From an optimization exercise on the open Yosys and OpenROAD flow, aimed at small area; shortcuts taken in it are not production practice.
Function was checked by simulation only, so behaviour that the tests miss may differ from the original.
Not every run is shown, and edits may drop behaviour that the tests do not exercise.
The clock cells of runs 6 to 9 come from the design's own scripts or RTL, not from TritonCTS.
The flow treats the clock pin as an ideal source. Dropping or thinning the clock tree relies on that and would not hold on a real chip.

$ cat flow/config.mk
export PLATFORM = sky130hd
export DESIGN_NAME = fir_lowpass
export DESIGN_NICKNAME = fir_lowpass
export VERILOG_FILES = /design/flow/design.v
export SDC_FILE = /design/flow/constraint.sdc
export NUM_CORES = 4
export LEC_CHECK = 0
export CAP_MARGIN = 20
export CORE_MARGIN = 2
export CORE_UTILIZATION = 40
export SLEW_MARGIN = 20
$ cat flow/constraint.sdc
create_clock -name core_clock -period 20.0 [get_ports {clock}]
set_input_delay 4.0000 -clock core_clock [delete_from_list [all_inputs] [get_ports {clock}]]
set_output_delay 4.0000 -clock core_clock [all_outputs]
set_load 0.01 [all_outputs]
$ cat flow/design.v
`default_nettype none
module fir  
 #(parameter n = 10,
             w = 16)
  (input  logic clock, reset,
   input  logic [w-1:0] xin,
   input  logic [n*w-1:0] taps,  
   output logic [w-1:0] y);
    logic [w-1:0] x[n-1:0];
    logic [2*w-1:0] y_comb[n:0];
    always_ff @(posedge clock) begin
        if (reset) begin
            for (int i = 0; i < n; i = i+1)
                x[i] <= 0;
            y <= 0;
        end
        else begin
            for (int i = 1; i < n; i = i+1)
                x[i] <= x[i-1];
            x[0] <= xin;
            y <= y_comb[n][w-1:0];
        end
    end
    always_comb begin
        y_comb[0] = 32'b0;
        for (int i = 0; i < n; i = i+1) begin
            if (x[i] >= 16'h8000)  
                y_comb[i+1] = y_comb[i] - (((16'hffff - x[i] + 16'b1) * taps[i*w +: w]) >> 15);
            else
                y_comb[i+1] = y_comb[i] + ((x[i] * taps[i*w +: w]) >> 15);
        end
    end
endmodule
`default_nettype none
module fir_lowpass
  (input  logic clock, reset,
   input  logic [15:0] xin,
   output logic [15:0] y);
    localparam logic [159:0] TAPS = {16'hF85, 16'h79E, 16'h8D8, 16'h9C0, 16'hA3C,
                                     16'hA3C, 16'h9C0, 16'h8D8, 16'h79E, 16'hF85};
    fir #(10, 16) dut (.clock(clock), .reset(reset), .xin(xin), .taps(TAPS), .y(y));
endmodule
$ cat flow/run.sh
#!/bin/bash
# synth_recipe.tcl (not shown) runs the flow's synth.tcl, then flattens the netlist and writes it again
# the make line also repeats each setting of config.mk as NAME=value (left out here)
make -C /OpenROAD-flow-scripts/flow DESIGN_CONFIG=/design/flow/config.mk WORK_HOME=/design/flow/orfs CLKGATE_MAP_FILE= SYNTH_SCRIPT=/design/flow/synth_recipe.tcl finish
Run 1, top view of the die:
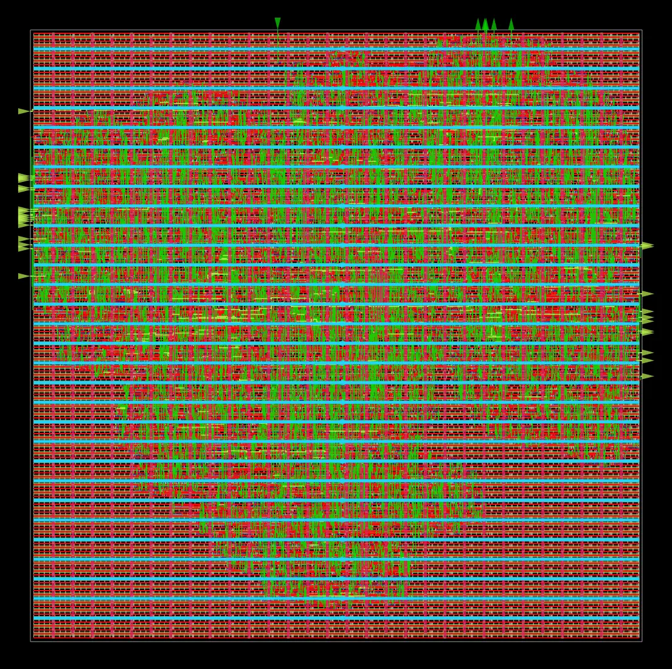
Total Die Area: 180000 um^2
Die Wd: 424 um

Run 1, routed clock nets over the placement:
The bar under the picture is 100 um long.
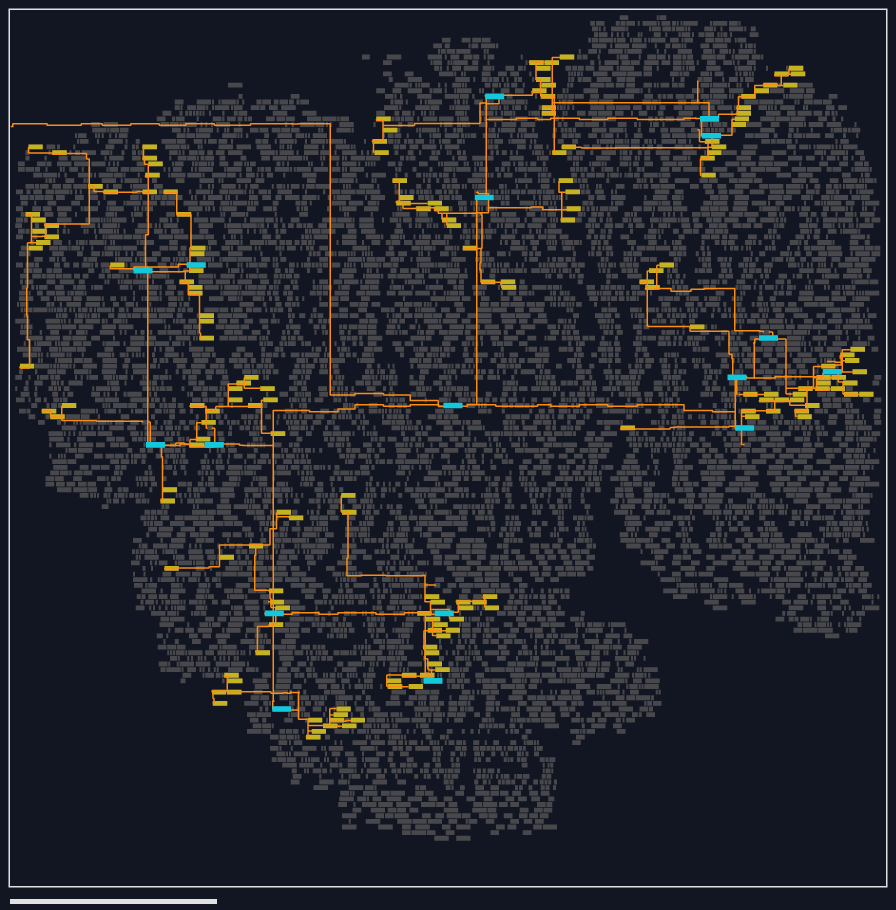
[flip-flops] yellow | count: 176
[clock wires] orange | length: 3910 um
[clock-net drivers] cyan | count: 17
flops lie: all over the die

==> impl_metrics.toml, run 1 <==
[outcome]
status = "timing/DRC/antenna clean"

[layout]
final_util_pct = 42.2
finalNonFillerCells = 10000
multi_input_area_um2 = 60800
nets = 10400
area_growth_syn_to_layout_pct = 5.20
layout-drive-gt1-share_pct = 1.60
n_fill_cell = 17400
seq_area_um2 = 3520

[synth]
synth.net_count = 10400
synth-main-ff-cell = "dfxtp_1"
synth-edff-count = 0
ys_warn_count = 3
ys_seq_elements = 176
yosysMostFrequentCell = "ha_1"
avgSynthCellArea_um2 = 9.18
ys_seq_area_share_pct = 4.99
async_flop_share_pct = 0
synth_area_leaders = "ha_1, fa_1, inv_1, xnor2_1, dfxtp_1"
synth_top_area_cell = "ha_1"
synth_common_cells = "ha_1, inv_1, fa_1, nor2_1, xnor2_1"
synthDistinctLibCells = 99
synthesis.instances = 7686
yosysTopAreaCellShare_pct = 31.3
syn_area_um2 = 70500

[floorplan]
pin_count = 34
initial_core_util_pct = 40.1
core_area_um2 = 176000
rows = 154

[sta]
layout_min_cycle_time_ns = 16.03
drv_slew = 0
rsz0062_at_grt = "no"
hold_viol = 0
setup_viol_count_final = 0
relSlewSlack_pct = 28.7
clock.fmax_mhz = 62.4
tns_ns = 0
fin_skew_ns = 0.0285
worst-slew-pin-transition_ns = 1.07
fin_crit_sh_pct = 80.1

[route]
dr_total_vias = 50400
wl_per_cell_um = 16.0
vias_per_cell = 5.03
wl_um = 161000
drtIter0Drc = 2053
drtAntennaViolNets = 0
drcViolationCount = 0
drt-pass1-iter-count = 5

[setup_path]
crit_slowest_cell = "a2111oi_0"
cp_slowest_stage_delay_ns = 0.76
cp-start-kind = "flop"
crit_path_end_kind = "flop"
critPathTopFamily = "adder cells"
required_ns = 20.41
crit_cells = 62
crit_type = "reg -> reg"
crit_fanout = 10
arrival_ns = 16.44
timing.critical_path.mode_cell = "xnor2_1"
cp_num_buf_inv = 3
r2r_cells = 62

[placement]
dpl.cell_count = 9995
hpwlAfterDp_um = 143000
numPortBuffers = 33
routabilityCongestion = 0.881

[clock_network]
clkLatencyLatePin_ns = 0.56
cts_tree = "done"
cts_inserted_buffers = 17
cts_resized = 0
postCtsHoldBufs = 0
clock_path_buffers = 2
root_buffer = "clkbuf_16"
path_clk_slew_ns = 0.10
post_cts_buffers = 0
htreeDepth = 4
cts_sinks = 176

[global_routing]
met3_usage_pct = 1.40
first_global_vias = 53900
busiest_layer = "met2"
grt_max_degree = 114
grt_pass1_wl_um = 272000
grt_use_total_pct = 18.5
grtUsageMet2_pct = 34.1
met1_usage_pct = 23.1
gr-total-overflow = 0
antenna_found_initial = 0

[worst_hold_path]
hp-class = "reg -> reg"
whs_path_depth = 2

[flow_run]
maxCapViolations = 0
Run 1, port wiring:
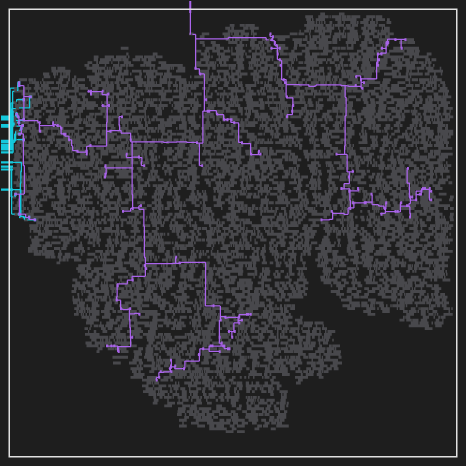
| port | colour | bits | direction | edge | end cells | buffers | wire |
|---|---|---|---|---|---|---|---|
| reset | purple | 1 | input | top | 176 | 2 | 2330 um |
| xin | cyan | 16 | input | left | 16 | 16 | 537 um |

Run 1, metal layers overlaid:
The bar under the picture is 100 um long.
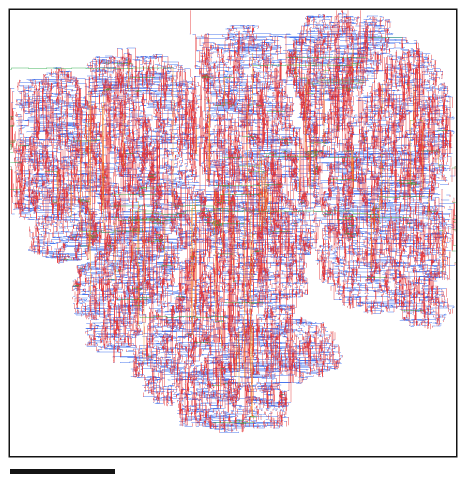
| layer | colour | wire length |
|---|---|---|
| M2 | red | 82.6 mm |
| M3 | green | 2820 um |
| M4 | orange | 4210 um |
| M1 | blue | 71.2 mm |

-- run 1: layout by cell type (no fill, tap or decap), types with 102 or more instances in the layout --
master and instances:
nand3_1 102, a21o_1 122, o21ai_0 217, nand2_1 318
xor2_1 123, a21oi_1 293, xnor2_1 431, fa_1 969
nor3_1 118, dfxtp_1 176, nor2_1 452, ha_1 1762
inv_1 1581
-- run 1: cells by family after synthesis --
kind of cell	after synthesis	share of synthesized area, %
buffers and inverters	1671	8.90
XOR/XNOR	559	7.03
adder cells (fa/ha/maj)	2731	58.7
AO/OA/AOI/OAI	1100	10.2
flip-flops	176	4.99
multiplexers	27	0.396
AND/OR/NAND/NOR	1422	9.69
-- run 1: sequential cells by signal (all words and copies together) (netlist names) --
register,flops
dut.y,16
dut.x,160
-- run 1: final cells by class --
cell class	instances	area share, %
Sequential cell	176	4.75
Clock buffer	18	0.578
Tap cell	2340	3.94
Multi-Input combinational cell	5839	81.9
Clock inverter	14	0.172
Timing Repair Buffer	57	0.690
Antenna cell	1	0.00337
Inverter	1583	8.01
-- run 1: worst register-to-register path: cells and delay by family (launching register included) --
family / cells / cell delay, ns
compound gates: 17 / 3.73
simple gates: 12 / 2.21
fa+ha+maj: 15 / 5.40
buf+inv: 3 / 0.34
xor+xnor: 15 / 3.53
flops: 1 / 0.66
-- run 1: worst paths after layout --
kind	slack [ns]	from	end
setup / recovery	3.97	dut.x[0][2]	dut.y[15]
hold / removal	0.63	dut.x[2][12]	dut.x[3][12]
setup reg to reg	3.97	dut.x[0][2]	dut.y[15]
hold reg to reg	0.63	dut.x[2][12]	dut.x[3][12]
-- run 1: layer usage --
metal  vias up  wire length, um
met3       154             2820
met4         0             4210
met2       547            82600
met5         -                0
li1      25200                -
met1     24600            71200
-- run 1: stage by stage --
stage / hold slack [ns] / area, um^2 / worst slack (ns)
finish: 0.628 / 74200 / 3.97
global route: 0.655 / 74200 / 2.73
CTS: 0.631 / 74200 / 4.02
detailed placement: 0.626 / 73700 / 4.16
global placement: 0.616 / 73700 / 4.26
floorplan: 0.520 / 70500 / 6.01
## Run 2: files that changed since run 1, shown whole
==> flow/design.v <==
`default_nettype none
module fir_lowpass
  (input  logic clock, reset,
   input  logic [15:0] xin,
   output logic [15:0] y);
    logic [15:0] xr;   
    logic [15:0] a1;   
    logic [15:0] a2;   
    logic [15:0] a3;   
    logic [14:0] a4;   
    logic [14:0] a5;   
    logic [14:0] a6;   
    logic [13:0] a7;   
    logic [13:0] a8;   
    logic [12:0] a9;   
    logic [15:0] d0;
    logic [15:0] d1;
    logic [15:0] d2;
    logic [15:0] d3;
    logic [14:0] d4;
    logic [14:0] d5;
    logic [14:0] d6;
    logic [13:0] d7;
    logic [13:0] d8;
    logic [12:0] d9;
    logic n1;
    logic n2;
    logic n3;
    logic n4;
    logic n5;
    logic n6;
    logic n7;
    logic n8;
    logic n9;
    logic n10;
    logic n11;
    logic n12;
    logic n13;
    logic n14;
    logic n15;
    logic n16;
    logic n17;
    logic n18;
    logic n19;
    logic n20;
    logic n21;
    logic n22;
    logic n23;
    logic n24;
    logic n25;
    logic n26;
    logic n27;
    logic n28;
    logic n29;
    logic n30;
    logic n31;
    logic n32;
    logic n33;
    logic n34;
    logic n35;
    logic n36;
    logic n37;
    logic n38;
    logic n39;
    logic n40;
    logic n41;
    logic n42;
    logic n43;
    logic n44;
    logic n45;
    logic n46;
    logic n47;
    logic n48;
    logic n49;
    logic n50;
    logic n51;
    logic n52;
    logic n53;
    logic n54;
    logic n55;
    logic n56;
    logic n57;
    logic n58;
    logic n59;
    logic n60;
    logic n61;
    logic n62;
    logic n63;
    logic n64;
    logic n65;
    logic n66;
    logic n67;
    logic n68;
    logic n69;
    logic n70;
    logic n71;
    logic n72;
    logic n73;
    logic n74;
    logic n75;
    logic n76;
    logic n77;
    logic n78;
    logic n79;
    logic n80;
    logic n81;
    logic n82;
    logic n83;
    logic n84;
    logic n85;
    logic n86;
    logic n87;
    logic n88;
    logic n89;
    logic n90;
    logic n91;
    logic n92;
    logic n93;
    logic n94;
    logic n95;
    logic n96;
    logic n97;
    logic n98;
    logic n99;
    logic n100;
    logic n101;
    logic n102;
    logic n103;
    logic n104;
    logic n105;
    logic n106;
    logic n107;
    logic n108;
    logic n109;
    logic n110;
    logic n111;
    logic n112;
    logic n113;
    logic n114;
    logic n115;
    logic n116;
    logic n117;
    logic n118;
    logic n119;
    logic n120;
    logic n121;
    logic n122;
    logic n123;
    logic n124;
    logic n125;
    logic n126;
    logic n127;
    logic n128;
    logic n129;
    logic n130;
    logic n131;
    logic n132;
    logic n133;
    logic n134;
    logic n135;
    logic n136;
    logic n137;
    logic n138;
    logic n139;
    logic n140;
    logic n141;
    logic n142;
    logic n143;
    logic n144;
    logic n145;
    logic n146;
    logic n147;
    logic n148;
    logic n149;
    logic n150;
    logic n151;
    logic n152;
    logic n153;
    logic n154;
    logic n155;
    logic n156;
    logic n157;
    logic n158;
    logic n159;
    logic n160;
    logic n161;
    logic n162;
    logic n163;
    logic n164;
    logic n165;
    logic n166;
    logic n167;
    logic n168;
    logic n169;
    logic n170;
    logic n171;
    logic n172;
    logic n173;
    logic n174;
    logic n175;
    logic n176;
    logic n177;
    logic n178;
    logic n179;
    logic n180;
    logic n181;
    logic n182;
    logic n183;
    logic n184;
    logic n185;
    logic n186;
    logic n187;
    logic n188;
    logic n189;
    logic n190;
    logic n191;
    logic n192;
    logic n193;
    logic n194;
    logic n195;
    logic n196;
    logic n197;
    logic n198;
    logic n199;
    logic n200;
    logic n201;
    logic n202;
    logic n203;
    logic n204;
    logic n205;
    logic n206;
    logic n207;
    logic n208;
    logic n209;
    logic n210;
    logic n211;
    logic n212;
    logic n213;
    logic n214;
    logic n215;
    logic n216;
    logic n217;
    logic n218;
    logic n219;
    logic n220;
    logic n221;
    logic n222;
    logic n223;
    logic n224;
    logic n225;
    logic n226;
    logic n227;
    logic n228;
    logic n229;
    logic n230;
    logic n231;
    logic n232;
    logic n233;
    logic n234;
    logic n235;
    logic n236;
    logic n237;
    logic n238;
    logic n239;
    logic n240;
    logic n241;
    logic n242;
    logic n243;
    logic n244;
    logic n245;
    logic n246;
    logic n247;
    logic n248;
    logic n249;
    logic n250;
    logic n251;
    logic n252;
    logic n253;
    logic n254;
    logic n255;
    logic n256;
    logic n257;
    logic n258;
    logic n259;
    logic n260;
    logic n261;
    logic n262;
    logic n263;
    logic n264;
    logic n265;
    logic n266;
    logic n267;
    logic n268;
    logic n269;
    logic n270;
    logic n271;
    logic n272;
    logic n273;
    logic n274;
    logic n275;
    logic n276;
    logic n277;
    logic n278;
    logic n279;
    logic n280;
    logic n281;
    logic n282;
    logic n283;
    logic n284;
    logic n285;
    logic n286;
    logic n287;
    logic n288;
    logic n289;
    logic n290;
    logic n291;
    logic n292;
    logic n293;
    logic n294;
    logic n295;
    logic n296;
    logic n297;
    logic n298;
    logic n299;
    logic n300;
    logic n301;
    logic n302;
    logic n303;
    logic n304;
    logic n305;
    logic n306;
    logic n307;
    logic n308;
    logic n309;
    logic n310;
    logic n311;
    logic n312;
    logic n313;
    logic n314;
    logic n315;
    logic n316;
    logic n317;
    logic n318;
    logic n319;
    logic n320;
    logic n321;
    logic n322;
    logic n323;
    logic n324;
    logic n325;
    logic n326;
    logic n327;
    logic n328;
    logic n329;
    logic n330;
    logic n331;
    logic n332;
    logic n333;
    logic n334;
    logic n335;
    logic n336;
    logic n337;
    logic n338;
    logic n339;
    logic n340;
    logic n341;
    logic n342;
    logic n343;
    logic n344;
    logic n345;
    logic n346;
    logic n347;
    logic n348;
    logic n349;
    logic n350;
    logic n351;
    logic n352;
    logic n353;
    logic n354;
    logic n355;
    logic n356;
    logic n357;
    logic n358;
    logic n359;
    logic n360;
    logic n361;
    logic n362;
    logic n363;
    logic n364;
    logic n365;
    logic n366;
    logic n367;
    logic n368;
    logic n369;
    logic n370;
    logic n371;
    logic n372;
    logic n373;
    logic n374;
    logic n375;
    logic n376;
    logic n377;
    logic n378;
    logic n379;
    logic n380;
    logic n381;
    logic n382;
    logic n383;
    logic n384;
    logic n385;
    logic n386;
    logic n387;
    logic n388;
    logic n389;
    logic n390;
    logic n391;
    logic n392;
    logic n393;
    logic n394;
    logic n395;
    logic n396;
    logic n397;
    logic n398;
    logic n399;
    logic n400;
    logic n401;
    logic n402;
    logic n403;
    logic n404;
    logic n405;
    logic n406;
    logic n407;
    logic n408;
    logic n409;
    logic n410;
    logic n411;
    logic n412;
    logic n413;
    logic n414;
    logic n415;
    logic n416;
    logic n417;
    logic n418;
    logic n419;
    logic n420;
    logic n421;
    logic n422;
    logic n423;
    logic n424;
    logic n425;
    logic n426;
    logic n427;
    logic n428;
    logic n429;
    logic n430;
    logic n431;
    logic n432;
    logic n433;
    logic n434;
    logic n435;
    logic n436;
    logic n437;
    logic n438;
    logic n439;
    logic n440;
    logic n441;
    logic n442;
    logic n443;
    logic n444;
    logic n445;
    logic n446;
    logic n447;
    logic n448;
    logic n449;
    logic n450;
    logic n451;
    logic n452;
    logic n453;
    logic n454;
    logic n455;
    logic n456;
    logic n457;
    logic n458;
    logic n459;
    logic n460;
    logic n461;
    logic n462;
    logic n463;
    logic n464;
    logic n465;
    logic n466;
    logic n467;
    logic n468;
    logic n469;
    logic n470;
    logic n471;
    logic n472;
    logic n473;
    logic n474;
    logic n475;
    logic n476;
    logic n477;
    logic n478;
    logic n479;
    logic n480;
    logic n481;
    logic n482;
    logic n483;
    logic n484;
    logic n485;
    logic n486;
    logic n487;
    logic n488;
    logic n489;
    logic n490;
    logic n491;
    logic n492;
    logic n493;
    logic n494;
    logic n495;
    logic n496;
    logic n497;
    logic n498;
    logic n499;
    logic n500;
    logic n501;
    logic n502;
    logic n503;
    logic n504;
    logic n505;
    logic n506;
    logic n507;
    logic n508;
    logic n509;
    logic n510;
    logic n511;
    logic n512;
    logic n513;
    logic n514;
    logic n515;
    logic n516;
    logic n517;
    logic n518;
    logic n519;
    logic n520;
    logic n521;
    logic n522;
    logic n523;
    logic n524;
    logic n525;
    logic n526;
    logic n527;
    logic n528;
    logic n529;
    logic n530;
    logic n531;
    logic n532;
    logic n533;
    logic n534;
    logic n535;
    logic n536;
    logic n537;
    logic n538;
    logic n539;
    logic n540;
    logic n541;
    logic n542;
    logic n543;
    logic n544;
    logic n545;
    logic n546;
    logic n547;
    logic n548;
    logic n549;
    logic n550;
    logic n551;
    logic n552;
    logic n553;
    logic n554;
    logic n555;
    logic n556;
    logic n557;
    logic n558;
    logic n559;
    logic n560;
    logic n561;
    logic n562;
    logic n563;
    logic n564;
    logic n565;
    logic n566;
    logic n567;
    logic n568;
    logic n569;
    logic n570;
    logic n571;
    logic n572;
    logic n573;
    logic n574;
    logic n575;
    logic n576;
    logic n577;
    logic n578;
    logic n579;
    logic n580;
    logic n581;
    logic n582;
    logic n583;
    logic n584;
    logic n585;
    logic n586;
    logic n587;
    logic n588;
    logic n589;
    logic n590;
    logic n591;
    logic n592;
    logic n593;
    logic n594;
    logic n595;
    logic n596;
    logic n597;
    logic n598;
    logic n599;
    logic n600;
    logic n601;
    logic n602;
    logic n603;
    logic n604;
    logic n605;
    logic n606;
    logic n607;
    logic n608;
    logic n609;
    logic n610;
    logic n611;
    logic n612;
    logic n613;
    logic n614;
    logic n615;
    logic n616;
    logic n617;
    logic n618;
    logic n619;
    logic n620;
    logic n621;
    logic n622;
    logic n623;
    logic n624;
    logic n625;
    logic n626;
    logic n627;
    logic n628;
    logic n629;
    logic n630;
    logic n631;
    logic n632;
    logic n633;
    logic n634;
    logic n635;
    logic n636;
    logic n637;
    logic n638;
    logic n639;
    logic n640;
    logic n641;
    logic n642;
    logic n643;
    logic n644;
    logic n645;
    logic n646;
    logic n647;
    logic n648;
    logic n649;
    logic n650;
    logic n651;
    logic n652;
    logic n653;
    logic n654;
    logic n655;
    logic n656;
    logic n657;
    logic n658;
    logic n659;
    logic n660;
    logic n661;
    logic n662;
    logic n663;
    logic n664;
    logic n665;
    logic n666;
    logic n667;
    logic n668;
    logic n669;
    logic n670;
    logic n671;
    logic n672;
    assign n1 = xr[0] ^ xr[2];
    assign n2 = xr[0] & xr[2];
    fa un3 (.a(xr[1]), .b(xr[3]), .c(n2), .s(n3), .co(n4));
    fa un5 (.a(xr[2]), .b(xr[4]), .c(n4), .s(n5), .co(n6));
    fa un7 (.a(xr[3]), .b(xr[5]), .c(n6), .s(n7), .co(n8));
    fa un9 (.a(xr[4]), .b(xr[6]), .c(n8), .s(n9), .co(n10));
    fa un11 (.a(xr[5]), .b(xr[7]), .c(n10), .s(n11), .co(n12));
    fa un13 (.a(xr[6]), .b(xr[8]), .c(n12), .s(n13), .co(n14));
    fa un15 (.a(xr[7]), .b(xr[9]), .c(n14), .s(n15), .co(n16));
    fa un17 (.a(xr[8]), .b(xr[10]), .c(n16), .s(n17), .co(n18));
    fa un19 (.a(xr[9]), .b(xr[11]), .c(n18), .s(n19), .co(n20));
    fa un21 (.a(xr[10]), .b(xr[12]), .c(n20), .s(n21), .co(n22));
    fa un23 (.a(xr[11]), .b(xr[13]), .c(n22), .s(n23), .co(n24));
    fa un25 (.a(xr[12]), .b(xr[14]), .c(n24), .s(n25), .co(n26));
    fa un27 (.a(xr[13]), .b(xr[15]), .c(n26), .s(n27), .co(n28));
    fa un29 (.a(xr[14]), .b(xr[15]), .c(n28), .s(n29), .co(n30));
    assign n31 = ~xr[0];
    assign n32 = ~xr[1];
    assign n33 = ~xr[2];
    assign n34 = ~xr[3];
    assign n35 = ~xr[4];
    assign n36 = ~xr[5];
    assign n37 = ~xr[6];
    assign n38 = ~xr[7];
    assign n39 = ~xr[8];
    assign n40 = ~xr[9];
    assign n41 = ~xr[10];
    assign n42 = ~xr[11];
    assign n43 = ~xr[12];
    assign n44 = ~xr[13];
    assign n45 = ~xr[14];
    assign n46 = ~xr[15];
    assign n47 = n31 ^ n34;
    assign n48 = ~n31 & ~n34;
    assign n49 = ~n48;
    fa un50 (.a(n32), .b(n35), .c(n49), .s(n50), .co(n51));
    fa un52 (.a(n33), .b(n36), .c(n51), .s(n52), .co(n53));
    fa un54 (.a(n34), .b(n37), .c(n53), .s(n54), .co(n55));
    fa un56 (.a(n35), .b(n38), .c(n55), .s(n56), .co(n57));
    fa un58 (.a(n36), .b(n39), .c(n57), .s(n58), .co(n59));
    fa un60 (.a(n37), .b(n40), .c(n59), .s(n60), .co(n61));
    fa un62 (.a(n38), .b(n41), .c(n61), .s(n62), .co(n63));
    fa un64 (.a(n39), .b(n42), .c(n63), .s(n64), .co(n65));
    fa un66 (.a(n40), .b(n43), .c(n65), .s(n66), .co(n67));
    fa un68 (.a(n41), .b(n44), .c(n67), .s(n68), .co(n69));
    fa un70 (.a(n42), .b(n45), .c(n69), .s(n70), .co(n71));
    fa un72 (.a(n43), .b(n46), .c(n71), .s(n72), .co(n73));
    fa un74 (.a(n44), .b(n46), .c(n73), .s(n74), .co(n75));
    fa un76 (.a(n45), .b(n46), .c(n75), .s(n76), .co(n77));
    assign n78 = n32 ^ n31;
    assign n79 = n32 & n31;
    assign n80 = n33 ^ n79;
    assign n81 = n33 & n79;
    assign n82 = n34 ^ n81;
    assign n83 = n34 & n81;
    assign n84 = n35 ^ n83;
    assign n85 = n35 & n83;
    fa un86 (.a(xr[0]), .b(n36), .c(n85), .s(n86), .co(n87));
    fa un88 (.a(xr[1]), .b(n37), .c(n87), .s(n88), .co(n89));
    fa un90 (.a(xr[2]), .b(n38), .c(n89), .s(n90), .co(n91));
    fa un92 (.a(xr[3]), .b(n39), .c(n91), .s(n92), .co(n93));
    fa un94 (.a(xr[4]), .b(n40), .c(n93), .s(n94), .co(n95));
    fa un96 (.a(xr[5]), .b(n41), .c(n95), .s(n96), .co(n97));
    fa un98 (.a(xr[6]), .b(n42), .c(n97), .s(n98), .co(n99));
    fa un100 (.a(xr[7]), .b(n43), .c(n99), .s(n100), .co(n101));
    fa un102 (.a(xr[8]), .b(n44), .c(n101), .s(n102), .co(n103));
    fa un104 (.a(xr[9]), .b(n45), .c(n103), .s(n104), .co(n105));
    fa un106 (.a(xr[10]), .b(n46), .c(n105), .s(n106), .co(n107));
    fa un108 (.a(xr[11]), .b(n46), .c(n107), .s(n108), .co(n109));
    fa un110 (.a(xr[12]), .b(n46), .c(n109), .s(n110), .co(n111));
    fa un112 (.a(xr[13]), .b(n46), .c(n111), .s(n112), .co(n113));
    fa un114 (.a(xr[14]), .b(n46), .c(n113), .s(n114), .co(n115));
    assign n116 = xr[15] ^ n46;
    assign n117 = n116 ^ n115;
    assign n118 = ~n31;
    assign n119 = xr[0] ^ n82;
    assign n120 = xr[0] & n82;
    fa un121 (.a(xr[1]), .b(n84), .c(n120), .s(n121), .co(n122));
    fa un123 (.a(xr[2]), .b(n86), .c(n122), .s(n123), .co(n124));
    fa un125 (.a(xr[3]), .b(n88), .c(n124), .s(n125), .co(n126));
    fa un127 (.a(xr[4]), .b(n90), .c(n126), .s(n127), .co(n128));
    fa un129 (.a(xr[5]), .b(n92), .c(n128), .s(n129), .co(n130));
    fa un131 (.a(xr[6]), .b(n94), .c(n130), .s(n131), .co(n132));
    fa un133 (.a(xr[7]), .b(n96), .c(n132), .s(n133), .co(n134));
    fa un135 (.a(xr[8]), .b(n98), .c(n134), .s(n135), .co(n136));
    fa un137 (.a(xr[9]), .b(n100), .c(n136), .s(n137), .co(n138));
    fa un139 (.a(xr[10]), .b(n102), .c(n138), .s(n139), .co(n140));
    fa un141 (.a(xr[11]), .b(n104), .c(n140), .s(n141), .co(n142));
    fa un143 (.a(xr[12]), .b(n106), .c(n142), .s(n143), .co(n144));
    fa un145 (.a(xr[13]), .b(n108), .c(n144), .s(n145), .co(n146));
    fa un147 (.a(xr[14]), .b(n110), .c(n146), .s(n147), .co(n148));
    fa un149 (.a(xr[15]), .b(n112), .c(n148), .s(n149), .co(n150));
    fa un151 (.a(xr[15]), .b(n114), .c(n150), .s(n151), .co(n152));
    fa un153 (.a(xr[15]), .b(n117), .c(n152), .s(n153), .co(n154));
    assign n155 = xr[15] ^ n117;
    assign n156 = n155 ^ n154;
    assign n157 = ~n47;
    assign n158 = xr[1] ^ xr[0];
    assign n159 = ~xr[1] & ~xr[0];
    assign n160 = n1 ^ n159;
    assign n161 = ~n1 & n159;
    assign n162 = n3 ^ n161;
    assign n163 = ~n3 & n161;
    assign n164 = n5 ^ n163;
    assign n165 = ~n5 & n163;
    assign n166 = ~n165;
    assign n167 = (n31 & n7) | (n31 & n166) | (n7 & n166);
    assign n168 = (n32 & n9) | (n32 & n167) | (n9 & n167);
    assign n169 = (n33 & n11) | (n33 & n168) | (n11 & n168);
    assign n170 = (n157 & n13) | (n157 & n169) | (n13 & n169);
    assign n171 = (n50 & n15) | (n50 & n170) | (n15 & n170);
    assign n172 = (n52 & n17) | (n52 & n171) | (n17 & n171);
    assign n173 = (n54 & n19) | (n54 & n172) | (n19 & n172);
    fa un174 (.a(n56), .b(n21), .c(n173), .s(n174), .co(n175));
    fa un176 (.a(n58), .b(n23), .c(n175), .s(n176), .co(n177));
    fa un178 (.a(n60), .b(n25), .c(n177), .s(n178), .co(n179));
    fa un180 (.a(n62), .b(n27), .c(n179), .s(n180), .co(n181));
    fa un182 (.a(n64), .b(n29), .c(n181), .s(n182), .co(n183));
    fa un184 (.a(n66), .b(n30), .c(n183), .s(n184), .co(n185));
    fa un186 (.a(n68), .b(xr[15]), .c(n185), .s(n186), .co(n187));
    fa un188 (.a(n70), .b(xr[15]), .c(n187), .s(n188), .co(n189));
    fa un190 (.a(n72), .b(xr[15]), .c(n189), .s(n190), .co(n191));
    fa un192 (.a(n74), .b(xr[15]), .c(n191), .s(n192), .co(n193));
    fa un194 (.a(n76), .b(xr[15]), .c(n193), .s(n194), .co(n195));
    fa un196 (.a(n77), .b(xr[15]), .c(n195), .s(n196), .co(n197));
    assign n198 = n46 ^ xr[15];
    assign n199 = n198 ^ n197;
    assign n200 = n84 ^ n118;
    assign n201 = n84 & n118;
    fa un202 (.a(n86), .b(n78), .c(n201), .s(n202), .co(n203));
    fa un204 (.a(n88), .b(n80), .c(n203), .s(n204), .co(n205));
    fa un206 (.a(n90), .b(n119), .c(n205), .s(n206), .co(n207));
    fa un208 (.a(n92), .b(n121), .c(n207), .s(n208), .co(n209));
    fa un210 (.a(n94), .b(n123), .c(n209), .s(n210), .co(n211));
    fa un212 (.a(n96), .b(n125), .c(n211), .s(n212), .co(n213));
    fa un214 (.a(n98), .b(n127), .c(n213), .s(n214), .co(n215));
    fa un216 (.a(n100), .b(n129), .c(n215), .s(n216), .co(n217));
    fa un218 (.a(n102), .b(n131), .c(n217), .s(n218), .co(n219));
    fa un220 (.a(n104), .b(n133), .c(n219), .s(n220), .co(n221));
    fa un222 (.a(n106), .b(n135), .c(n221), .s(n222), .co(n223));
    fa un224 (.a(n108), .b(n137), .c(n223), .s(n224), .co(n225));
    fa un226 (.a(n110), .b(n139), .c(n225), .s(n226), .co(n227));
    fa un228 (.a(n112), .b(n141), .c(n227), .s(n228), .co(n229));
    fa un230 (.a(n114), .b(n143), .c(n229), .s(n230), .co(n231));
    fa un232 (.a(n117), .b(n145), .c(n231), .s(n232), .co(n233));
    fa un234 (.a(n117), .b(n147), .c(n233), .s(n234), .co(n235));
    fa un236 (.a(n117), .b(n149), .c(n235), .s(n236), .co(n237));
    fa un238 (.a(n117), .b(n151), .c(n237), .s(n238), .co(n239));
    fa un240 (.a(n117), .b(n153), .c(n239), .s(n240), .co(n241));
    assign n242 = n117 ^ n156;
    assign n243 = n242 ^ n241;
    assign n244 = xr[0] ^ n204;
    assign n245 = xr[0] & n204;
    assign n246 = (xr[1] & n206) | (xr[1] & n245) | (n206 & n245);
    assign n247 = (n1 & n208) | (n1 & n246) | (n208 & n246);
    assign n248 = (n3 & n210) | (n3 & n247) | (n210 & n247);
    assign n249 = (n5 & n212) | (n5 & n248) | (n212 & n248);
    assign n250 = (n7 & n214) | (n7 & n249) | (n214 & n249);
    assign n251 = (n9 & n216) | (n9 & n250) | (n216 & n250);
    assign n252 = (n11 & n218) | (n11 & n251) | (n218 & n251);
    fa un253 (.a(n13), .b(n220), .c(n252), .s(n253), .co(n254));
    fa un255 (.a(n15), .b(n222), .c(n254), .s(n255), .co(n256));
    fa un257 (.a(n17), .b(n224), .c(n256), .s(n257), .co(n258));
    fa un259 (.a(n19), .b(n226), .c(n258), .s(n259), .co(n260));
    fa un261 (.a(n21), .b(n228), .c(n260), .s(n261), .co(n262));
    fa un263 (.a(n23), .b(n230), .c(n262), .s(n263), .co(n264));
    fa un265 (.a(n25), .b(n232), .c(n264), .s(n265), .co(n266));
    fa un267 (.a(n27), .b(n234), .c(n266), .s(n267), .co(n268));
    fa un269 (.a(n29), .b(n236), .c(n268), .s(n269), .co(n270));
    fa un271 (.a(n30), .b(n238), .c(n270), .s(n271), .co(n272));
    fa un273 (.a(xr[15]), .b(n240), .c(n272), .s(n273), .co(n274));
    assign n275 = xr[15] ^ n243;
    assign n276 = n275 ^ n274;
    assign n277 = n11 ^ n118;
    assign n278 = n11 & n118;
    assign n279 = (n13 & n78) | (n13 & n278) | (n78 & n278);
    assign n280 = (n15 & n80) | (n15 & n279) | (n80 & n279);
    assign n281 = (n17 & n82) | (n17 & n280) | (n82 & n280);
    assign n282 = (n19 & n84) | (n19 & n281) | (n84 & n281);
    assign n283 = (n21 & n86) | (n21 & n282) | (n86 & n282);
    assign n284 = (n23 & n88) | (n23 & n283) | (n88 & n283);
    assign n285 = (n25 & n90) | (n25 & n284) | (n90 & n284);
    fa un286 (.a(n27), .b(n92), .c(n285), .s(n286), .co(n287));
    fa un288 (.a(n29), .b(n94), .c(n287), .s(n288), .co(n289));
    fa un290 (.a(n30), .b(n96), .c(n289), .s(n290), .co(n291));
    fa un292 (.a(xr[15]), .b(n98), .c(n291), .s(n292), .co(n293));
    fa un294 (.a(xr[15]), .b(n100), .c(n293), .s(n294), .co(n295));
    fa un296 (.a(xr[15]), .b(n102), .c(n295), .s(n296), .co(n297));
    fa un298 (.a(xr[15]), .b(n104), .c(n297), .s(n298), .co(n299));
    fa un300 (.a(xr[15]), .b(n106), .c(n299), .s(n300), .co(n301));
    fa un302 (.a(xr[15]), .b(n108), .c(n301), .s(n302), .co(n303));
    fa un304 (.a(xr[15]), .b(n110), .c(n303), .s(n304), .co(n305));
    fa un306 (.a(xr[15]), .b(n112), .c(n305), .s(n306), .co(n307));
    fa un308 (.a(xr[15]), .b(n114), .c(n307), .s(n308), .co(n309));
    assign n310 = xr[15] ^ n117;
    assign n311 = n310 ^ n309;
    assign n312 = ~n218;
    assign n313 = ~n220;
    assign n314 = ~n222;
    assign n315 = ~n224;
    assign n316 = ~n226;
    assign n317 = ~n228;
    assign n318 = ~n230;
    assign n319 = ~n232;
    assign n320 = ~n234;
    assign n321 = ~n236;
    assign n322 = ~n238;
    assign n323 = ~n240;
    assign n324 = ~n243;
    assign n325 = xr[0] | xr[1];
    assign n326 = n325 | xr[2];
    assign n327 = n326 | xr[3];
    assign n328 = n327 | xr[4];
    assign n329 = n328 | xr[5];
    assign n330 = n329 | xr[6];
    assign n331 = n330 | xr[7];
    assign n332 = n331 | xr[8];
    assign n333 = n332 | xr[9];
    assign n334 = n333 | xr[10];
    assign n335 = n334 | xr[11];
    assign n336 = n335 | xr[12];
    assign n337 = n336 | xr[13];
    assign n338 = n337 | xr[14];
    assign n339 = xr[15] & n338;
    assign n340 = xr[15] & n337;
    assign n341 = xr[15] & n335;
    assign n342 = xr[15] & n332;
    assign n343 = xr[15] & n336;
    assign n344 = n286 ^ n339;
    assign n345 = n286 & n339;
    assign n346 = n288 ^ n345;
    assign n347 = n288 & n345;
    assign n348 = n290 ^ n347;
    assign n349 = n290 & n347;
    assign n350 = n292 ^ n349;
    assign n351 = n292 & n349;
    assign n352 = n294 ^ n351;
    assign n353 = n294 & n351;
    assign n354 = n296 ^ n353;
    assign n355 = n296 & n353;
    assign n356 = n298 ^ n355;
    assign n357 = n298 & n355;
    assign n358 = n300 ^ n357;
    assign n359 = n300 & n357;
    assign n360 = n302 ^ n359;
    assign n361 = n302 & n359;
    assign n362 = n304 ^ n361;
    assign n363 = n304 & n361;
    assign n364 = n306 ^ n363;
    assign n365 = n306 & n363;
    assign n366 = n308 ^ n365;
    assign n367 = n308 & n365;
    assign n368 = n311 ^ n367;
    assign n369 = ~a9[0];
    fa un370 (.a(n369), .b(n253), .c(n340), .s(n370), .co(n371));
    assign n372 = ~a9[1];
    fa un373 (.a(n372), .b(n255), .c(n371), .s(n373), .co(n374));
    assign n375 = ~a9[2];
    fa un376 (.a(n375), .b(n257), .c(n374), .s(n376), .co(n377));
    assign n378 = ~a9[3];
    fa un379 (.a(n378), .b(n259), .c(n377), .s(n379), .co(n380));
    assign n381 = ~a9[4];
    fa un382 (.a(n381), .b(n261), .c(n380), .s(n382), .co(n383));
    assign n384 = ~a9[5];
    fa un385 (.a(n384), .b(n263), .c(n383), .s(n385), .co(n386));
    assign n387 = ~a9[6];
    fa un388 (.a(n387), .b(n265), .c(n386), .s(n388), .co(n389));
    assign n390 = ~a9[7];
    fa un391 (.a(n390), .b(n267), .c(n389), .s(n391), .co(n392));
    assign n393 = ~a9[8];
    fa un394 (.a(n393), .b(n269), .c(n392), .s(n394), .co(n395));
    assign n396 = ~a9[9];
    fa un397 (.a(n396), .b(n271), .c(n395), .s(n397), .co(n398));
    assign n399 = ~a9[10];
    fa un400 (.a(n399), .b(n273), .c(n398), .s(n400), .co(n401));
    assign n402 = ~a9[11];
    fa un403 (.a(n402), .b(n276), .c(n401), .s(n403), .co(n404));
    assign n405 = ~a9[12];
    fa un406 (.a(n405), .b(n276), .c(n404), .s(n406), .co(n407));
    assign n408 = a9[12] ^ n276;
    assign n409 = n408 ^ n407;
    assign n410 = ~n341;
    fa un411 (.a(a8[0]), .b(n174), .c(n410), .s(n411), .co(n412));
    fa un413 (.a(a8[1]), .b(n176), .c(n412), .s(n413), .co(n414));
    fa un415 (.a(a8[2]), .b(n178), .c(n414), .s(n415), .co(n416));
    fa un417 (.a(a8[3]), .b(n180), .c(n416), .s(n417), .co(n418));
    fa un419 (.a(a8[4]), .b(n182), .c(n418), .s(n419), .co(n420));
    fa un421 (.a(a8[5]), .b(n184), .c(n420), .s(n421), .co(n422));
    fa un423 (.a(a8[6]), .b(n186), .c(n422), .s(n423), .co(n424));
    fa un425 (.a(a8[7]), .b(n188), .c(n424), .s(n425), .co(n426));
    fa un427 (.a(a8[8]), .b(n190), .c(n426), .s(n427), .co(n428));
    fa un429 (.a(a8[9]), .b(n192), .c(n428), .s(n429), .co(n430));
    fa un431 (.a(a8[10]), .b(n194), .c(n430), .s(n431), .co(n432));
    fa un433 (.a(a8[11]), .b(n196), .c(n432), .s(n433), .co(n434));
    fa un435 (.a(a8[12]), .b(n199), .c(n434), .s(n435), .co(n436));
    assign n437 = a8[13] ^ n199;
    assign n438 = n437 ^ n436;
    fa un439 (.a(a7[0]), .b(n131), .c(n342), .s(n439), .co(n440));
    fa un441 (.a(a7[1]), .b(n133), .c(n440), .s(n441), .co(n442));
    fa un443 (.a(a7[2]), .b(n135), .c(n442), .s(n443), .co(n444));
    fa un445 (.a(a7[3]), .b(n137), .c(n444), .s(n445), .co(n446));
    fa un447 (.a(a7[4]), .b(n139), .c(n446), .s(n447), .co(n448));
    fa un449 (.a(a7[5]), .b(n141), .c(n448), .s(n449), .co(n450));
    fa un451 (.a(a7[6]), .b(n143), .c(n450), .s(n451), .co(n452));
    fa un453 (.a(a7[7]), .b(n145), .c(n452), .s(n453), .co(n454));
    fa un455 (.a(a7[8]), .b(n147), .c(n454), .s(n455), .co(n456));
    fa un457 (.a(a7[9]), .b(n149), .c(n456), .s(n457), .co(n458));
    fa un459 (.a(a7[10]), .b(n151), .c(n458), .s(n459), .co(n460));
    fa un461 (.a(a7[11]), .b(n153), .c(n460), .s(n461), .co(n462));
    fa un463 (.a(a7[12]), .b(n156), .c(n462), .s(n463), .co(n464));
    assign n465 = ~a7[13];
    fa un466 (.a(n465), .b(n156), .c(n464), .s(n466), .co(n467));
    assign n468 = a7[13] ^ n156;
    assign n469 = n468 ^ n467;
    assign n470 = ~n343;
    fa un471 (.a(a6[0]), .b(n312), .c(n470), .s(n471), .co(n472));
    fa un473 (.a(a6[1]), .b(n313), .c(n472), .s(n473), .co(n474));
    fa un475 (.a(a6[2]), .b(n314), .c(n474), .s(n475), .co(n476));
    fa un477 (.a(a6[3]), .b(n315), .c(n476), .s(n477), .co(n478));
    fa un479 (.a(a6[4]), .b(n316), .c(n478), .s(n479), .co(n480));
    fa un481 (.a(a6[5]), .b(n317), .c(n480), .s(n481), .co(n482));
    fa un483 (.a(a6[6]), .b(n318), .c(n482), .s(n483), .co(n484));
    fa un485 (.a(a6[7]), .b(n319), .c(n484), .s(n485), .co(n486));
    fa un487 (.a(a6[8]), .b(n320), .c(n486), .s(n487), .co(n488));
    fa un489 (.a(a6[9]), .b(n321), .c(n488), .s(n489), .co(n490));
    fa un491 (.a(a6[10]), .b(n322), .c(n490), .s(n491), .co(n492));
    fa un493 (.a(a6[11]), .b(n323), .c(n492), .s(n493), .co(n494));
    fa un495 (.a(a6[12]), .b(n324), .c(n494), .s(n495), .co(n496));
    fa un497 (.a(a6[13]), .b(n324), .c(n496), .s(n497), .co(n498));
    assign n499 = a6[14] ^ n324;
    assign n500 = n499 ^ n498;
    fa un501 (.a(a5[0]), .b(n312), .c(n470), .s(n501), .co(n502));
    fa un503 (.a(a5[1]), .b(n313), .c(n502), .s(n503), .co(n504));
    fa un505 (.a(a5[2]), .b(n314), .c(n504), .s(n505), .co(n506));
    fa un507 (.a(a5[3]), .b(n315), .c(n506), .s(n507), .co(n508));
    fa un509 (.a(a5[4]), .b(n316), .c(n508), .s(n509), .co(n510));
    fa un511 (.a(a5[5]), .b(n317), .c(n510), .s(n511), .co(n512));
    fa un513 (.a(a5[6]), .b(n318), .c(n512), .s(n513), .co(n514));
    fa un515 (.a(a5[7]), .b(n319), .c(n514), .s(n515), .co(n516));
    fa un517 (.a(a5[8]), .b(n320), .c(n516), .s(n517), .co(n518));
    fa un519 (.a(a5[9]), .b(n321), .c(n518), .s(n519), .co(n520));
    fa un521 (.a(a5[10]), .b(n322), .c(n520), .s(n521), .co(n522));
    fa un523 (.a(a5[11]), .b(n323), .c(n522), .s(n523), .co(n524));
    fa un525 (.a(a5[12]), .b(n324), .c(n524), .s(n525), .co(n526));
    fa un527 (.a(a5[13]), .b(n324), .c(n526), .s(n527), .co(n528));
    assign n529 = a5[14] ^ n324;
    assign n530 = n529 ^ n528;
    fa un531 (.a(a4[0]), .b(n131), .c(n342), .s(n531), .co(n532));
    fa un533 (.a(a4[1]), .b(n133), .c(n532), .s(n533), .co(n534));
    fa un535 (.a(a4[2]), .b(n135), .c(n534), .s(n535), .co(n536));
    fa un537 (.a(a4[3]), .b(n137), .c(n536), .s(n537), .co(n538));
    fa un539 (.a(a4[4]), .b(n139), .c(n538), .s(n539), .co(n540));
    fa un541 (.a(a4[5]), .b(n141), .c(n540), .s(n541), .co(n542));
    fa un543 (.a(a4[6]), .b(n143), .c(n542), .s(n543), .co(n544));
    fa un545 (.a(a4[7]), .b(n145), .c(n544), .s(n545), .co(n546));
    fa un547 (.a(a4[8]), .b(n147), .c(n546), .s(n547), .co(n548));
    fa un549 (.a(a4[9]), .b(n149), .c(n548), .s(n549), .co(n550));
    fa un551 (.a(a4[10]), .b(n151), .c(n550), .s(n551), .co(n552));
    fa un553 (.a(a4[11]), .b(n153), .c(n552), .s(n553), .co(n554));
    fa un555 (.a(a4[12]), .b(n156), .c(n554), .s(n555), .co(n556));
    fa un557 (.a(a4[13]), .b(n156), .c(n556), .s(n557), .co(n558));
    assign n559 = ~a4[14];
    fa un560 (.a(n559), .b(n156), .c(n558), .s(n560), .co(n561));
    assign n562 = a4[14] ^ n156;
    assign n563 = n562 ^ n561;
    fa un564 (.a(a3[0]), .b(n174), .c(n410), .s(n564), .co(n565));
    fa un566 (.a(a3[1]), .b(n176), .c(n565), .s(n566), .co(n567));
    fa un568 (.a(a3[2]), .b(n178), .c(n567), .s(n568), .co(n569));
    fa un570 (.a(a3[3]), .b(n180), .c(n569), .s(n570), .co(n571));
    fa un572 (.a(a3[4]), .b(n182), .c(n571), .s(n572), .co(n573));
    fa un574 (.a(a3[5]), .b(n184), .c(n573), .s(n574), .co(n575));
    fa un576 (.a(a3[6]), .b(n186), .c(n575), .s(n576), .co(n577));
    fa un578 (.a(a3[7]), .b(n188), .c(n577), .s(n578), .co(n579));
    fa un580 (.a(a3[8]), .b(n190), .c(n579), .s(n580), .co(n581));
    fa un582 (.a(a3[9]), .b(n192), .c(n581), .s(n582), .co(n583));
    fa un584 (.a(a3[10]), .b(n194), .c(n583), .s(n584), .co(n585));
    fa un586 (.a(a3[11]), .b(n196), .c(n585), .s(n586), .co(n587));
    fa un588 (.a(a3[12]), .b(n199), .c(n587), .s(n588), .co(n589));
    fa un590 (.a(a3[13]), .b(n199), .c(n589), .s(n590), .co(n591));
    fa un592 (.a(a3[14]), .b(n199), .c(n591), .s(n592), .co(n593));
    assign n594 = a3[15] ^ n199;
    assign n595 = n594 ^ n593;
    fa un596 (.a(a2[0]), .b(n253), .c(n340), .s(n596), .co(n597));
    fa un598 (.a(a2[1]), .b(n255), .c(n597), .s(n598), .co(n599));
    fa un600 (.a(a2[2]), .b(n257), .c(n599), .s(n600), .co(n601));
    fa un602 (.a(a2[3]), .b(n259), .c(n601), .s(n602), .co(n603));
    fa un604 (.a(a2[4]), .b(n261), .c(n603), .s(n604), .co(n605));
    fa un606 (.a(a2[5]), .b(n263), .c(n605), .s(n606), .co(n607));
    fa un608 (.a(a2[6]), .b(n265), .c(n607), .s(n608), .co(n609));
    fa un610 (.a(a2[7]), .b(n267), .c(n609), .s(n610), .co(n611));
    fa un612 (.a(a2[8]), .b(n269), .c(n611), .s(n612), .co(n613));
    fa un614 (.a(a2[9]), .b(n271), .c(n613), .s(n614), .co(n615));
    fa un616 (.a(a2[10]), .b(n273), .c(n615), .s(n616), .co(n617));
    fa un618 (.a(a2[11]), .b(n276), .c(n617), .s(n618), .co(n619));
    fa un620 (.a(a2[12]), .b(n276), .c(n619), .s(n620), .co(n621));
    fa un622 (.a(a2[13]), .b(n276), .c(n621), .s(n622), .co(n623));
    fa un624 (.a(a2[14]), .b(n276), .c(n623), .s(n624), .co(n625));
    assign n626 = a2[15] ^ n276;
    assign n627 = n626 ^ n625;
    assign n628 = a1[0] ^ n344;
    assign n629 = ~a1[0] & n344;
    assign n630 = ~n346;
    assign n631 = ~n629;
    fa un632 (.a(a1[1]), .b(n630), .c(n631), .s(n632), .co(n633));
    assign n634 = ~n348;
    fa un635 (.a(a1[2]), .b(n634), .c(n633), .s(n635), .co(n636));
    assign n637 = ~n350;
    fa un638 (.a(a1[3]), .b(n637), .c(n636), .s(n638), .co(n639));
    assign n640 = ~n352;
    fa un641 (.a(a1[4]), .b(n640), .c(n639), .s(n641), .co(n642));
    assign n643 = ~n354;
    fa un644 (.a(a1[5]), .b(n643), .c(n642), .s(n644), .co(n645));
    assign n646 = ~n356;
    fa un647 (.a(a1[6]), .b(n646), .c(n645), .s(n647), .co(n648));
    assign n649 = ~n358;
    fa un650 (.a(a1[7]), .b(n649), .c(n648), .s(n650), .co(n651));
    assign n652 = ~n360;
    fa un653 (.a(a1[8]), .b(n652), .c(n651), .s(n653), .co(n654));
    assign n655 = ~n362;
    fa un656 (.a(a1[9]), .b(n655), .c(n654), .s(n656), .co(n657));
    assign n658 = ~n364;
    fa un659 (.a(a1[10]), .b(n658), .c(n657), .s(n659), .co(n660));
    assign n661 = ~n366;
    fa un662 (.a(a1[11]), .b(n661), .c(n660), .s(n662), .co(n663));
    assign n664 = ~n368;
    fa un665 (.a(a1[12]), .b(n664), .c(n663), .s(n665), .co(n666));
    fa un667 (.a(a1[13]), .b(n664), .c(n666), .s(n667), .co(n668));
    fa un669 (.a(a1[14]), .b(n664), .c(n668), .s(n669), .co(n670));
    assign n671 = a1[15] ^ n368;
    assign n672 = n671 ^ n670;
    assign d0 = {~(n672 | reset), ~(n669 | reset), ~(n667 | reset), ~(n665 | reset), ~(n662 | reset), ~(n659 | reset), ~(n656 | reset), ~(n653 | reset), ~(n650 | reset), ~(n647 | reset), ~(n644 | reset), ~(n641 | reset), ~(n638 | reset), ~(n635 | reset), ~(n632 | reset), ~(n628 | reset)};
    assign d1 = {~(n627 | reset), ~(n624 & ~reset), ~(n622 & ~reset), ~(n620 & ~reset), ~(n618 & ~reset), ~(n616 & ~reset), ~(n614 & ~reset), ~(n612 & ~reset), ~(n610 & ~reset), ~(n608 & ~reset), ~(n606 & ~reset), ~(n604 & ~reset), ~(n602 & ~reset), ~(n600 & ~reset), ~(n598 & ~reset), ~(n596 & ~reset)};
    assign d2 = {~(n595 & ~reset), ~(n592 | reset), ~(n590 | reset), ~(n588 | reset), ~(n586 | reset), ~(n584 | reset), ~(n582 | reset), ~(n580 | reset), ~(n578 | reset), ~(n576 | reset), ~(n574 | reset), ~(n572 | reset), ~(n570 | reset), ~(n568 | reset), ~(n566 | reset), ~(n564 | reset)};
    assign d3 = {~(n563 | reset), ~(n560 & ~reset), ~(n557 & ~reset), ~(n555 & ~reset), ~(n553 & ~reset), ~(n551 & ~reset), ~(n549 & ~reset), ~(n547 & ~reset), ~(n545 & ~reset), ~(n543 & ~reset), ~(n541 & ~reset), ~(n539 & ~reset), ~(n537 & ~reset), ~(n535 & ~reset), ~(n533 & ~reset), ~(n531 & ~reset)};
    assign d4 = {~(n530 & ~reset), ~(n527 | reset), ~(n525 | reset), ~(n523 | reset), ~(n521 | reset), ~(n519 | reset), ~(n517 | reset), ~(n515 | reset), ~(n513 | reset), ~(n511 | reset), ~(n509 | reset), ~(n507 | reset), ~(n505 | reset), ~(n503 | reset), ~(n501 | reset)};
    assign d5 = {(n500 & ~reset), (n497 | reset), (n495 | reset), (n493 | reset), (n491 | reset), (n489 | reset), (n487 | reset), (n485 | reset), (n483 | reset), (n481 | reset), (n479 | reset), (n477 | reset), (n475 | reset), (n473 | reset), (n471 | reset)};
    assign d6 = {~(n469 | reset), ~(n466 & ~reset), ~(n463 & ~reset), ~(n461 & ~reset), ~(n459 & ~reset), ~(n457 & ~reset), ~(n455 & ~reset), ~(n453 & ~reset), ~(n451 & ~reset), ~(n449 & ~reset), ~(n447 & ~reset), ~(n445 & ~reset), ~(n443 & ~reset), ~(n441 & ~reset), ~(n439 & ~reset)};
    assign d7 = {~(n438 & ~reset), ~(n435 | reset), ~(n433 | reset), ~(n431 | reset), ~(n429 | reset), ~(n427 | reset), ~(n425 | reset), ~(n423 | reset), ~(n421 | reset), ~(n419 | reset), ~(n417 | reset), ~(n415 | reset), ~(n413 | reset), ~(n411 | reset)};
    assign d8 = {~(n409 | reset), ~(n406 & ~reset), ~(n403 & ~reset), ~(n400 & ~reset), ~(n397 & ~reset), ~(n394 & ~reset), ~(n391 & ~reset), ~(n388 & ~reset), ~(n385 & ~reset), ~(n382 & ~reset), ~(n379 & ~reset), ~(n376 & ~reset), ~(n373 & ~reset), ~(n370 & ~reset)};
    assign d9 = {~(n368 & ~reset), ~(n366 & ~reset), ~(n364 & ~reset), ~(n362 & ~reset), ~(n360 & ~reset), ~(n358 & ~reset), ~(n356 & ~reset), ~(n354 & ~reset), ~(n352 & ~reset), ~(n350 & ~reset), ~(n348 & ~reset), ~(n346 & ~reset), ~(n344 & ~reset)};
    always_ff @(posedge clock) begin
        xr <= xin & {16{~reset}};
        y <= d0;
        a1 <= d1;
        a2 <= d2;
        a3 <= d3;
        a4 <= d4;
        a5 <= d5;
        a6 <= d6;
        a7 <= d7;
        a8 <= d8;
        a9 <= d9;
    end
endmodule
module fa (input logic a, b, c, output logic s, co);
    assign s = a ^ b ^ c;
    assign co = (a & b) | (a & c) | (b & c);
endmodule
==> flow/config.mk <==
export PLATFORM = sky130hd
export DESIGN_NAME = fir_lowpass
export DESIGN_NICKNAME = fir_lowpass
export VERILOG_FILES = /design/flow/design.v
export SDC_FILE = /design/flow/constraint.sdc
export NUM_CORES = 4
export LEC_CHECK = 0
export CAP_MARGIN = 20
export CORE_MARGIN = 2
export CORE_UTILIZATION = 40
export SLEW_MARGIN = 20
export SYNTH_HIERARCHICAL = 1
Run 2, metal layers overlaid:
The bar under the picture is 50 um long.
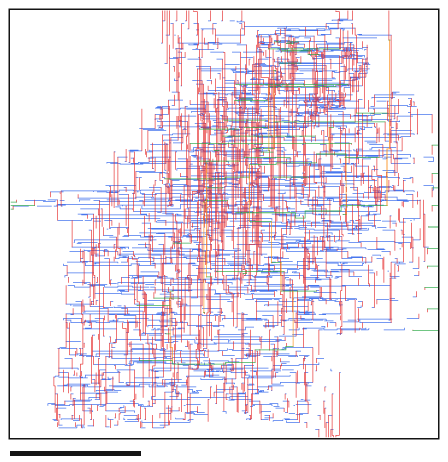
| layer | colour | wire length |
|---|---|---|
| M3 | green | 762 um |
| M2 | red | 8580 um |
| M4 | orange | 334 um |
| M1 | blue | 9200 um |

Run 2, top view of the die:
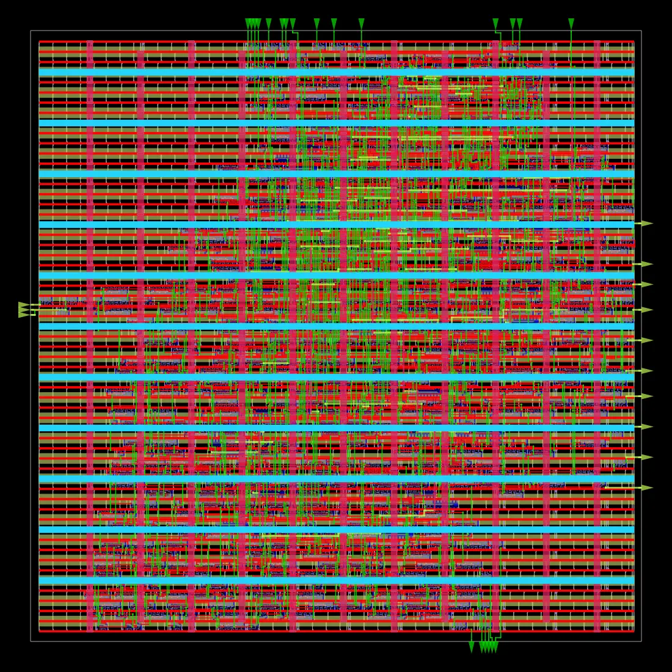
Die Ht: 163 um
Design Area, Final: 11500 um^2
Layout Utilization: 45.8%
Total Die Area: 26700 um^2
Post-Route WL: 18900 um

==> run 2 against run 1 <==
Still clean. Global-route usage shrank 2.5 points. Wire length shrank 88%. Sequential cell count shrank 10. Utilization grew 3.6 points. Clock skew shrank 0.012 ns. Critical path type unchanged. Critical endpoint is now y[15].
==> impl_metrics.toml, run 2 <==
[outcome]
status = "timing/DRC/antenna clean"

[synth]
synth_top_area_cell = "fa_1"
yosysMostFrequentCell = "fa_1"
avgSynthCellArea_um2 = 13.5
synth-main-ff-cell = "dfxtp_1"
synthesis.instances = 754
ys_warn_count = 7
syn_area_um2 = 10200
synth_area_leaders = "fa_1, dfxtp_1, nand2b_1, nor2_1, ha_1"
yosysTopAreaCellShare_pct = 47.6
synth_common_cells = "fa_1, dfxtp_1, nand2b_1, nor2_1, inv_1"
ys_seq_area_share_pct = 32.7
synth-edff-count = 0
ys_seq_elements = 166

[flow_run]
maxCapViolations = 0

[layout]
layout-drive-gt1-share_pct = 6.72
diodes = 0
final_common_cell = "fa_1"
final_cell_mix = "fa_1, dfxtp_1, nand2b_1"

[floorplan]
die_x_um = 163
initial_core_util_pct = 40.5
core_area_um2 = 25100

[setup_path]
r2r_cells = 39
crit_type = "reg -> reg"
crit_fanout = 10
cp-start-kind = "flop"
crit_path_end_kind = "flop"
cp_slowest_stage_delay_ns = 0.59

[sta]
worst-slew-pin-transition_ns = 0.891
fin_crit_sh_pct = 69.6
hold-worst-slack_ns = 0.567
drv_slew = 0
clock.fmax_mhz = 71.8
rsz0062_at_grt = "no"
setup_slack_ns = 6.08
hold_viol = 0
setup_viol_count_final = 0
fin_skew_ns = 0.0164
relSlewSlack_pct = 40.2

[global_routing]
antenna_found_initial = 0
gr-total-overflow = 0
grt_pass1_wl_um = 31900
grt_use_total_pct = 16.1
grt_max_degree = 126
first_global_vias = 5808

[route]
drtIter0Drc = 290
vias_per_cell = 4.56
dr_total_vias = 5171
wl_per_cell_um = 16.7
drcViolationCount = 0
drt-pass1-iter-count = 4

[placement]
numPortBuffers = 33
dpl_cell_area_um2 = 10900
post-place-ws_ns = 6.04
hpwlAfterDp_um = 15300

[clock_network]
clkLatencyLatePin_ns = 0.45
postCtsHoldBufs = 0
cts_inserted_buffers = 17
clock_path_buffers = 2
post_cts_buffers = 0
htreeDepth = 4
cts_tree = "done"

[worst_hold_path]
whs_path_depth = 2
hp-class = "reg -> reg"
Run 2, supply network:
Pins as bars on the die edge. Tap cells in grey.
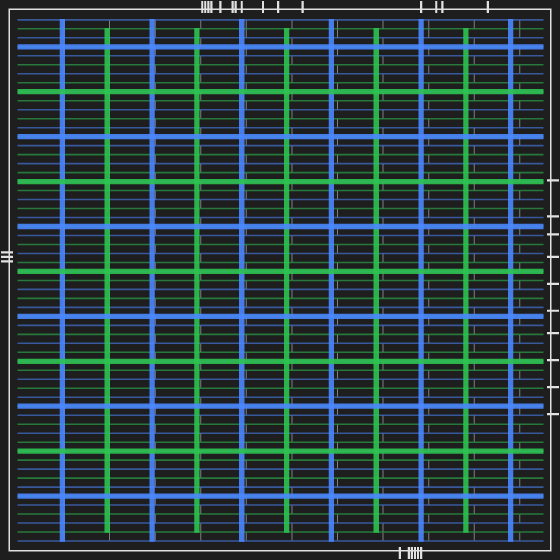
| net | colour |
|---|---|
| VSS | blue |
| VDD | green |
met1 rails: 59
met4 straps: 11

[run 2: path summary, 6_finish.rpt]
path | startpoint | to | slack, ns
max reg2reg | xr[0] | y[15] | 6.08
min reg2reg | a5[2] | a4[2] | 0.57
min | a5[2] | a4[2] | 0.57
max | xr[0] | y[15] | 6.08
[run 2: modules after synthesis (local to each module, per instance)]
module / cell area (um^2) / flops+latches
fir_lowpass: 5330 / 166
fa: 20.0 / 0
[run 2: cells by family (layout without fill, tap and decap cells)]
group | after synthesis | after routing | share of synthesized area, %
and+or+nand+nor | 191 | 191 | 9.96
AOI/OAI and AO/OA | 28 | 28 | 1.94
xor gates and xnor gates | 25 | 25 | 2.15
buffers and inverters | 80 | 129 | 2.95
adders and majority gates | 264 | 264 | 50.3
DFF | 166 | 166 | 32.7
[run 2: routing by layer]
layer / global-route usage [%] / vias up / wire length (um)
li1: - / 2374 / -
met1: 24.3 / 2668 / 9200
met2: 23.6 / 101 / 8580
met3: 3.00 / 28 / 762
met4: 4.94 / 0 / 333
met5: 0 / - / 0
[run 2: cell type report]
class                   instances  area, um^2
multi-input cells             508        6560
well taps                     330         413
fillers                      2278       13600
repair buffers                 35         347
clock buffers                  17         425
inverters                      62         233
flip-flops and latches        166        3320
clock inverters                15         199
[run 2: critical path: cells and delay by family (launching register included)]
family	cells	cell delay, ns
and+or+nand+nor	5	0.86
DFF	1	0.44
adders and majority gates	29	11.51
buffers and inverters	1	0.19
xor gates and xnor gates	4	0.79
[run 2: stage by stage]
step                instances  utilization (%)
detailed placement       1101             43.3
floorplan                 754                -
global route             1133             45.8
CTS                      1133             45.7
finish                   1133             45.8
global placement         1101             43.3
--- run 3: outline of the changes from run 2 ---
flow/design.v: 1155 -> 1132 lines; modules unchanged: 1
  fir_lowpass: edited, 1150 -> 1124 lines
  inv: new, 3 lines
==> module inv as of run 3 <==
module inv (input logic a, output logic y);
    assign y = ~a;
endmodule
==> flow/flow/run.sh (new file) <==
#!/bin/bash
# The standard layout (standard.sh: ORFS synthesis through finish), with two changes:
# ports are buffered with the smallest buffer, and clock tree synthesis uses small clock buffers
# and inserts no dummy loads. Each tool's output is kept by ORFS under orfs/logs/; make's own
# output goes to make_finish.log here.
set -euo pipefail
CTS="-sink_clustering_enable -repair_clock_nets -dont_use_dummy_load -buf_list ${FLOW_CTS_BUF:-sky130_fd_sc_hd__clkbuf_8} -sink_clustering_size ${FLOW_CTS_SIZE:-14}"
bash standard.sh "BUFFER_PORTS_ARGS=-buffer_cell sky130_fd_sc_hd__buf_1" "CTS_ARGS=$CTS" finish > make_finish.log 2>&1
==> flow/standard.sh (new file) <==
#!/bin/bash
# synth_recipe.tcl (not shown) runs the flow's synth.tcl, then flattens the netlist and writes it again
# the make line also repeats each setting of config.mk as NAME=value (left out here)
make -C /OpenROAD-flow-scripts/flow DESIGN_CONFIG=/design/flow/config.mk WORK_HOME=/design/flow/orfs CLKGATE_MAP_FILE= SYNTH_SCRIPT=/design/flow/synth_recipe.tcl "${@:-finish}"
--- a/flow/config.mk
+++ b/flow/config.mk
@@ -8,5 +8,6 @@
 export CAP_MARGIN = 20
 export CORE_MARGIN = 2
-export CORE_UTILIZATION = 40
+export CORE_UTILIZATION = 85
+export PLACE_DENSITY = 0.9
 export SLEW_MARGIN = 20
 export SYNTH_HIERARCHICAL = 1
removed: flow/run.sh
Run 3, port wiring:
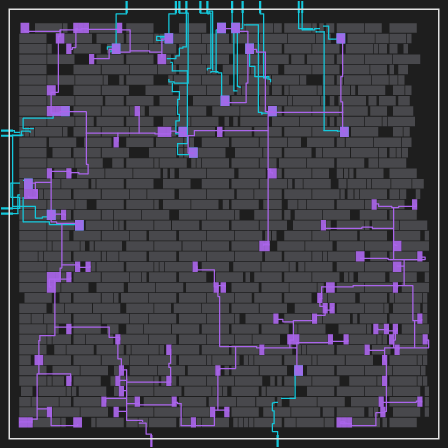
| port | colour | bits | direction | edge | end cells | buffers | wire |
|---|---|---|---|---|---|---|---|
| reset | purple | 1 | input | bottom | 106 | 1 | 936 um |
| xin | cyan | 16 | input | 11 top, 4 left, 1 bottom | 16 | 16 | 483 um |

Run 3, metal layers overlaid:
The bar under the picture is 20 um long.
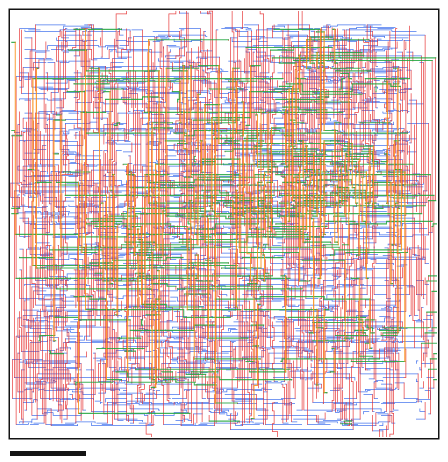
| layer | colour | wire length |
|---|---|---|
| M4 | orange | 2930 um |
| M2 | red | 13400 um |
| M1 | blue | 8190 um |
| M3 | green | 3320 um |

==> run 3 against run 2 <==
Highest routed layer unchanged. Still clean. Cell area fell by 9.3%. Critical endpoint is now a1[15]. Non-clock buffer count down 1.
==> impl_metrics.toml, run 3 <==
[outcome]
status = "timing/DRC/antenna clean"

[clock_network]
root_buffer = "clkbuf_8"
postCtsHoldBufs = 0
cts_tree = "done"
clkLatencyLatePin_ns = 0.47
htreeDepth = 4
clock_path_buffers = 2
post_cts_buffers = 0
cts_inserted_buffers = 17

[layout]
final_common_cell = "fa_1"
diodes = 0
seq_area_um2 = 3320
n_fill_cell = 362
multi_input_area_um2 = 6380
final_cell_mix = "fa_1, dfxtp_1, nor2_1"
layout-drive-gt1-share_pct = 4.92

[synth]
synth_common_cells = "fa_1, dfxtp_1, nor2_1, nand2_1, inv_1"
ys_warn_count = 7
synth-edff-count = 0
avgSynthCellArea_um2 = 13.4
synth-main-ff-cell = "dfxtp_1"
yosysMostFrequentCell = "fa_1"
ys_seq_elements = 166
syn_area_um2 = 9950
synth_area_leaders = "fa_1, dfxtp_1, nor2_1, ha_1, nand2_1"
synth_top_area_cell = "fa_1"
yosysTopAreaCellShare_pct = 48.7
ys_seq_area_share_pct = 33.4
synthesis.instances = 741

[floorplan]
fp.dieArea_um2 = 12600
die_x_um = 112
core_area_um2 = 11400
initial_core_util_pct = 87.1

[setup_path]
r2r_start = "xr[1]"
cp-start-kind = "flop"
timing.critical_path.mode_cell = "fa_1"
crit_path_end_kind = "flop"
crit_slowest_cell = "fa_1"
cp_slowest_stage_delay_ns = 0.61
timing.rr.end = "a1[15]"
crit_fanout = 6
r2r_slack_ns = 5.24
crit_type = "reg -> reg"
r2r_cells = 37

[flow_run]
maxCapViolations = 0

[route]
drt-pass1-iter-count = 7
vias_per_cell = 6.97
drtIter0Drc = 899
wl_per_cell_um = 30.4
drcViolationCount = 0
dr_total_vias = 6388

[sta]
rsz0062_at_grt = "no"
relSlewSlack_pct = 23.7
clock.fmax_mhz = 67.8
fin_skew_ns = 0.0238
hold_viol = 0
tns_ns = 0
fin_crit_sh_pct = 73.8
setup_viol_count_final = 0
worst-slew-pin-transition_ns = 1.14
drv_slew = 0

[placement]
hpwlAfterDp_um = 19800
numPortBuffers = 33

[worst_hold_path]
hp-start = "a5[1]"
whs_path_depth = 2
hp-class = "reg -> reg"
hold_end = "a4[1]"

[global_routing]
grt_use_total_pct = 49.6
grt_pass1_wl_um = 43600
gr-total-overflow = 0
first_global_vias = 7393
grtUsageMet2_pct = 77.4
grt_max_degree = 107
busiest_layer = "met2"
antenna_found_initial = 0
met3_usage_pct = 19.6
met1_usage_pct = 56.1
Run 3, top view of the die:
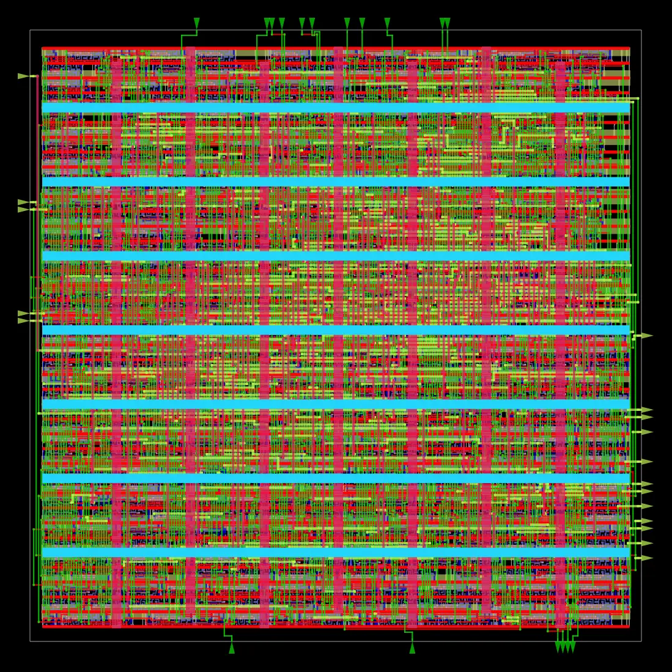
Die Ht: 112 um
Post-Route WL: 27900 um
Ports: 34
Layout Utilization: 91.4%

run 3: stage by stage:
step | util [%] | hold WS [ns] | area [um^2] | setup slack, ns | instances
4_1_cts | 91.3 | 0.586 | 10400 | 5.66 | 916
2_1_floorplan | - | 0.556 | 9950 | 7.02 | 741
6_report | 91.4 | 0.580 | 10400 | 5.24 | 916
5_1_grt | 91.4 | 0.603 | 10400 | 4.95 | 916
3_3_place_gp | 89.2 | 0.559 | 10200 | 6.42 | 899
3_5_place_dp | 89.2 | 0.571 | 10200 | 5.90 | 899
run 3: logic make-up (layout without fill, tap and decap cells):
family / after synthesis / after routing / synth area share, %
AO/OA/AOI/OAI: 30 / 30 / 2.18
XOR/XNOR: 25 / 25 / 2.20
adder cells (fa/ha/maj): 263 / 263 / 51.3
buffers and inverters: 66 / 98 / 2.49
flip-flops: 166 / 166 / 33.4
AND/OR/NAND/NOR: 191 / 191 / 8.39
run 3: routing by layer:
metal	up-vias	wire length, um
met5	-	0
met4	0	2930
met3	273	3320
met2	633	13400
met1	3161	8190
li1	2321	-
run 3: worst max-delay path by stage:
stage,start,endpoint
after floorplan,xr[0],y[15]
after global placement,xr[2],y[15]
after detailed placement,xr[0],y[15]
after CTS,xr[1],a1[15]
after global routing,xr[1],a1[15]
final,xr[1],a1[15]
run 3: area by class of cell:
cell class / count / share of cell area, %
multi-input combinational: 509 / 61.2
sequential: 166 / 31.9
clock buffer: 17 / 2.24
inverter: 47 / 1.70
tap: 143 / 1.72
timing repair buffer: 34 / 1.30
run 3: Yosys stat by module (local to each module, per instance):
module       times used  cells  area [um^2]
fa                  242      1         20.0
fir_lowpass           1    498         5100
inv                   1      1         3.75
run 3: worst max-delay path: cells and delay by family, from the launching register on:
kind                       cells  cell delay, ns
adders and majority gates     29           11.55
xor gates and xnor gates       3            1.16
AOI/OAI and AO/OA              2            0.70
buffers and inverters          2            0.55
DFF                            1            0.47
and+or+nand+nor                1            0.14
==> run 3 -> run 4 <==
--- a/flow/config.mk
+++ b/flow/config.mk
@@ -7,7 +7,7 @@
 export LEC_CHECK = 0
 export CAP_MARGIN = 20
 export CORE_MARGIN = 2
-export CORE_UTILIZATION = 85
-export PLACE_DENSITY = 0.9
+export CORE_UTILIZATION = 90
+export PLACE_DENSITY = 0.95
 export SLEW_MARGIN = 20
 export SYNTH_HIERARCHICAL = 1
==> run 4 against run 3 <==
Synthesized area unchanged. The flow now stops in 3_5_place_dp. Synthesized cell count is the same.
==> impl_metrics.toml, run 4 <==
[floorplan]
die_x_um = 109
pin_count = 34
rows = 38
die_h_um = 109
initial_core_util_pct = 92.2

[synth]
synth-main-ff-cell = "dfxtp_1"
synthesis.instances = 741
avgSynthCellArea_um2 = 13.4
yosysMostFrequentCell = "fa_1"
synth-edff-count = 0
ys_seq_area_share_pct = 33.4
async_flop_share_pct = 0
yosysTopAreaCellShare_pct = 48.7
ys_warn_count = 7
synthDistinctLibCells = 34
ys_seq_elements = 166
syn_area_um2 = 9950
synth.net_count = 1021
synth_area_leaders = "fa_1, dfxtp_1, nor2_1, ha_1, nand2_1"
synth_common_cells = "fa_1, dfxtp_1, nor2_1, nand2_1, inv_1"
synth_top_area_cell = "fa_1"

[outcome]
status = "aborted with a tool error"
failed_stage = "3_5_place_dp"
tool.error = "[ERROR DPL-0033] detailed placement checks failed during check placement."

[placement]
hpwlAfterDp_um = 21800
routabilityCongestion = 1.01
numPortBuffers = 33
-- run 4: cell families after synthesis --
family                     count (synthesis)  share of synthesized area (%)
AOI/OAI and AO/OA                         30                           2.18
xor gates and xnor gates                  25                           2.20
adders and majority gates                263                           51.3
buffers and inverters                     66                           2.49
DFF                                      166                           33.4
and+or+nand+nor                          191                           8.39
-- run 4: Yosys stat by module, one instance, submodules excluded --
module | flops+latches | cells | cell area (um^2)
inv | 0 | 1 | 3.75
fir_lowpass | 166 | 498 | 5100
fa | 0 | 1 | 20.0
-- run 4: how the worst max path moves through the flow --
stage	from	end	slack, ns	cells past startpoint
3_3_place_gp	xr[0]	y[15]	6.45	38
2_1_floorplan	xr[0]	y[15]	7.02	38
-- run 4: per-stage QoR --
step	hold WS [ns]	instance area, um^2	cells
after floorplan	0.556	9950	741
after global placement	0.559	10200	897
==> run 4 -> run 5 <==
--- a/flow/config.mk
+++ b/flow/config.mk
@@ -7,7 +7,6 @@
 export LEC_CHECK = 0
 export CAP_MARGIN = 20
 export CORE_MARGIN = 2
-export CORE_UTILIZATION = 90
-export PLACE_DENSITY = 0.95
+export CORE_UTILIZATION = 70
 export SLEW_MARGIN = 20
 export SYNTH_HIERARCHICAL = 1
Run 5, supply network:
Pins as bars on the die edge. Tap cells in grey.
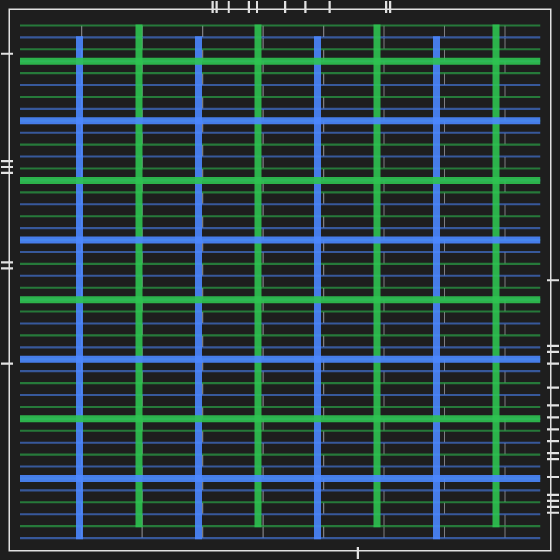
| net | colour |
|---|---|
| VDD | green |
| VSS | blue |
tap cells: 180
met5 straps: 8

Run 5, port wiring:
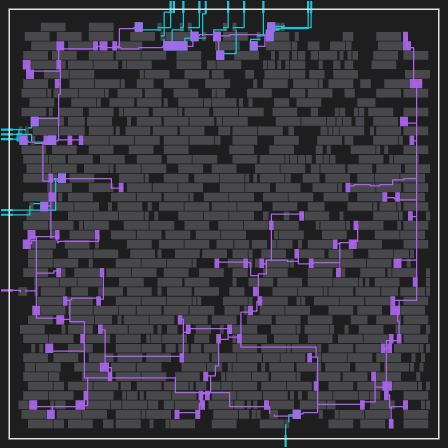
| port | colour | bits | direction | edge | end cells | buffers | wire |
|---|---|---|---|---|---|---|---|
| xin | cyan | 16 | input | 10 top, 5 left, 1 bottom | 16 | 16 | 222 um |
| reset | purple | 1 | input | left | 106 | 2 | 949 um |

==> run 5 against run 4 <==
The run now finishes clean. Synthesized cell count unchanged. Synthesized area is the same.
==> impl_metrics.toml, run 5 <==
[sta]
rsz0062_at_grt = "no"
fin_skew_ns = 0.0383
drv_slew = 0
relSlewSlack_pct = 29.1
hold_viol = 0
clock.fmax_mhz = 72.5

[synth]
synth.net_count = 1021
ys_seq_area_share_pct = 33.4
ys_seq_elements = 166
yosysTopAreaCellShare_pct = 48.7
yosysMostFrequentCell = "fa_1"
ys_warn_count = 7
avgSynthCellArea_um2 = 13.4
synth_top_area_cell = "fa_1"
syn_area_um2 = 9950
synth-main-ff-cell = "dfxtp_1"
async_flop_share_pct = 0
synth_common_cells = "fa_1, dfxtp_1, nor2_1, nand2_1, inv_1"
synthesis.instances = 741
synth_area_leaders = "fa_1, dfxtp_1, nor2_1, ha_1, nand2_1"
synthDistinctLibCells = 34
synth-edff-count = 0

[global_routing]
grt_max_degree = 62
grt_pass1_wl_um = 32400
gr-total-overflow = 0

[placement]
numPortBuffers = 33
routabilityCongestion = 0.980
dpl_cell_area_um2 = 10200
hpwlAfterDp_um = 16600

[worst_hold_path]
hp-start = "a1[1]"
whs_path_depth = 2
hp-class = "reg -> reg"

[clock_network]
path_clk_slew_ns = 0.10
cts_sinks = 166
post_cts_buffers = 0
clock_path_buffers = 2
clkLatencyLatePin_ns = 0.46
postCtsHoldBufs = 0
cts_resized = 0

[route]
wl_um = 20200
drcViolationCount = 0
drtAntennaViolNets = 0
vias_per_cell = 5.62

[outcome]
status = "timing/DRC/antenna clean"

[layout]
final_common_cell = "fa_1"
final_cell_mix = "fa_1, dfxtp_1, nor2_1"
nets = 1056
finalNonFillerCells = 954
layout-drive-gt1-share_pct = 5.04

[setup_path]
timing.rr.end = "y[15]"
r2r_slack_ns = 6.21
crit_fanout = 5
crit_slowest_cell = "fa_1"
crit_path_end_kind = "flop"
r2r_cells = 38
cp_slowest_stage_delay_ns = 0.58
arrival_ns = 14.13

[floorplan]
initial_core_util_pct = 71.7
pin_count = 34
Run 5, top view of the die:
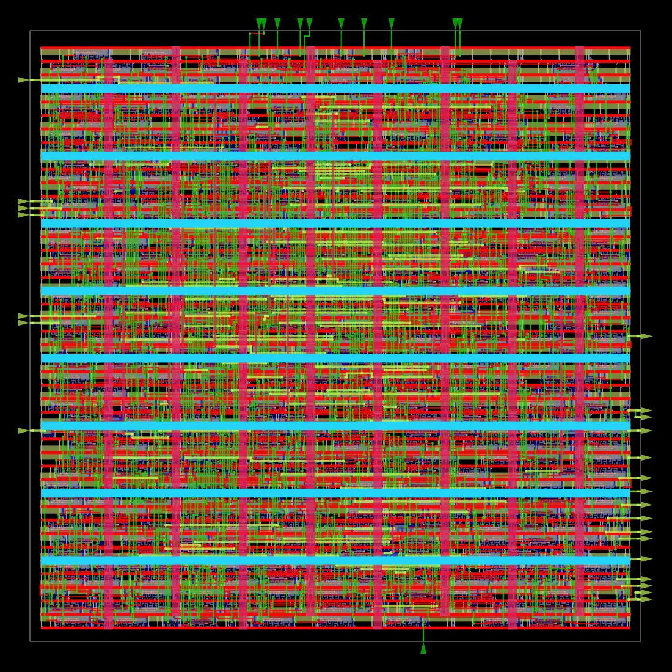
Design Area, Final: 10500 um^2
FP Rows: 43
Die Wd: 123 um
Die Ht: 123 um

[run 5: cell counts after synthesis]
No cell type changed its count.
[run 5: cells by family after synthesis]
group | after synthesis | synth area share [%]
AO/OA/AOI/OAI | 30 | 2.18
XOR/XNOR | 25 | 2.20
adder cells (fa/ha/maj) | 263 | 51.3
buffers and inverters | 66 | 2.49
flip-flops | 166 | 33.4
AND/OR/NAND/NOR | 191 | 8.39
[run 5: routing by layer]
layer	part of all wire, %	track usage (%)	up-vias
met5	0	0	-
li1	-	-	2324
met1	43	46.2	2802
met4	1.9	9.23	0
met3	8.3	6.60	35
met2	47	45.0	200
[run 5: worst max-delay path by stage]
stage / cells past startpoint / slack (ns) / endpoint / from
floorplan: 38 / 7.02 / y[15] / xr[0]
global placement: 38 / 6.36 / y[15] / xr[2]
detailed placement: 38 / 6.21 / y[15] / xr[2]
CTS: 38 / 6.20 / y[15] / xr[2]
global route: 38 / 5.78 / y[15] / xr[2]
finish: 38 / 6.21 / y[15] / xr[2]
[run 5: Yosys stat by module (local to each module, per instance)]
| module | cells | area (um^2) | times used |
|---|---|---|---|
| fa | 1 | 20.0 | 242 |
| fir_lowpass | 498 | 5100 | 1 |
| inv | 1 | 3.75 | 1 |
[run 5: stage by stage]
stage	worst slack [ns]	utilization, %
2_1_floorplan	7.02	-
3_3_place_gp	6.36	73.8
3_5_place_dp	6.21	73.8
4_1_cts	6.20	75.5
5_1_grt	5.78	75.5
6_report	6.21	75.5
[run 5: area by class of cell]
type | count | area, um^2
Fill cell | 950 | 3400
Multi-Input combinational cell | 509 | 6380
Clock buffer | 17 | 234
Sequential cell | 166 | 3320
Timing Repair Buffer | 35 | 143
Inverter | 47 | 176
Tap cell | 180 | 225
[run 5: critical path, delay by kind of cell (launching register included)]
family                     cells  cell delay, ns
xor gates and xnor gates       2            0.30
DFF                            1            0.42
buffers and inverters          1            0.08
and+or+nand+nor                5            0.89
adders and majority gates     30           11.98
==> run 5 -> run 6 <==
==> flow/flow/run.sh (replaced) <==
#!/bin/bash
# The standard layout (standard.sh: ORFS from synthesis to finish) with three changes:
# - ports are buffered with the smallest buffer (BUFFER_PORTS_ARGS);
# - clock tree synthesis inserts no dummy loads;
# - after clock tree synthesis, flow/post_cts.tcl replaces its tree with a two-level tree of
#   fewer buffers (flow/mytree.tcl).
# ORFS keeps each tool's log under orfs/logs/; make's own output goes to make_finish.log here.
set -euo pipefail
here=$(pwd)
export POST_CTS_TCL="$here/flow/post_cts.tcl"
CTS="-sink_clustering_enable -repair_clock_nets -dont_use_dummy_load -buf_list sky130_fd_sc_hd__clkbuf_8"
bash standard.sh "BUFFER_PORTS_ARGS=-buffer_cell sky130_fd_sc_hd__buf_1" "CTS_ARGS=$CTS" "POST_CTS_TCL=$POST_CTS_TCL" finish > make_finish.log 2>&1
==> flow/flow/mytree.tcl (new file) <==
# Builds a two-level clock tree by hand: the clock port drives one root buffer, which drives
# NLEAF leaf buffers, each placed at the centroid of a k-means cluster of flip-flops.
proc build_clock_tree {nleaf leafcell rootcell} {
  set block [ord::get_db_block]
  set db [ord::get_db]
  set clknet [$block findNet clock]
  set sinks {}
  foreach it [$clknet getITerms] {
    lappend sinks $it
  }
  set n [llength $sinks]
  set xs {}; set ys {}
  foreach it $sinks {
    set bb [[$it getInst] getBBox]
    lappend xs [expr {([$bb xMin] + [$bb xMax]) / 2.0}]
    lappend ys [expr {([$bb yMin] + [$bb yMax]) / 2.0}]
  }
  # k-means, seeded with sinks spread along the sorted order of x+y
  set order [lsort -real -indices [lmap x $xs y $ys {expr {$x + 0.7 * $y}}]]
  set cx {}; set cy {}
  for {set k 0} {$k < $nleaf} {incr k} {
    set i [lindex $order [expr {int(($k + 0.5) * $n / $nleaf)}]]
    lappend cx [lindex $xs $i]; lappend cy [lindex $ys $i]
  }
  set cap [expr {int(ceil(double($n) / $nleaf)) + 2}]
  for {set iter 0} {$iter < 30} {incr iter} {
    # capacitated assignment: sinks in order of their best distance, each to the nearest cluster with room
    set cnt [lrepeat $nleaf 0]
    set assign [lrepeat $n -1]
    set pairs {}
    for {set i 0} {$i < $n} {incr i} {
      for {set k 0} {$k < $nleaf} {incr k} {
        set d [expr {abs([lindex $xs $i] - [lindex $cx $k]) + abs([lindex $ys $i] - [lindex $cy $k])}]
        lappend pairs [list $d $i $k]
      }
    }
    foreach p [lsort -real -index 0 $pairs] {
      lassign $p d i k
      if {[lindex $assign $i] >= 0} continue
      if {[lindex $cnt $k] >= $cap} continue
      lset assign $i $k
      lset cnt $k [expr {[lindex $cnt $k] + 1}]
    }
    set sx [lrepeat $nleaf 0.0]; set sy [lrepeat $nleaf 0.0]
    for {set i 0} {$i < $n} {incr i} {
      set k [lindex $assign $i]
      lset sx $k [expr {[lindex $sx $k] + [lindex $xs $i]}]
      lset sy $k [expr {[lindex $sy $k] + [lindex $ys $i]}]
    }
    for {set k 0} {$k < $nleaf} {incr k} {
      if {[lindex $cnt $k] > 0} {
        lset cx $k [expr {[lindex $sx $k] / [lindex $cnt $k]}]
        lset cy $k [expr {[lindex $sy $k] / [lindex $cnt $k]}]
      }
    }
  }
  set rootm [$db findMaster $rootcell]
  set leafm [$db findMaster $leafcell]
  set rootnet [odb::dbNet_create $block "clknet_root"]
  $rootnet setSigType CLOCK
  set root [odb::dbInst_create $block $rootm "clkbuf_root"]
  set mx 0.0; set my 0.0
  for {set k 0} {$k < $nleaf} {incr k} { set mx [expr {$mx + [lindex $cx $k]}]; set my [expr {$my + [lindex $cy $k]}] }
  $root setLocation [expr {int($mx / $nleaf)}] [expr {int($my / $nleaf)}]
  $root setPlacementStatus PLACED
  [$root findITerm A] connect $clknet
  [$root findITerm X] connect $rootnet
  set leafnets {}
  for {set k 0} {$k < $nleaf} {incr k} {
    set net [odb::dbNet_create $block "clknet_leaf_$k"]
    $net setSigType CLOCK
    set b [odb::dbInst_create $block $leafm "clkbuf_leaf_$k"]
    $b setLocation [expr {int([lindex $cx $k])}] [expr {int([lindex $cy $k])}]
    $b setPlacementStatus PLACED
    [$b findITerm A] connect $rootnet
    [$b findITerm X] connect $net
    lappend leafnets $net
  }
  for {set i 0} {$i < $n} {incr i} {
    set it [lindex $sinks $i]
    $it disconnect
    $it connect [lindex $leafnets [lindex $assign $i]]
  }
  puts "manual clock tree: $n sinks, $nleaf leaves of $leafcell, root $rootcell, cluster sizes $cnt"
}
==> flow/flow/post_cts.tcl (new file) <==
# POST_CTS_TCL hook: swap the clock tree that clock_tree_synthesis built for a two-level tree of
# fewer, larger clock buffers (clock port -> one root buffer -> leaf buffers -> flip-flops),
# then legalize the placement again.
set here [file dirname $::env(POST_CTS_TCL)]
source $here/mytree.tcl
source $here/replace_tree.tcl
replace_clock_tree 10 sky130_fd_sc_hd__clkbuf_8 sky130_fd_sc_hd__clkbuf_4
detailed_placement
check_placement -verbose
estimate_parasitics -placement
==> flow/flow/replace_tree.tcl (new file) <==
# Replaces the clock tree that clock_tree_synthesis built with build_clock_tree's.
proc replace_clock_tree {nleaf leafcell rootcell} {
  set block [ord::get_db_block]
  set clknet [$block findNet clock]
  foreach inst [$block getInsts] {
    if {[string match "sky130_fd_sc_hd__dfxtp*" [[$inst getMaster] getName]]} {
      set it [$inst findITerm CLK]
      $it disconnect
      $it connect $clknet
    }
  }
  set del {}
  foreach inst [$block getInsts] {
    set nm [$inst getName]
    if {[string match "clkbuf_*" $nm] || [string match "clkload*" $nm]} { lappend del $inst }
  }
  foreach inst $del { odb::dbInst_destroy $inst }
  foreach net [$block getNets] {
    if {[string match "clknet_*" [$net getName]] && [llength [$net getITerms]] == 0} { odb::dbNet_destroy $net }
  }
  puts "removed [llength $del] clock tree cells"
  build_clock_tree $nleaf $leafcell $rootcell
}
Run 6, top view of the die:
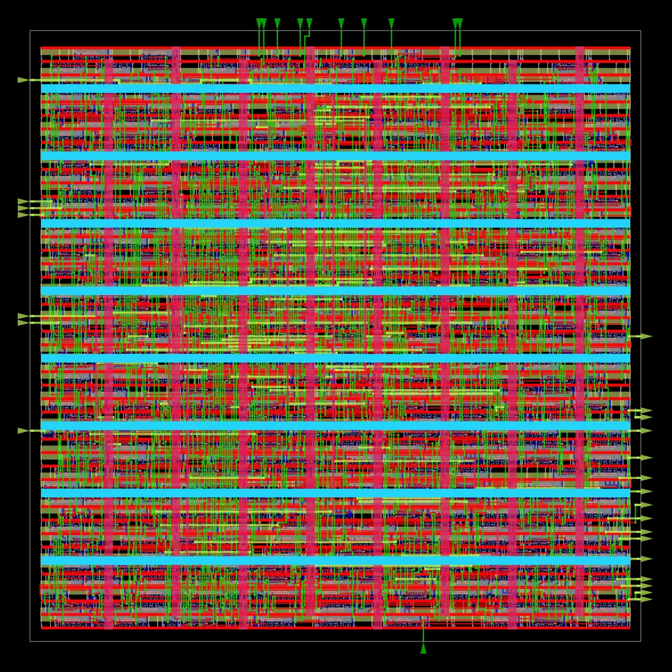
Total Die Area: 15200 um^2
Design Area, Final: 10400 um^2
non-filler cells, final: 949
Post-Route WL: 20100 um

Run 6, port wiring:
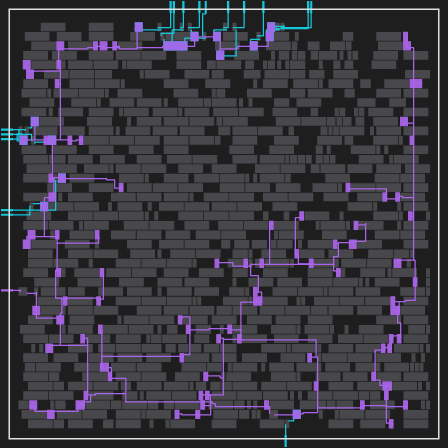
| port | colour | bits | direction | edge | end cells | buffers | wire |
|---|---|---|---|---|---|---|---|
| xin | cyan | 16 | input | 10 top, 5 left, 1 bottom | 16 | 16 | 222 um |
| reset | purple | 1 | input | left | 106 | 2 | 943 um |

==> run 6 against run 5 <==
Synthesized cell count unchanged. Utilization down 0.62 points. Sequential cell count unchanged. Cell area down 0.82%. Worst hold slack better by 0.012 ns.
==> impl_metrics.toml, run 6 <==
[clock_network]
cts_sinks = 166
path_clk_slew_ns = 0.10
clkLatencyLatePin_ns = 0.57

[floorplan]
initial_core_util_pct = 71.7
die_h_um = 123
die_x_um = 123
pin_count = 34
rows = 43
core_area_um2 = 13900

[sta]
drv_slew = 0
setup_viol_count_final = 0
worst-slew-pin-transition_ns = 1.05
rsz0062_at_grt = "no"
fin_skew_ns = 0.0223
layout_min_cycle_time_ns = 13.84
clock.fmax_mhz = 72.2
relSlewSlack_pct = 29.6
hold_viol = 0

[setup_path]
crit_fanout = 11
cp-start-kind = "flop"
timing.critical_path.mode_cell = "fa_1"
crit_slowest_cell = "fa_1"
arrival_ns = 14.28
required_ns = 20.44
crit_type = "reg -> reg"
cp_slowest_stage_delay_ns = 0.58
crit_path_end_kind = "flop"

[synth]
synth_top_family_by_area = "adder cells"
synth_area_leaders = "fa_1, dfxtp_1, nor2_1, ha_1, nand2_1"
synth_common_cells = "fa_1, dfxtp_1, nor2_1, nand2_1, inv_1"
synth-main-ff-cell = "dfxtp_1"
ys_seq_elements = 166
synth_compound_area_share_pct = 2.18
synth-simple-area-share_pct = 8.39
synthDistinctLibCells = 34
synthesis.instances = 741
yosysMostFrequentCell = "fa_1"
synth_top_area_cell = "fa_1"
async_flop_share_pct = 0
synthMuxAreaShare_pct = 0
ys_warn_count = 7
synth_xor_area_share_pct = 2.20
syn_area_um2 = 9950
synthAdderAreaFrac_pct = 51.3
yosysTopAreaCellShare_pct = 48.7
synth-edff-count = 0
avgSynthCellArea_um2 = 13.4
ys_seq_area_share_pct = 33.4
synth.net_count = 1021

[outcome]
status = "timing/DRC/antenna clean"

[placement]
hpwlAfterDp_um = 16600
numPortBuffers = 33
routabilityCongestion = 0.980
dpl_cell_area_um2 = 10200

[layout]
nets = 1050
final_common_cell = "fa_1"
layout-drive-gt1-share_pct = 4.30
n_fill_cell = 941
area_growth_syn_to_layout_pct = 4.55
final_cell_mix = "fa_1, dfxtp_1, nor2_1"

[global_routing]
grt_use_total_pct = 29.5
grt_pass1_wl_um = 32300
grt_max_degree = 62
gr-total-overflow = 0

[flow_run]
maxCapViolations = 0

[route]
drcViolationCount = 0
dr_total_vias = 5357
wl_per_cell_um = 21.2
drtAntennaViolNets = 0
drtIter0Drc = 369
vias_per_cell = 5.64

[worst_hold_path]
hp-class = "reg -> reg"
Run 6, metal layers overlaid:
The bar under the picture is 20 um long.
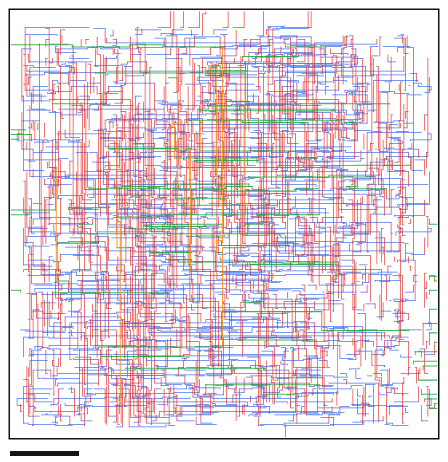
| layer | colour | wire length |
|---|---|---|
| M3 | green | 1510 um |
| M1 | blue | 8770 um |
| M2 | red | 9400 um |
| M4 | orange | 432 um |

## run 6: worst max-delay path: cells and delay by family (launching register included)
family	cells	cell delay (ns)
xor+xnor	2	0.30
buf+inv	1	0.08
flops	1	0.44
simple gates	5	0.89
fa+ha+maj	30	11.99
## run 6: logic make-up after synthesis
| kind of cell | Yosys count |
|---|---|
| buffers and inverters | 66 |
| DFF | 166 |
| xor gates and xnor gates | 25 |
| and+or+nand+nor | 191 |
| AOI/OAI and AO/OA | 30 |
| adders and majority gates | 263 |
## run 6: final cells by class
type	count	area (um^2)	share of cell area (%)
inverters	47	176	1.70
multi-input cells	509	6380	61.4
flip-flops and latches	166	3320	32.0
well taps	180	225	2.17
repair buffers	35	143	1.37
diodes	1	2.50	0.0241
plain buffers	11	145	1.40
## run 6: per-layer routing
layer | vias to the layer above | track usage (%) | part of all wire (%)
met4 | 0 | 6.39 | 2.1
li1 | 2316 | - | -
met1 | 2824 | 46.0 | 44
met3 | 31 | 5.26 | 7.5
met5 | - | 0 | 0
met2 | 186 | 44.6 | 47
## run 6: path summary, 6_finish.rpt
kind | start | endpoint | slack [ns] | cells past startpoint
min reg2reg | a1[10] | y[10] | 0.56 | 2
max reg2reg | xr[0] | y[15] | 6.16 | 38
max | xr[0] | y[15] | 6.16 | 38
min | a1[10] | y[10] | 0.56 | 2
## run 6: per-module statistics from Yosys (local to each module, per instance)
| module | cells inside | cell area, um^2 | times used | flip-flops and latches |
|---|---|---|---|---|
| fa | 1 | 20.0 | 242 | 0 |
| fir_lowpass | 498 | 5100 | 1 | 166 |
| inv | 1 | 3.75 | 1 | 0 |
## run 6: per-stage QoR
stage               worst slack [ns]  hold WS (ns)  cells  util [%]
floorplan                       7.02         0.556    741         -
global placement                6.36         0.560    937      73.8
detailed placement              6.21         0.566    937      73.8
global route                    5.76         0.574    949      74.9
finish                          6.16         0.558    949      74.9
==> run 6 -> run 7 <==
--- a/flow/flow/post_cts.tcl
+++ b/flow/flow/post_cts.tcl
@@ -4,7 +4,7 @@
 set here [file dirname $::env(POST_CTS_TCL)]
 source $here/mytree.tcl
 source $here/replace_tree.tcl
-replace_clock_tree 10 sky130_fd_sc_hd__clkbuf_8 sky130_fd_sc_hd__clkbuf_4
+replace_clock_tree 6 sky130_fd_sc_hd__clkbuf_16 sky130_fd_sc_hd__clkbuf_8
 detailed_placement
 check_placement -verbose
 estimate_parasitics -placement
Run 7, top view of the die:
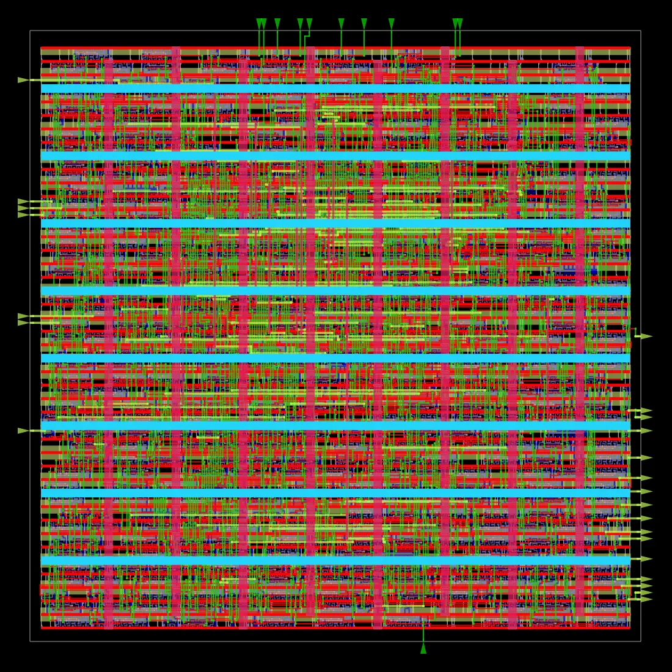
non-filler cells, final: 944
Post-Route WL: 20400 um
Design Area, Final: 10400 um^2
Layout Utilization: 75.0%

Run 7, metal layers overlaid:
The bar under the picture is 20 um long.
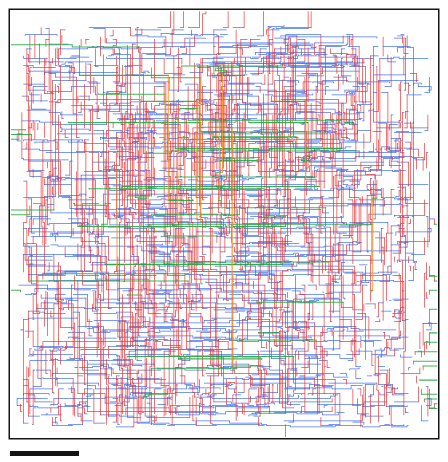
| layer | colour | wire length |
|---|---|---|
| M1 | blue | 8810 um |
| M3 | green | 1510 um |
| M2 | red | 9620 um |
| M4 | orange | 425 um |

==> run 7 against run 6 <==
Critical path depth did not move. Fmax is essentially flat. Clock skew is 0.0041 ns lower. Synthesized cell count unchanged. Utilization is 0.12 points higher. Synthesized area did not move. Sequential cell count stayed put.
==> impl_metrics.toml, run 7 <==
[outcome]
status = "timing/DRC/antenna clean"

[worst_hold_path]
hp-class = "reg -> reg"

[synth]
ys_seq_elements = 166
synth_top_area_cell = "fa_1"
synth-edff-count = 0
ys_seq_area_share_pct = 33.4
ys_warn_count = 7
synth-main-ff-cell = "dfxtp_1"
yosysMostFrequentCell = "fa_1"
synth_common_cells = "fa_1, dfxtp_1, nor2_1, nand2_1, inv_1"
syn_area_um2 = 9950
avgSynthCellArea_um2 = 13.4
async_flop_share_pct = 0
synth.net_count = 1021
synthDistinctLibCells = 34

[layout]
final_common_cell = "fa_1"
final_cell_mix = "fa_1, dfxtp_1, nor2_1"
layout-drive-gt1-share_pct = 3.80
n_fill_cell = 963

[floorplan]
die_x_um = 123
rows = 43
core_area_um2 = 13900
die_h_um = 123
fp.dieArea_um2 = 15200

[global_routing]
gr-total-overflow = 0
grt_pass1_wl_um = 32900
grt_use_total_pct = 29.9
grt_max_degree = 62

[placement]
post-place-ws_ns = 6.21
hpwlAfterDp_um = 16600
routabilityCongestion = 0.980
dpl.cell_count = 937

[setup_path]
r2r_cells = 38
startpoint = "xr[0]"
arrival_ns = 14.14
r2r_start = "xr[0]"
timing.critical_path.mode_cell = "fa_1"
r2r_slack_ns = 6.16
crit_fanout = 11
crit_slowest_cell = "fa_1"
cp_slowest_stage_delay_ns = 0.59
required_ns = 20.30

[sta]
hold-worst-slack_ns = 0.570
worst-slew-pin-transition_ns = 1.12
fin_skew_ns = 0.0182
setup_slack_ns = 6.16
relSlewSlack_pct = 25.2
setup_viol_count_final = 0

[route]
drtIter0Drc = 365

[clock_network]
path_clk_slew_ns = 0.10
clkLatencyLatePin_ns = 0.43
cts_sinks = 166

[flow_run]
maxCapViolations = 0
Run 7, port wiring:
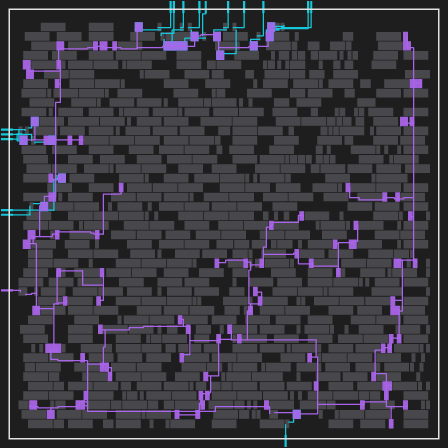
| port | colour | bits | direction | edge | end cells | buffers | wire |
|---|---|---|---|---|---|---|---|
| reset | purple | 1 | input | left | 106 | 2 | 923 um |
| xin | cyan | 16 | input | 10 top, 5 left, 1 bottom | 16 | 16 | 222 um |

run 7: changes by cell type in the layout (fill, tap and decap cells not counted):
cell,before,now
clkbuf_16,0,6
clkbuf_8,10,1
diode_2,1,0
clkbuf_4,2,1
run 7: Yosys stat by module, one instance, submodules excluded:
| module | flops+latches | area, um^2 | cells inside | copies in the design |
|---|---|---|---|---|
| fir_lowpass | 166 | 5100 | 498 | 1 |
| inv | 0 | 3.75 | 1 | 1 |
| fa | 0 | 20.0 | 1 | 242 |
run 7: kinds of logic after synthesis:
logic type | synth area share, %
buffers and inverters | 2.49
adders and majority gates | 51.3
DFF | 33.4
AOI/OAI and AO/OA | 2.18
and+or+nand+nor | 8.39
xor gates and xnor gates | 2.20
run 7: cell type report:
cell class / instances / area, um^2 / share of cell area, %
Sequential cell: 166 / 3320 / 31.9
Inverter: 47 / 176 / 1.69
Buffer: 7 / 164 / 1.57
Timing Repair Buffer: 35 / 143 / 1.37
Tap cell: 180 / 225 / 2.16
Multi-Input combinational cell: 509 / 6380 / 61.3
run 7: how the worst min path moves through the flow:
| stage | slack (ns) | to | from | cells past startpoint |
|---|---|---|---|---|
| after floorplan | 0.56 | a2[0] | a3[0] | 2 |
| after global placement | 0.56 | y[2] | a1[2] | 2 |
| after detailed placement | 0.57 | y[10] | a1[10] | 2 |
| after global routing | 0.60 | y[8] | a1[8] | 2 |
| final | 0.57 | a4[3] | a5[3] | 2 |
run 7: per-layer routing:
metal  part of all wire, %  track usage (%)  vias up
li1                      -                -     2303
met1                    43             44.9     2835
met2                    47             46.3      159
met3                   7.4             6.55       29
met4                   2.1             6.04        0
met5                     0                0        -
run 7: worst max-delay path, delay by kind of cell (launching register included):
family,cells,cell delay [ns]
flip-flops,1,0.44
adder cells (fa/ha/maj),30,12.01
buffers and inverters,1,0.08
XOR/XNOR,2,0.30
AND/OR/NAND/NOR,5,0.89
==> run 8: too many edits to list; what changed since run 7 <==
flow/design.v: 1132 -> 1153 lines; modules unchanged: 2
  fir_lowpass: edited, 1124 -> 1145 lines
--- a/flow/flow/post_cts.tcl
+++ b/flow/flow/post_cts.tcl
@@ -5,5 +5,5 @@
 source $here/mytree.tcl
 source $here/replace_tree.tcl
-replace_clock_tree 6 sky130_fd_sc_hd__clkbuf_16 sky130_fd_sc_hd__clkbuf_8
+replace_clock_tree 10 sky130_fd_sc_hd__clkbuf_8 sky130_fd_sc_hd__clkbuf_2
 detailed_placement
 check_placement -verbose
Run 8, routed clock nets over the placement:
The bar under the picture is 20 um long.
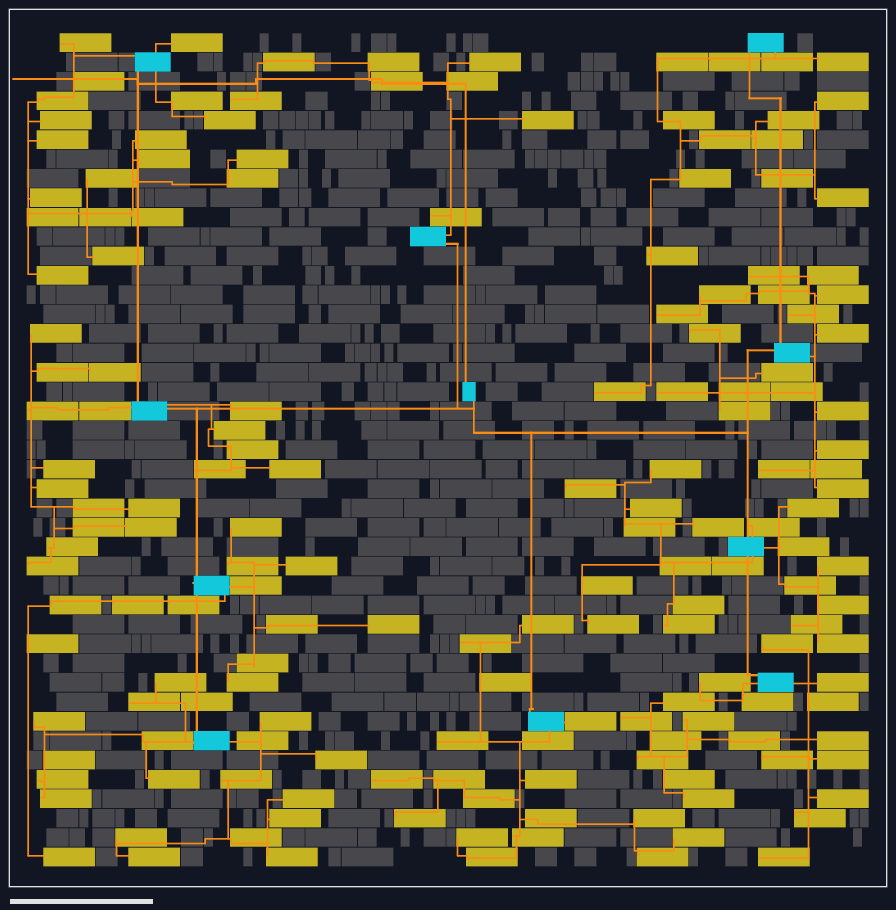
[clock-net drivers] cyan | count: 11
[clock wires] orange | length: 1720 um
[flip-flops] yellow | count: 166
flops lie: all over the die
routed clock nets: 12

Run 8, metal layers overlaid:
The bar under the picture is 20 um long.
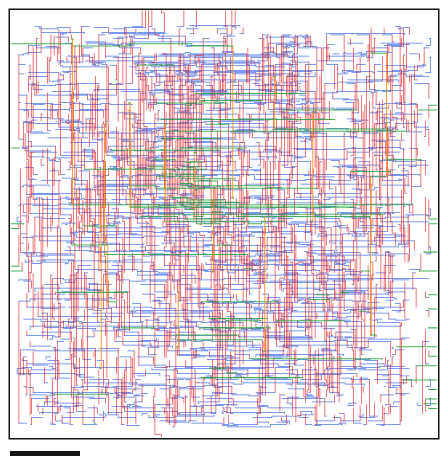
| layer | colour | wire length |
|---|---|---|
| M2 | red | 9460 um |
| M1 | blue | 8890 um |
| M4 | orange | 468 um |
| M3 | green | 1400 um |

==> run 8 against run 7 <==
Still clean. Critical endpoint unchanged. Worst setup slack lost 0.29 ns. Final cell count grew 2.6%.
==> impl_metrics.toml, run 8 <==
[outcome]
status = "timing/DRC/antenna clean"

[setup_path]
crit_slowest_cell = "fa_1"
r2r_slack_ns = 5.87
startpoint = "xr[0]"
cp_slowest_stage_delay_ns = 0.68
arrival_ns = 14.76
r2r_start = "xr[0]"
r2r_cells = 36
timing.critical_path.mode_cell = "fa_1"
required_ns = 20.63
crit_fanout = 9
timing.rr.end = "y[15]"

[sta]
worst-slew-pin-transition_ns = 1.07
hold-worst-slack_ns = 0.578
setup_viol_count_final = 0
fin_skew_ns = 0.0378
relSlewSlack_pct = 28.8
setup_slack_ns = 5.87

[clock_network]
path_clk_slew_ns = 0.11
clkLatencyLatePin_ns = 0.77
cts_sinks = 166

[floorplan]
fp.dieArea_um2 = 15100
die_x_um = 123
core_area_um2 = 13800
die_h_um = 123
pin_count = 34
rows = 43

[global_routing]
gr-total-overflow = 0
grt_use_total_pct = 29.8
grt_max_degree = 106
grt_pass1_wl_um = 32800

[layout]
final_cell_mix = "fa_1, dfxtp_1, nor2_1"
multi_input_area_um2 = 6260
final_common_cell = "fa_1"
final_util_pct = 74.8
final_area_um2 = 10300
layout-drive-gt1-share_pct = 4.31
seq_area_um2 = 3320
n_fill_cell = 905

[synth]
synth-edff-count = 0
synth_top_area_cell = "fa_1"
synthesis.instances = 761
ys_seq_area_share_pct = 33.6
synth.net_count = 1033
ys_seq_elements = 166
syn_area_um2 = 9900
avgSynthCellArea_um2 = 13.0
synthDistinctLibCells = 31
synth-main-ff-cell = "dfxtp_1"
async_flop_share_pct = 0
synth_common_cells = "fa_1, dfxtp_1, nor2_1, nand2_1, inv_1"

[placement]
post-place-ws_ns = 6.00
dpl.cell_count = 958
hpwlAfterDp_um = 16300

[route]
wl_um = 20200
drtAntennaViolNets = 0
drtIter0Drc = 452

[flow_run]
maxCapViolations = 0

[worst_hold_path]
hp-class = "reg -> reg"
Run 8, port wiring:
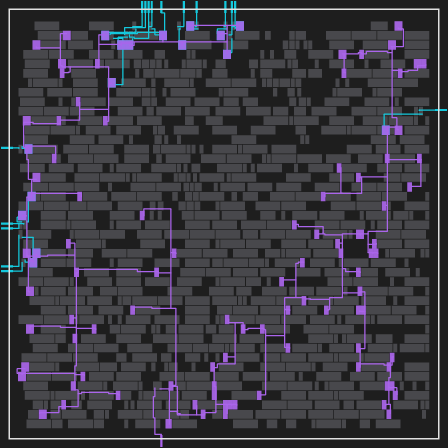
| port | colour | bits | direction | edge | end cells | buffers | wire |
|---|---|---|---|---|---|---|---|
| xin | cyan | 16 | input | 10 top, 5 left, 1 right | 16 | 16 | 228 um |
| reset | purple | 1 | input | bottom | 106 | 2 | 981 um |

==> run 8: cell type report <==
cell class              instances  area share [%]
repair buffers                 36            1.45
flip-flops and latches        166            32.1
plain buffers                  11            1.38
inverters                      63            2.30
well taps                     180            2.18
multi-input cells             513            60.6
==> run 8: metal layers <==
metal | share of wire, % | up-vias | GRT usage, %
li1 | - | 2356 | -
met1 | 44 | 2851 | 45.8
met2 | 47 | 183 | 45.2
met3 | 6.9 | 33 | 5.81
met4 | 2.3 | 0 | 6.75
met5 | 0 | - | 0
==> run 8: worst max-delay path: cells and delay by family (launching register included) <==
kind                     cells  cell delay, ns
XOR/XNOR                     2            0.32
adder cells (fa/ha/maj)     32           13.14
buffers and inverters        1            0.07
flip-flops                   1            0.43
AND/OR/NAND/NOR              1            0.05
==> run 8: how the worst min path moves through the flow <==
| stage | start | end | cells after the start | slack, ns |
|---|---|---|---|---|
| 3_5_place_dp | a5[13] | a4[13] | 2 | 0.57 |
| 5_1_grt | a5[4] | a4[4] | 2 | 0.60 |
| 3_3_place_gp | a5[10] | a4[10] | 2 | 0.56 |
| 2_1_floorplan | a3[0] | a2[0] | 2 | 0.56 |
| 6_report | a1[13] | y[13] | 2 | 0.58 |
==> run 8: logic make-up after synthesis <==
family                     count (synthesis)  synth area share [%]
xor gates and xnor gates                  24                  2.12
AOI/OAI and AO/OA                         33                  2.11
adders and majority gates                259                  50.5
buffers and inverters                     82                  3.11
DFF                                      166                  33.6
and+or+nand+nor                          197                  8.60
==> run 8: modules after synthesis, one instance, submodules excluded <==
module,copies in the design,flops+latches,cells,cell area (um^2)
fa,235,0,1,20.0
fir_lowpass,1,166,525,5190
inv,1,0,1,3.75
==> run 8 -> run 9 <==
--- a/flow/flow/post_cts.tcl
+++ b/flow/flow/post_cts.tcl
@@ -4,7 +4,7 @@
 set here [file dirname $::env(POST_CTS_TCL)]
 source $here/mytree.tcl
 source $here/replace_tree.tcl
-replace_clock_tree 10 sky130_fd_sc_hd__clkbuf_8 sky130_fd_sc_hd__clkbuf_2
+replace_clock_tree 10 sky130_fd_sc_hd__clkbuf_8 sky130_fd_sc_hd__clkbuf_4
 detailed_placement
 check_placement -verbose
 estimate_parasitics -placement
Run 9, port wiring:
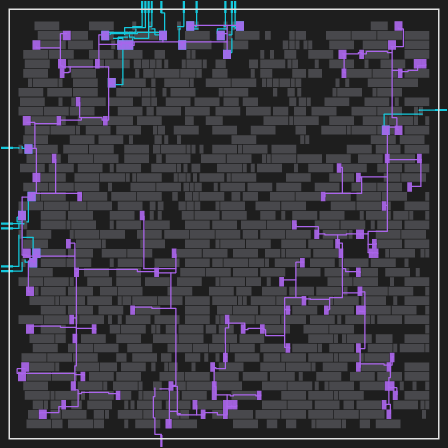
| port | colour | bits | direction | edge | end cells | buffers | wire |
|---|---|---|---|---|---|---|---|
| reset | purple | 1 | input | bottom | 106 | 2 | 970 um |
| xin | cyan | 16 | input | 10 top, 5 left, 1 right | 16 | 16 | 228 um |

Run 9, routed clock nets over the placement:
The bar under the picture is 20 um long.
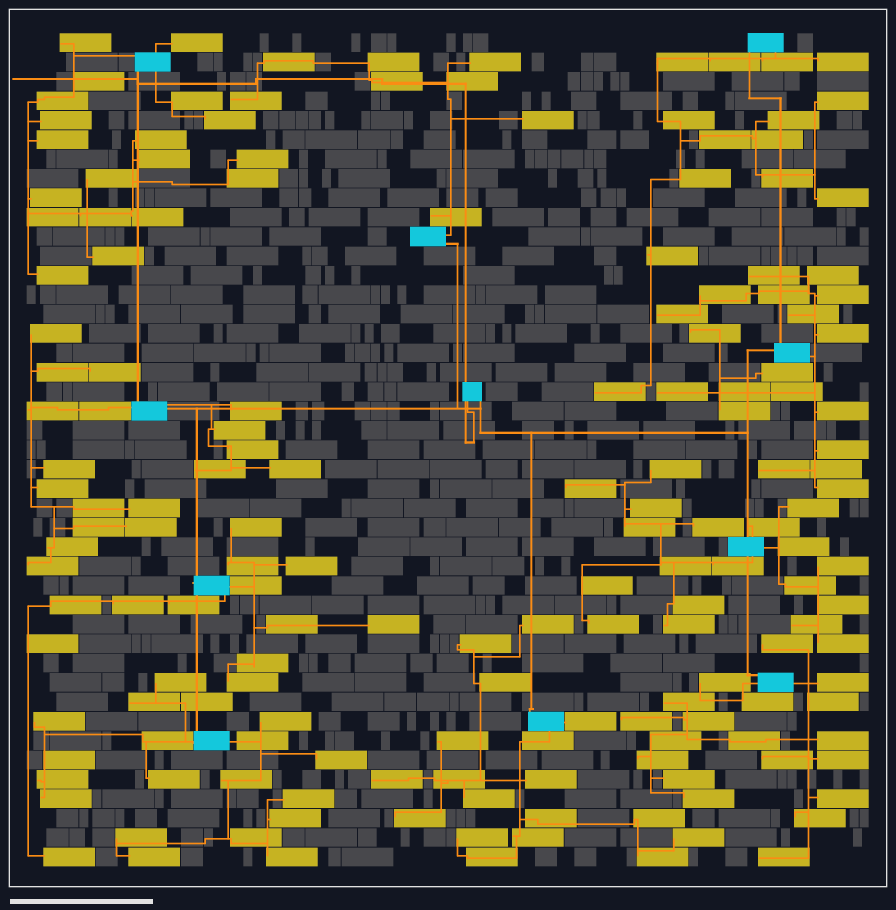
[clock wires] orange | length: 1750 um
[flip-flops] yellow | count: 166
[clock-net drivers] cyan | count: 11
flops lie: all over the die

==> run 9 against run 8 <==
Die area unchanged. Worst setup slack improved by 0.013 ns. Final cell count unchanged. Via count increased by 0.20%.
==> impl_metrics.toml, run 9 <==
[outcome]
status = "timing/DRC/antenna clean"

[worst_hold_path]
hp-start = "a1[13]"
hp-class = "reg -> reg"

[placement]
numPortBuffers = 33
hpwlAfterDp_um = 16300
dpl.cell_count = 958
post-place-ws_ns = 6.00
routabilityCongestion = 1.01

[sta]
fin_skew_ns = 0.0376
relSlewSlack_pct = 29.4
drv_slew = 0
rsz0062_at_grt = "no"
tns_ns = 0
setup_slack_ns = 5.88
hold_viol = 0
clock.fmax_mhz = 70.8
layout_min_cycle_time_ns = 14.12
worst-slew-pin-transition_ns = 1.06
setup_viol_count_final = 0
fin_crit_sh_pct = 70.6

[global_routing]
antenna_found_initial = 0
grt_pass1_wl_um = 32800
grt_use_total_pct = 29.8
first_global_vias = 5948
gr-total-overflow = 0
grt_max_degree = 106

[synth]
synth_area_leaders = "fa_1, dfxtp_1, nor2_1, nand2_1, ha_1"
synthesis.instances = 761
synth-edff-count = 0
async_flop_share_pct = 0
avgSynthCellArea_um2 = 13.0
ys_seq_elements = 166
yosysMostFrequentCell = "fa_1"
synth-main-ff-cell = "dfxtp_1"
synth_common_cells = "fa_1, dfxtp_1, nor2_1, nand2_1, inv_1"
synth.net_count = 1033
yosysTopAreaCellShare_pct = 47.5
ys_warn_count = 7
ys_seq_area_share_pct = 33.6
synthDistinctLibCells = 31
synth_top_area_cell = "fa_1"
syn_area_um2 = 9900

[route]
vias_per_cell = 5.61
wl_per_cell_um = 20.9
drtAntennaViolNets = 0
dr_total_vias = 5434
drtIter0Drc = 451
drt-pass1-iter-count = 5
drcViolationCount = 0

[flow_run]
maxCapViolations = 0

[setup_path]
r2r_start = "xr[0]"
crit_path_end_kind = "flop"
startpoint = "xr[0]"
required_ns = 20.44
arrival_ns = 14.56
cp_slowest_stage_delay_ns = 0.68
r2r_slack_ns = 5.88
cp-start-kind = "flop"
timing.critical_path.mode_cell = "fa_1"
crit_slowest_cell = "fa_1"
crit_fanout = 9
crit_type = "reg -> reg"

[clock_network]
path_clk_slew_ns = 0.11
clkLatencyLatePin_ns = 0.58
cts_sinks = 166

[floorplan]
core_area_um2 = 13800
pin_count = 34
die_x_um = 123
initial_core_util_pct = 71.6
rows = 43

[layout]
final_common_cell = "fa_1"
layout-drive-gt1-share_pct = 4.31
n_fill_cell = 904
seq_area_um2 = 3320
multi_input_area_um2 = 6260
diodes = 0
final_cell_mix = "fa_1, dfxtp_1, nor2_1"
nets = 1063
area_growth_syn_to_layout_pct = 4.55
finalNonFillerCells = 969

[power_and_ir_drop]
Run 9, top view of the die:
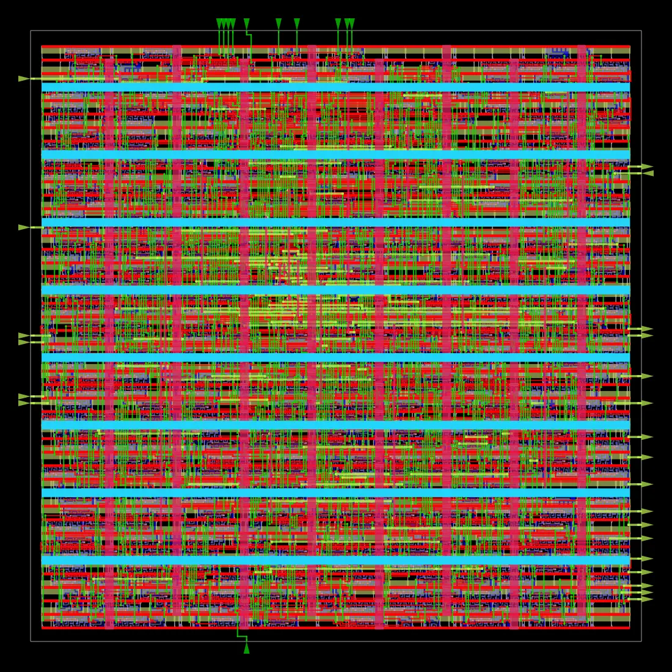
Design Area, Final: 10300 um^2
Total Die Area: 15100 um^2
Layout Utilization: 74.8%
Post-Route WL: 20300 um
Die Ht: 123 um

run 9: changes by cell type in the layout (fill, tap and decap cells not counted):
cell      change
clkbuf_2      -1
clkbuf_4      +1
run 9: path summary, 6_finish.rpt:
path | endpoint | cells after the start
worst max-delay path | y[15] | 36
worst min-delay path | y[13] | 2
worst max register to register | y[15] | 36
worst min register to register | y[13] | 2
run 9: kinds of logic (layout without fill, tap and decap cells):
logic type,Yosys count,count (layout),share of synthesized area [%]
DFF,166,166,33.6
adders and majority gates,259,259,50.5
xor gates and xnor gates,24,24,2.12
AOI/OAI and AO/OA,33,33,2.11
buffers and inverters,82,110,3.11
and+or+nand+nor,197,197,8.60
run 9: final cells by class:
cell class / count / area share [%]
well taps: 180 / 2.18
flip-flops and latches: 166 / 32.1
plain buffers: 11 / 1.40
multi-input cells: 513 / 60.6
inverters: 63 / 2.30
repair buffers: 36 / 1.45
run 9: metrics by stage:
stage                     hold WS, ns  instance area, um^2  utilization [%]
after global routing            0.599                10300             74.8
after floorplan                 0.556                 9900                -
after global placement          0.560                10200             73.8
after detailed placement        0.566                10200             73.8
final                           0.577                10300             74.8
run 9: metal layers:
layer	GRT usage (%)	wire length [um]
met1	45.8	8920
met2	45.2	9500
met3	5.81	1360
met4	6.75	490
met5	0	0
run 9: critical path: cells and delay by family, from the launching register on:
| family | cells | cell delay (ns) |
|---|---|---|
| buffers and inverters | 1 | 0.07 |
| flip-flops | 1 | 0.43 |
| AND/OR/NAND/NOR | 1 | 0.05 |
| adder cells (fa/ha/maj) | 32 | 13.13 |
| XOR/XNOR | 2 | 0.32 |
run 9: Yosys stat by module (local to each module, per instance):
| module | cells | area, um^2 | times used |
|---|---|---|---|
| fa | 1 | 20.0 | 235 |
| fir_lowpass | 525 | 5190 | 1 |
| inv | 1 | 3.75 | 1 |

==> layout pictures side by side <==
Supply network.
Pins as bars on the die edge. Tap cells in grey.
(a)
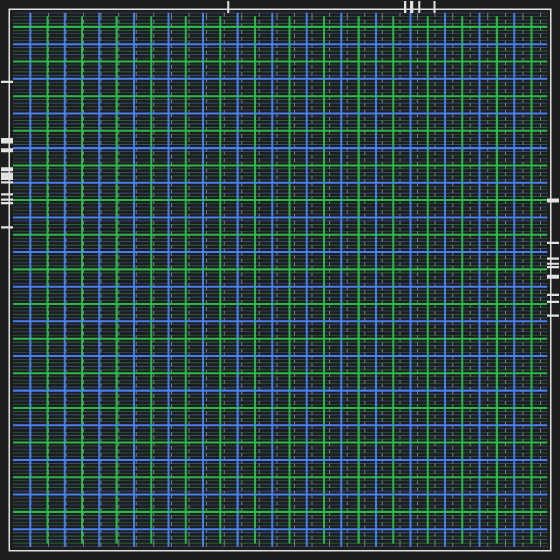
(b)
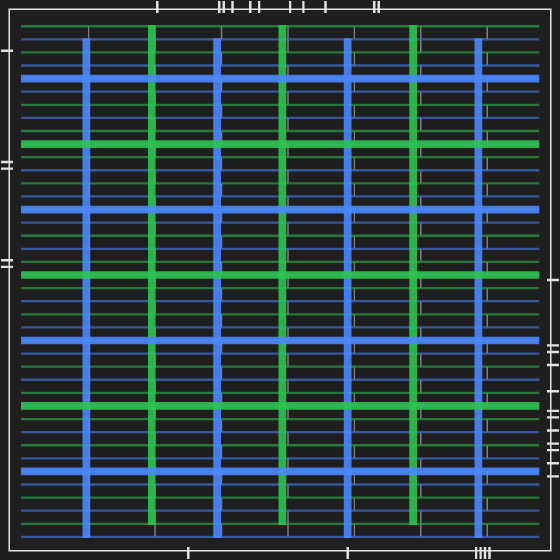
For run 3, see (b).
For run 1, see (a).
The one with the largest die is (a).


==> notes/layouts.md <==
Pictures saved along the way, in no particular order.

Routed clock nets over the placement.
shot_01.png
The bar under the picture is 20 um long.
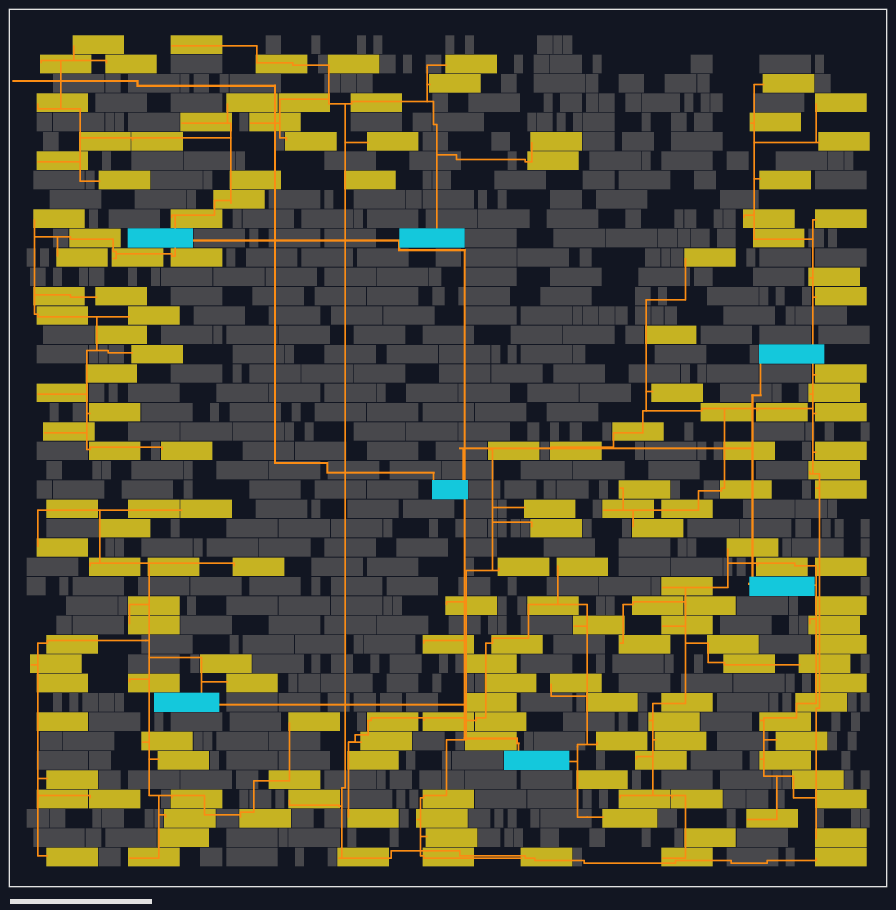
shot_02.png
The bar under the picture is 50 um long.
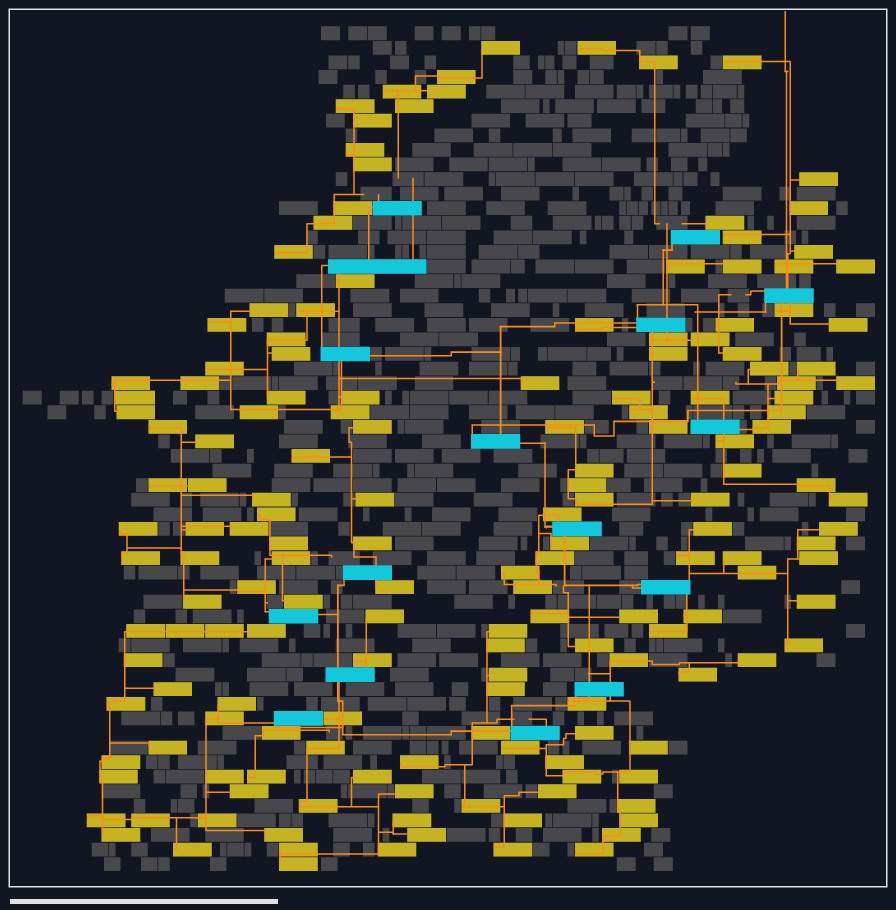
shot_03.png
The bar under the picture is 20 um long.
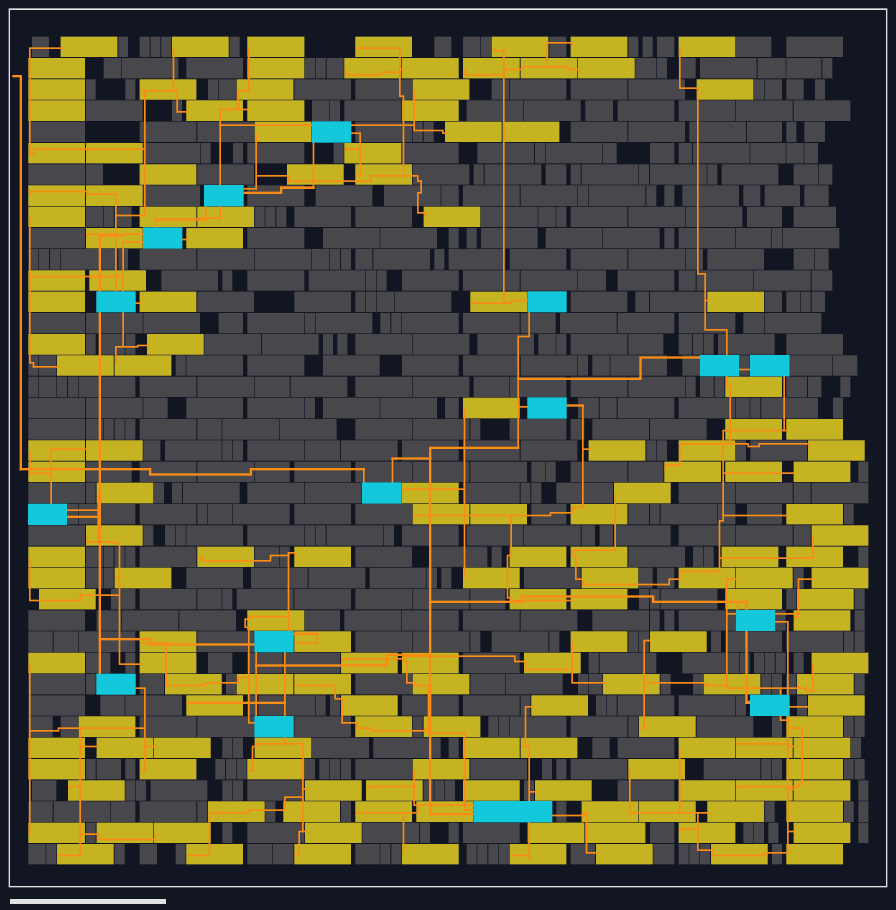
shot_03.png: run 3
shot_02.png: run 2
shot_01.png: run 7

Key to shot_01.png:
[clock-net drivers] cyan | count: 7
[flip-flops] yellow | count: 166
[clock wires] orange | length: 1770 um
routed clock nets: 8

## afterwards: timing with drivers on the ports
In the flow no input, the clock included, has a driving cell. The finished layouts below were timed again as built, in two steps. Step 1: set_driving_cell puts a clkbuf_16 on clock and a buf_2 on each other input, an assumption about the parent block. Step 2 adds t to the input delays and takes it off the output delays; t is the mean of the earliest and latest rising clock arrival at the registers after step 1. Input paths then give back, and output paths get back, about the clock's delay inside the block. Slacks: no drivers / after step 1 / after step 2; pairs: no drivers / after step 1.
run	shift t [ns]	slack for setup (ns)	worst setup path after step 2	worst data-port slew with drivers (ns)	pins driven straight from the clock port
run 1	0.629	3.972 / 3.972 / 3.972	register to register	0.07	1
run 2	0.485	6.075 / 6.075 / 6.075	register to register	0.04	1
run 3	0.492	5.242 / 5.242 / 5.242	register to register	0.04	1
run 5	0.482	6.212 / 6.212 / 6.212	register to register	0.04	1
run 6	0.596	6.157 / 6.157 / 6.157	register to register	0.04	1
run 7	0.458	6.158 / 6.158 / 6.158	register to register	0.04	1
run 8	0.784	5.867 / 5.867 / 5.867	register to register	0.04	1
run 9	0.602	5.880 / 5.880 / 5.880	register to register	0.04	1
After both steps every run listed still meets setup and hold.
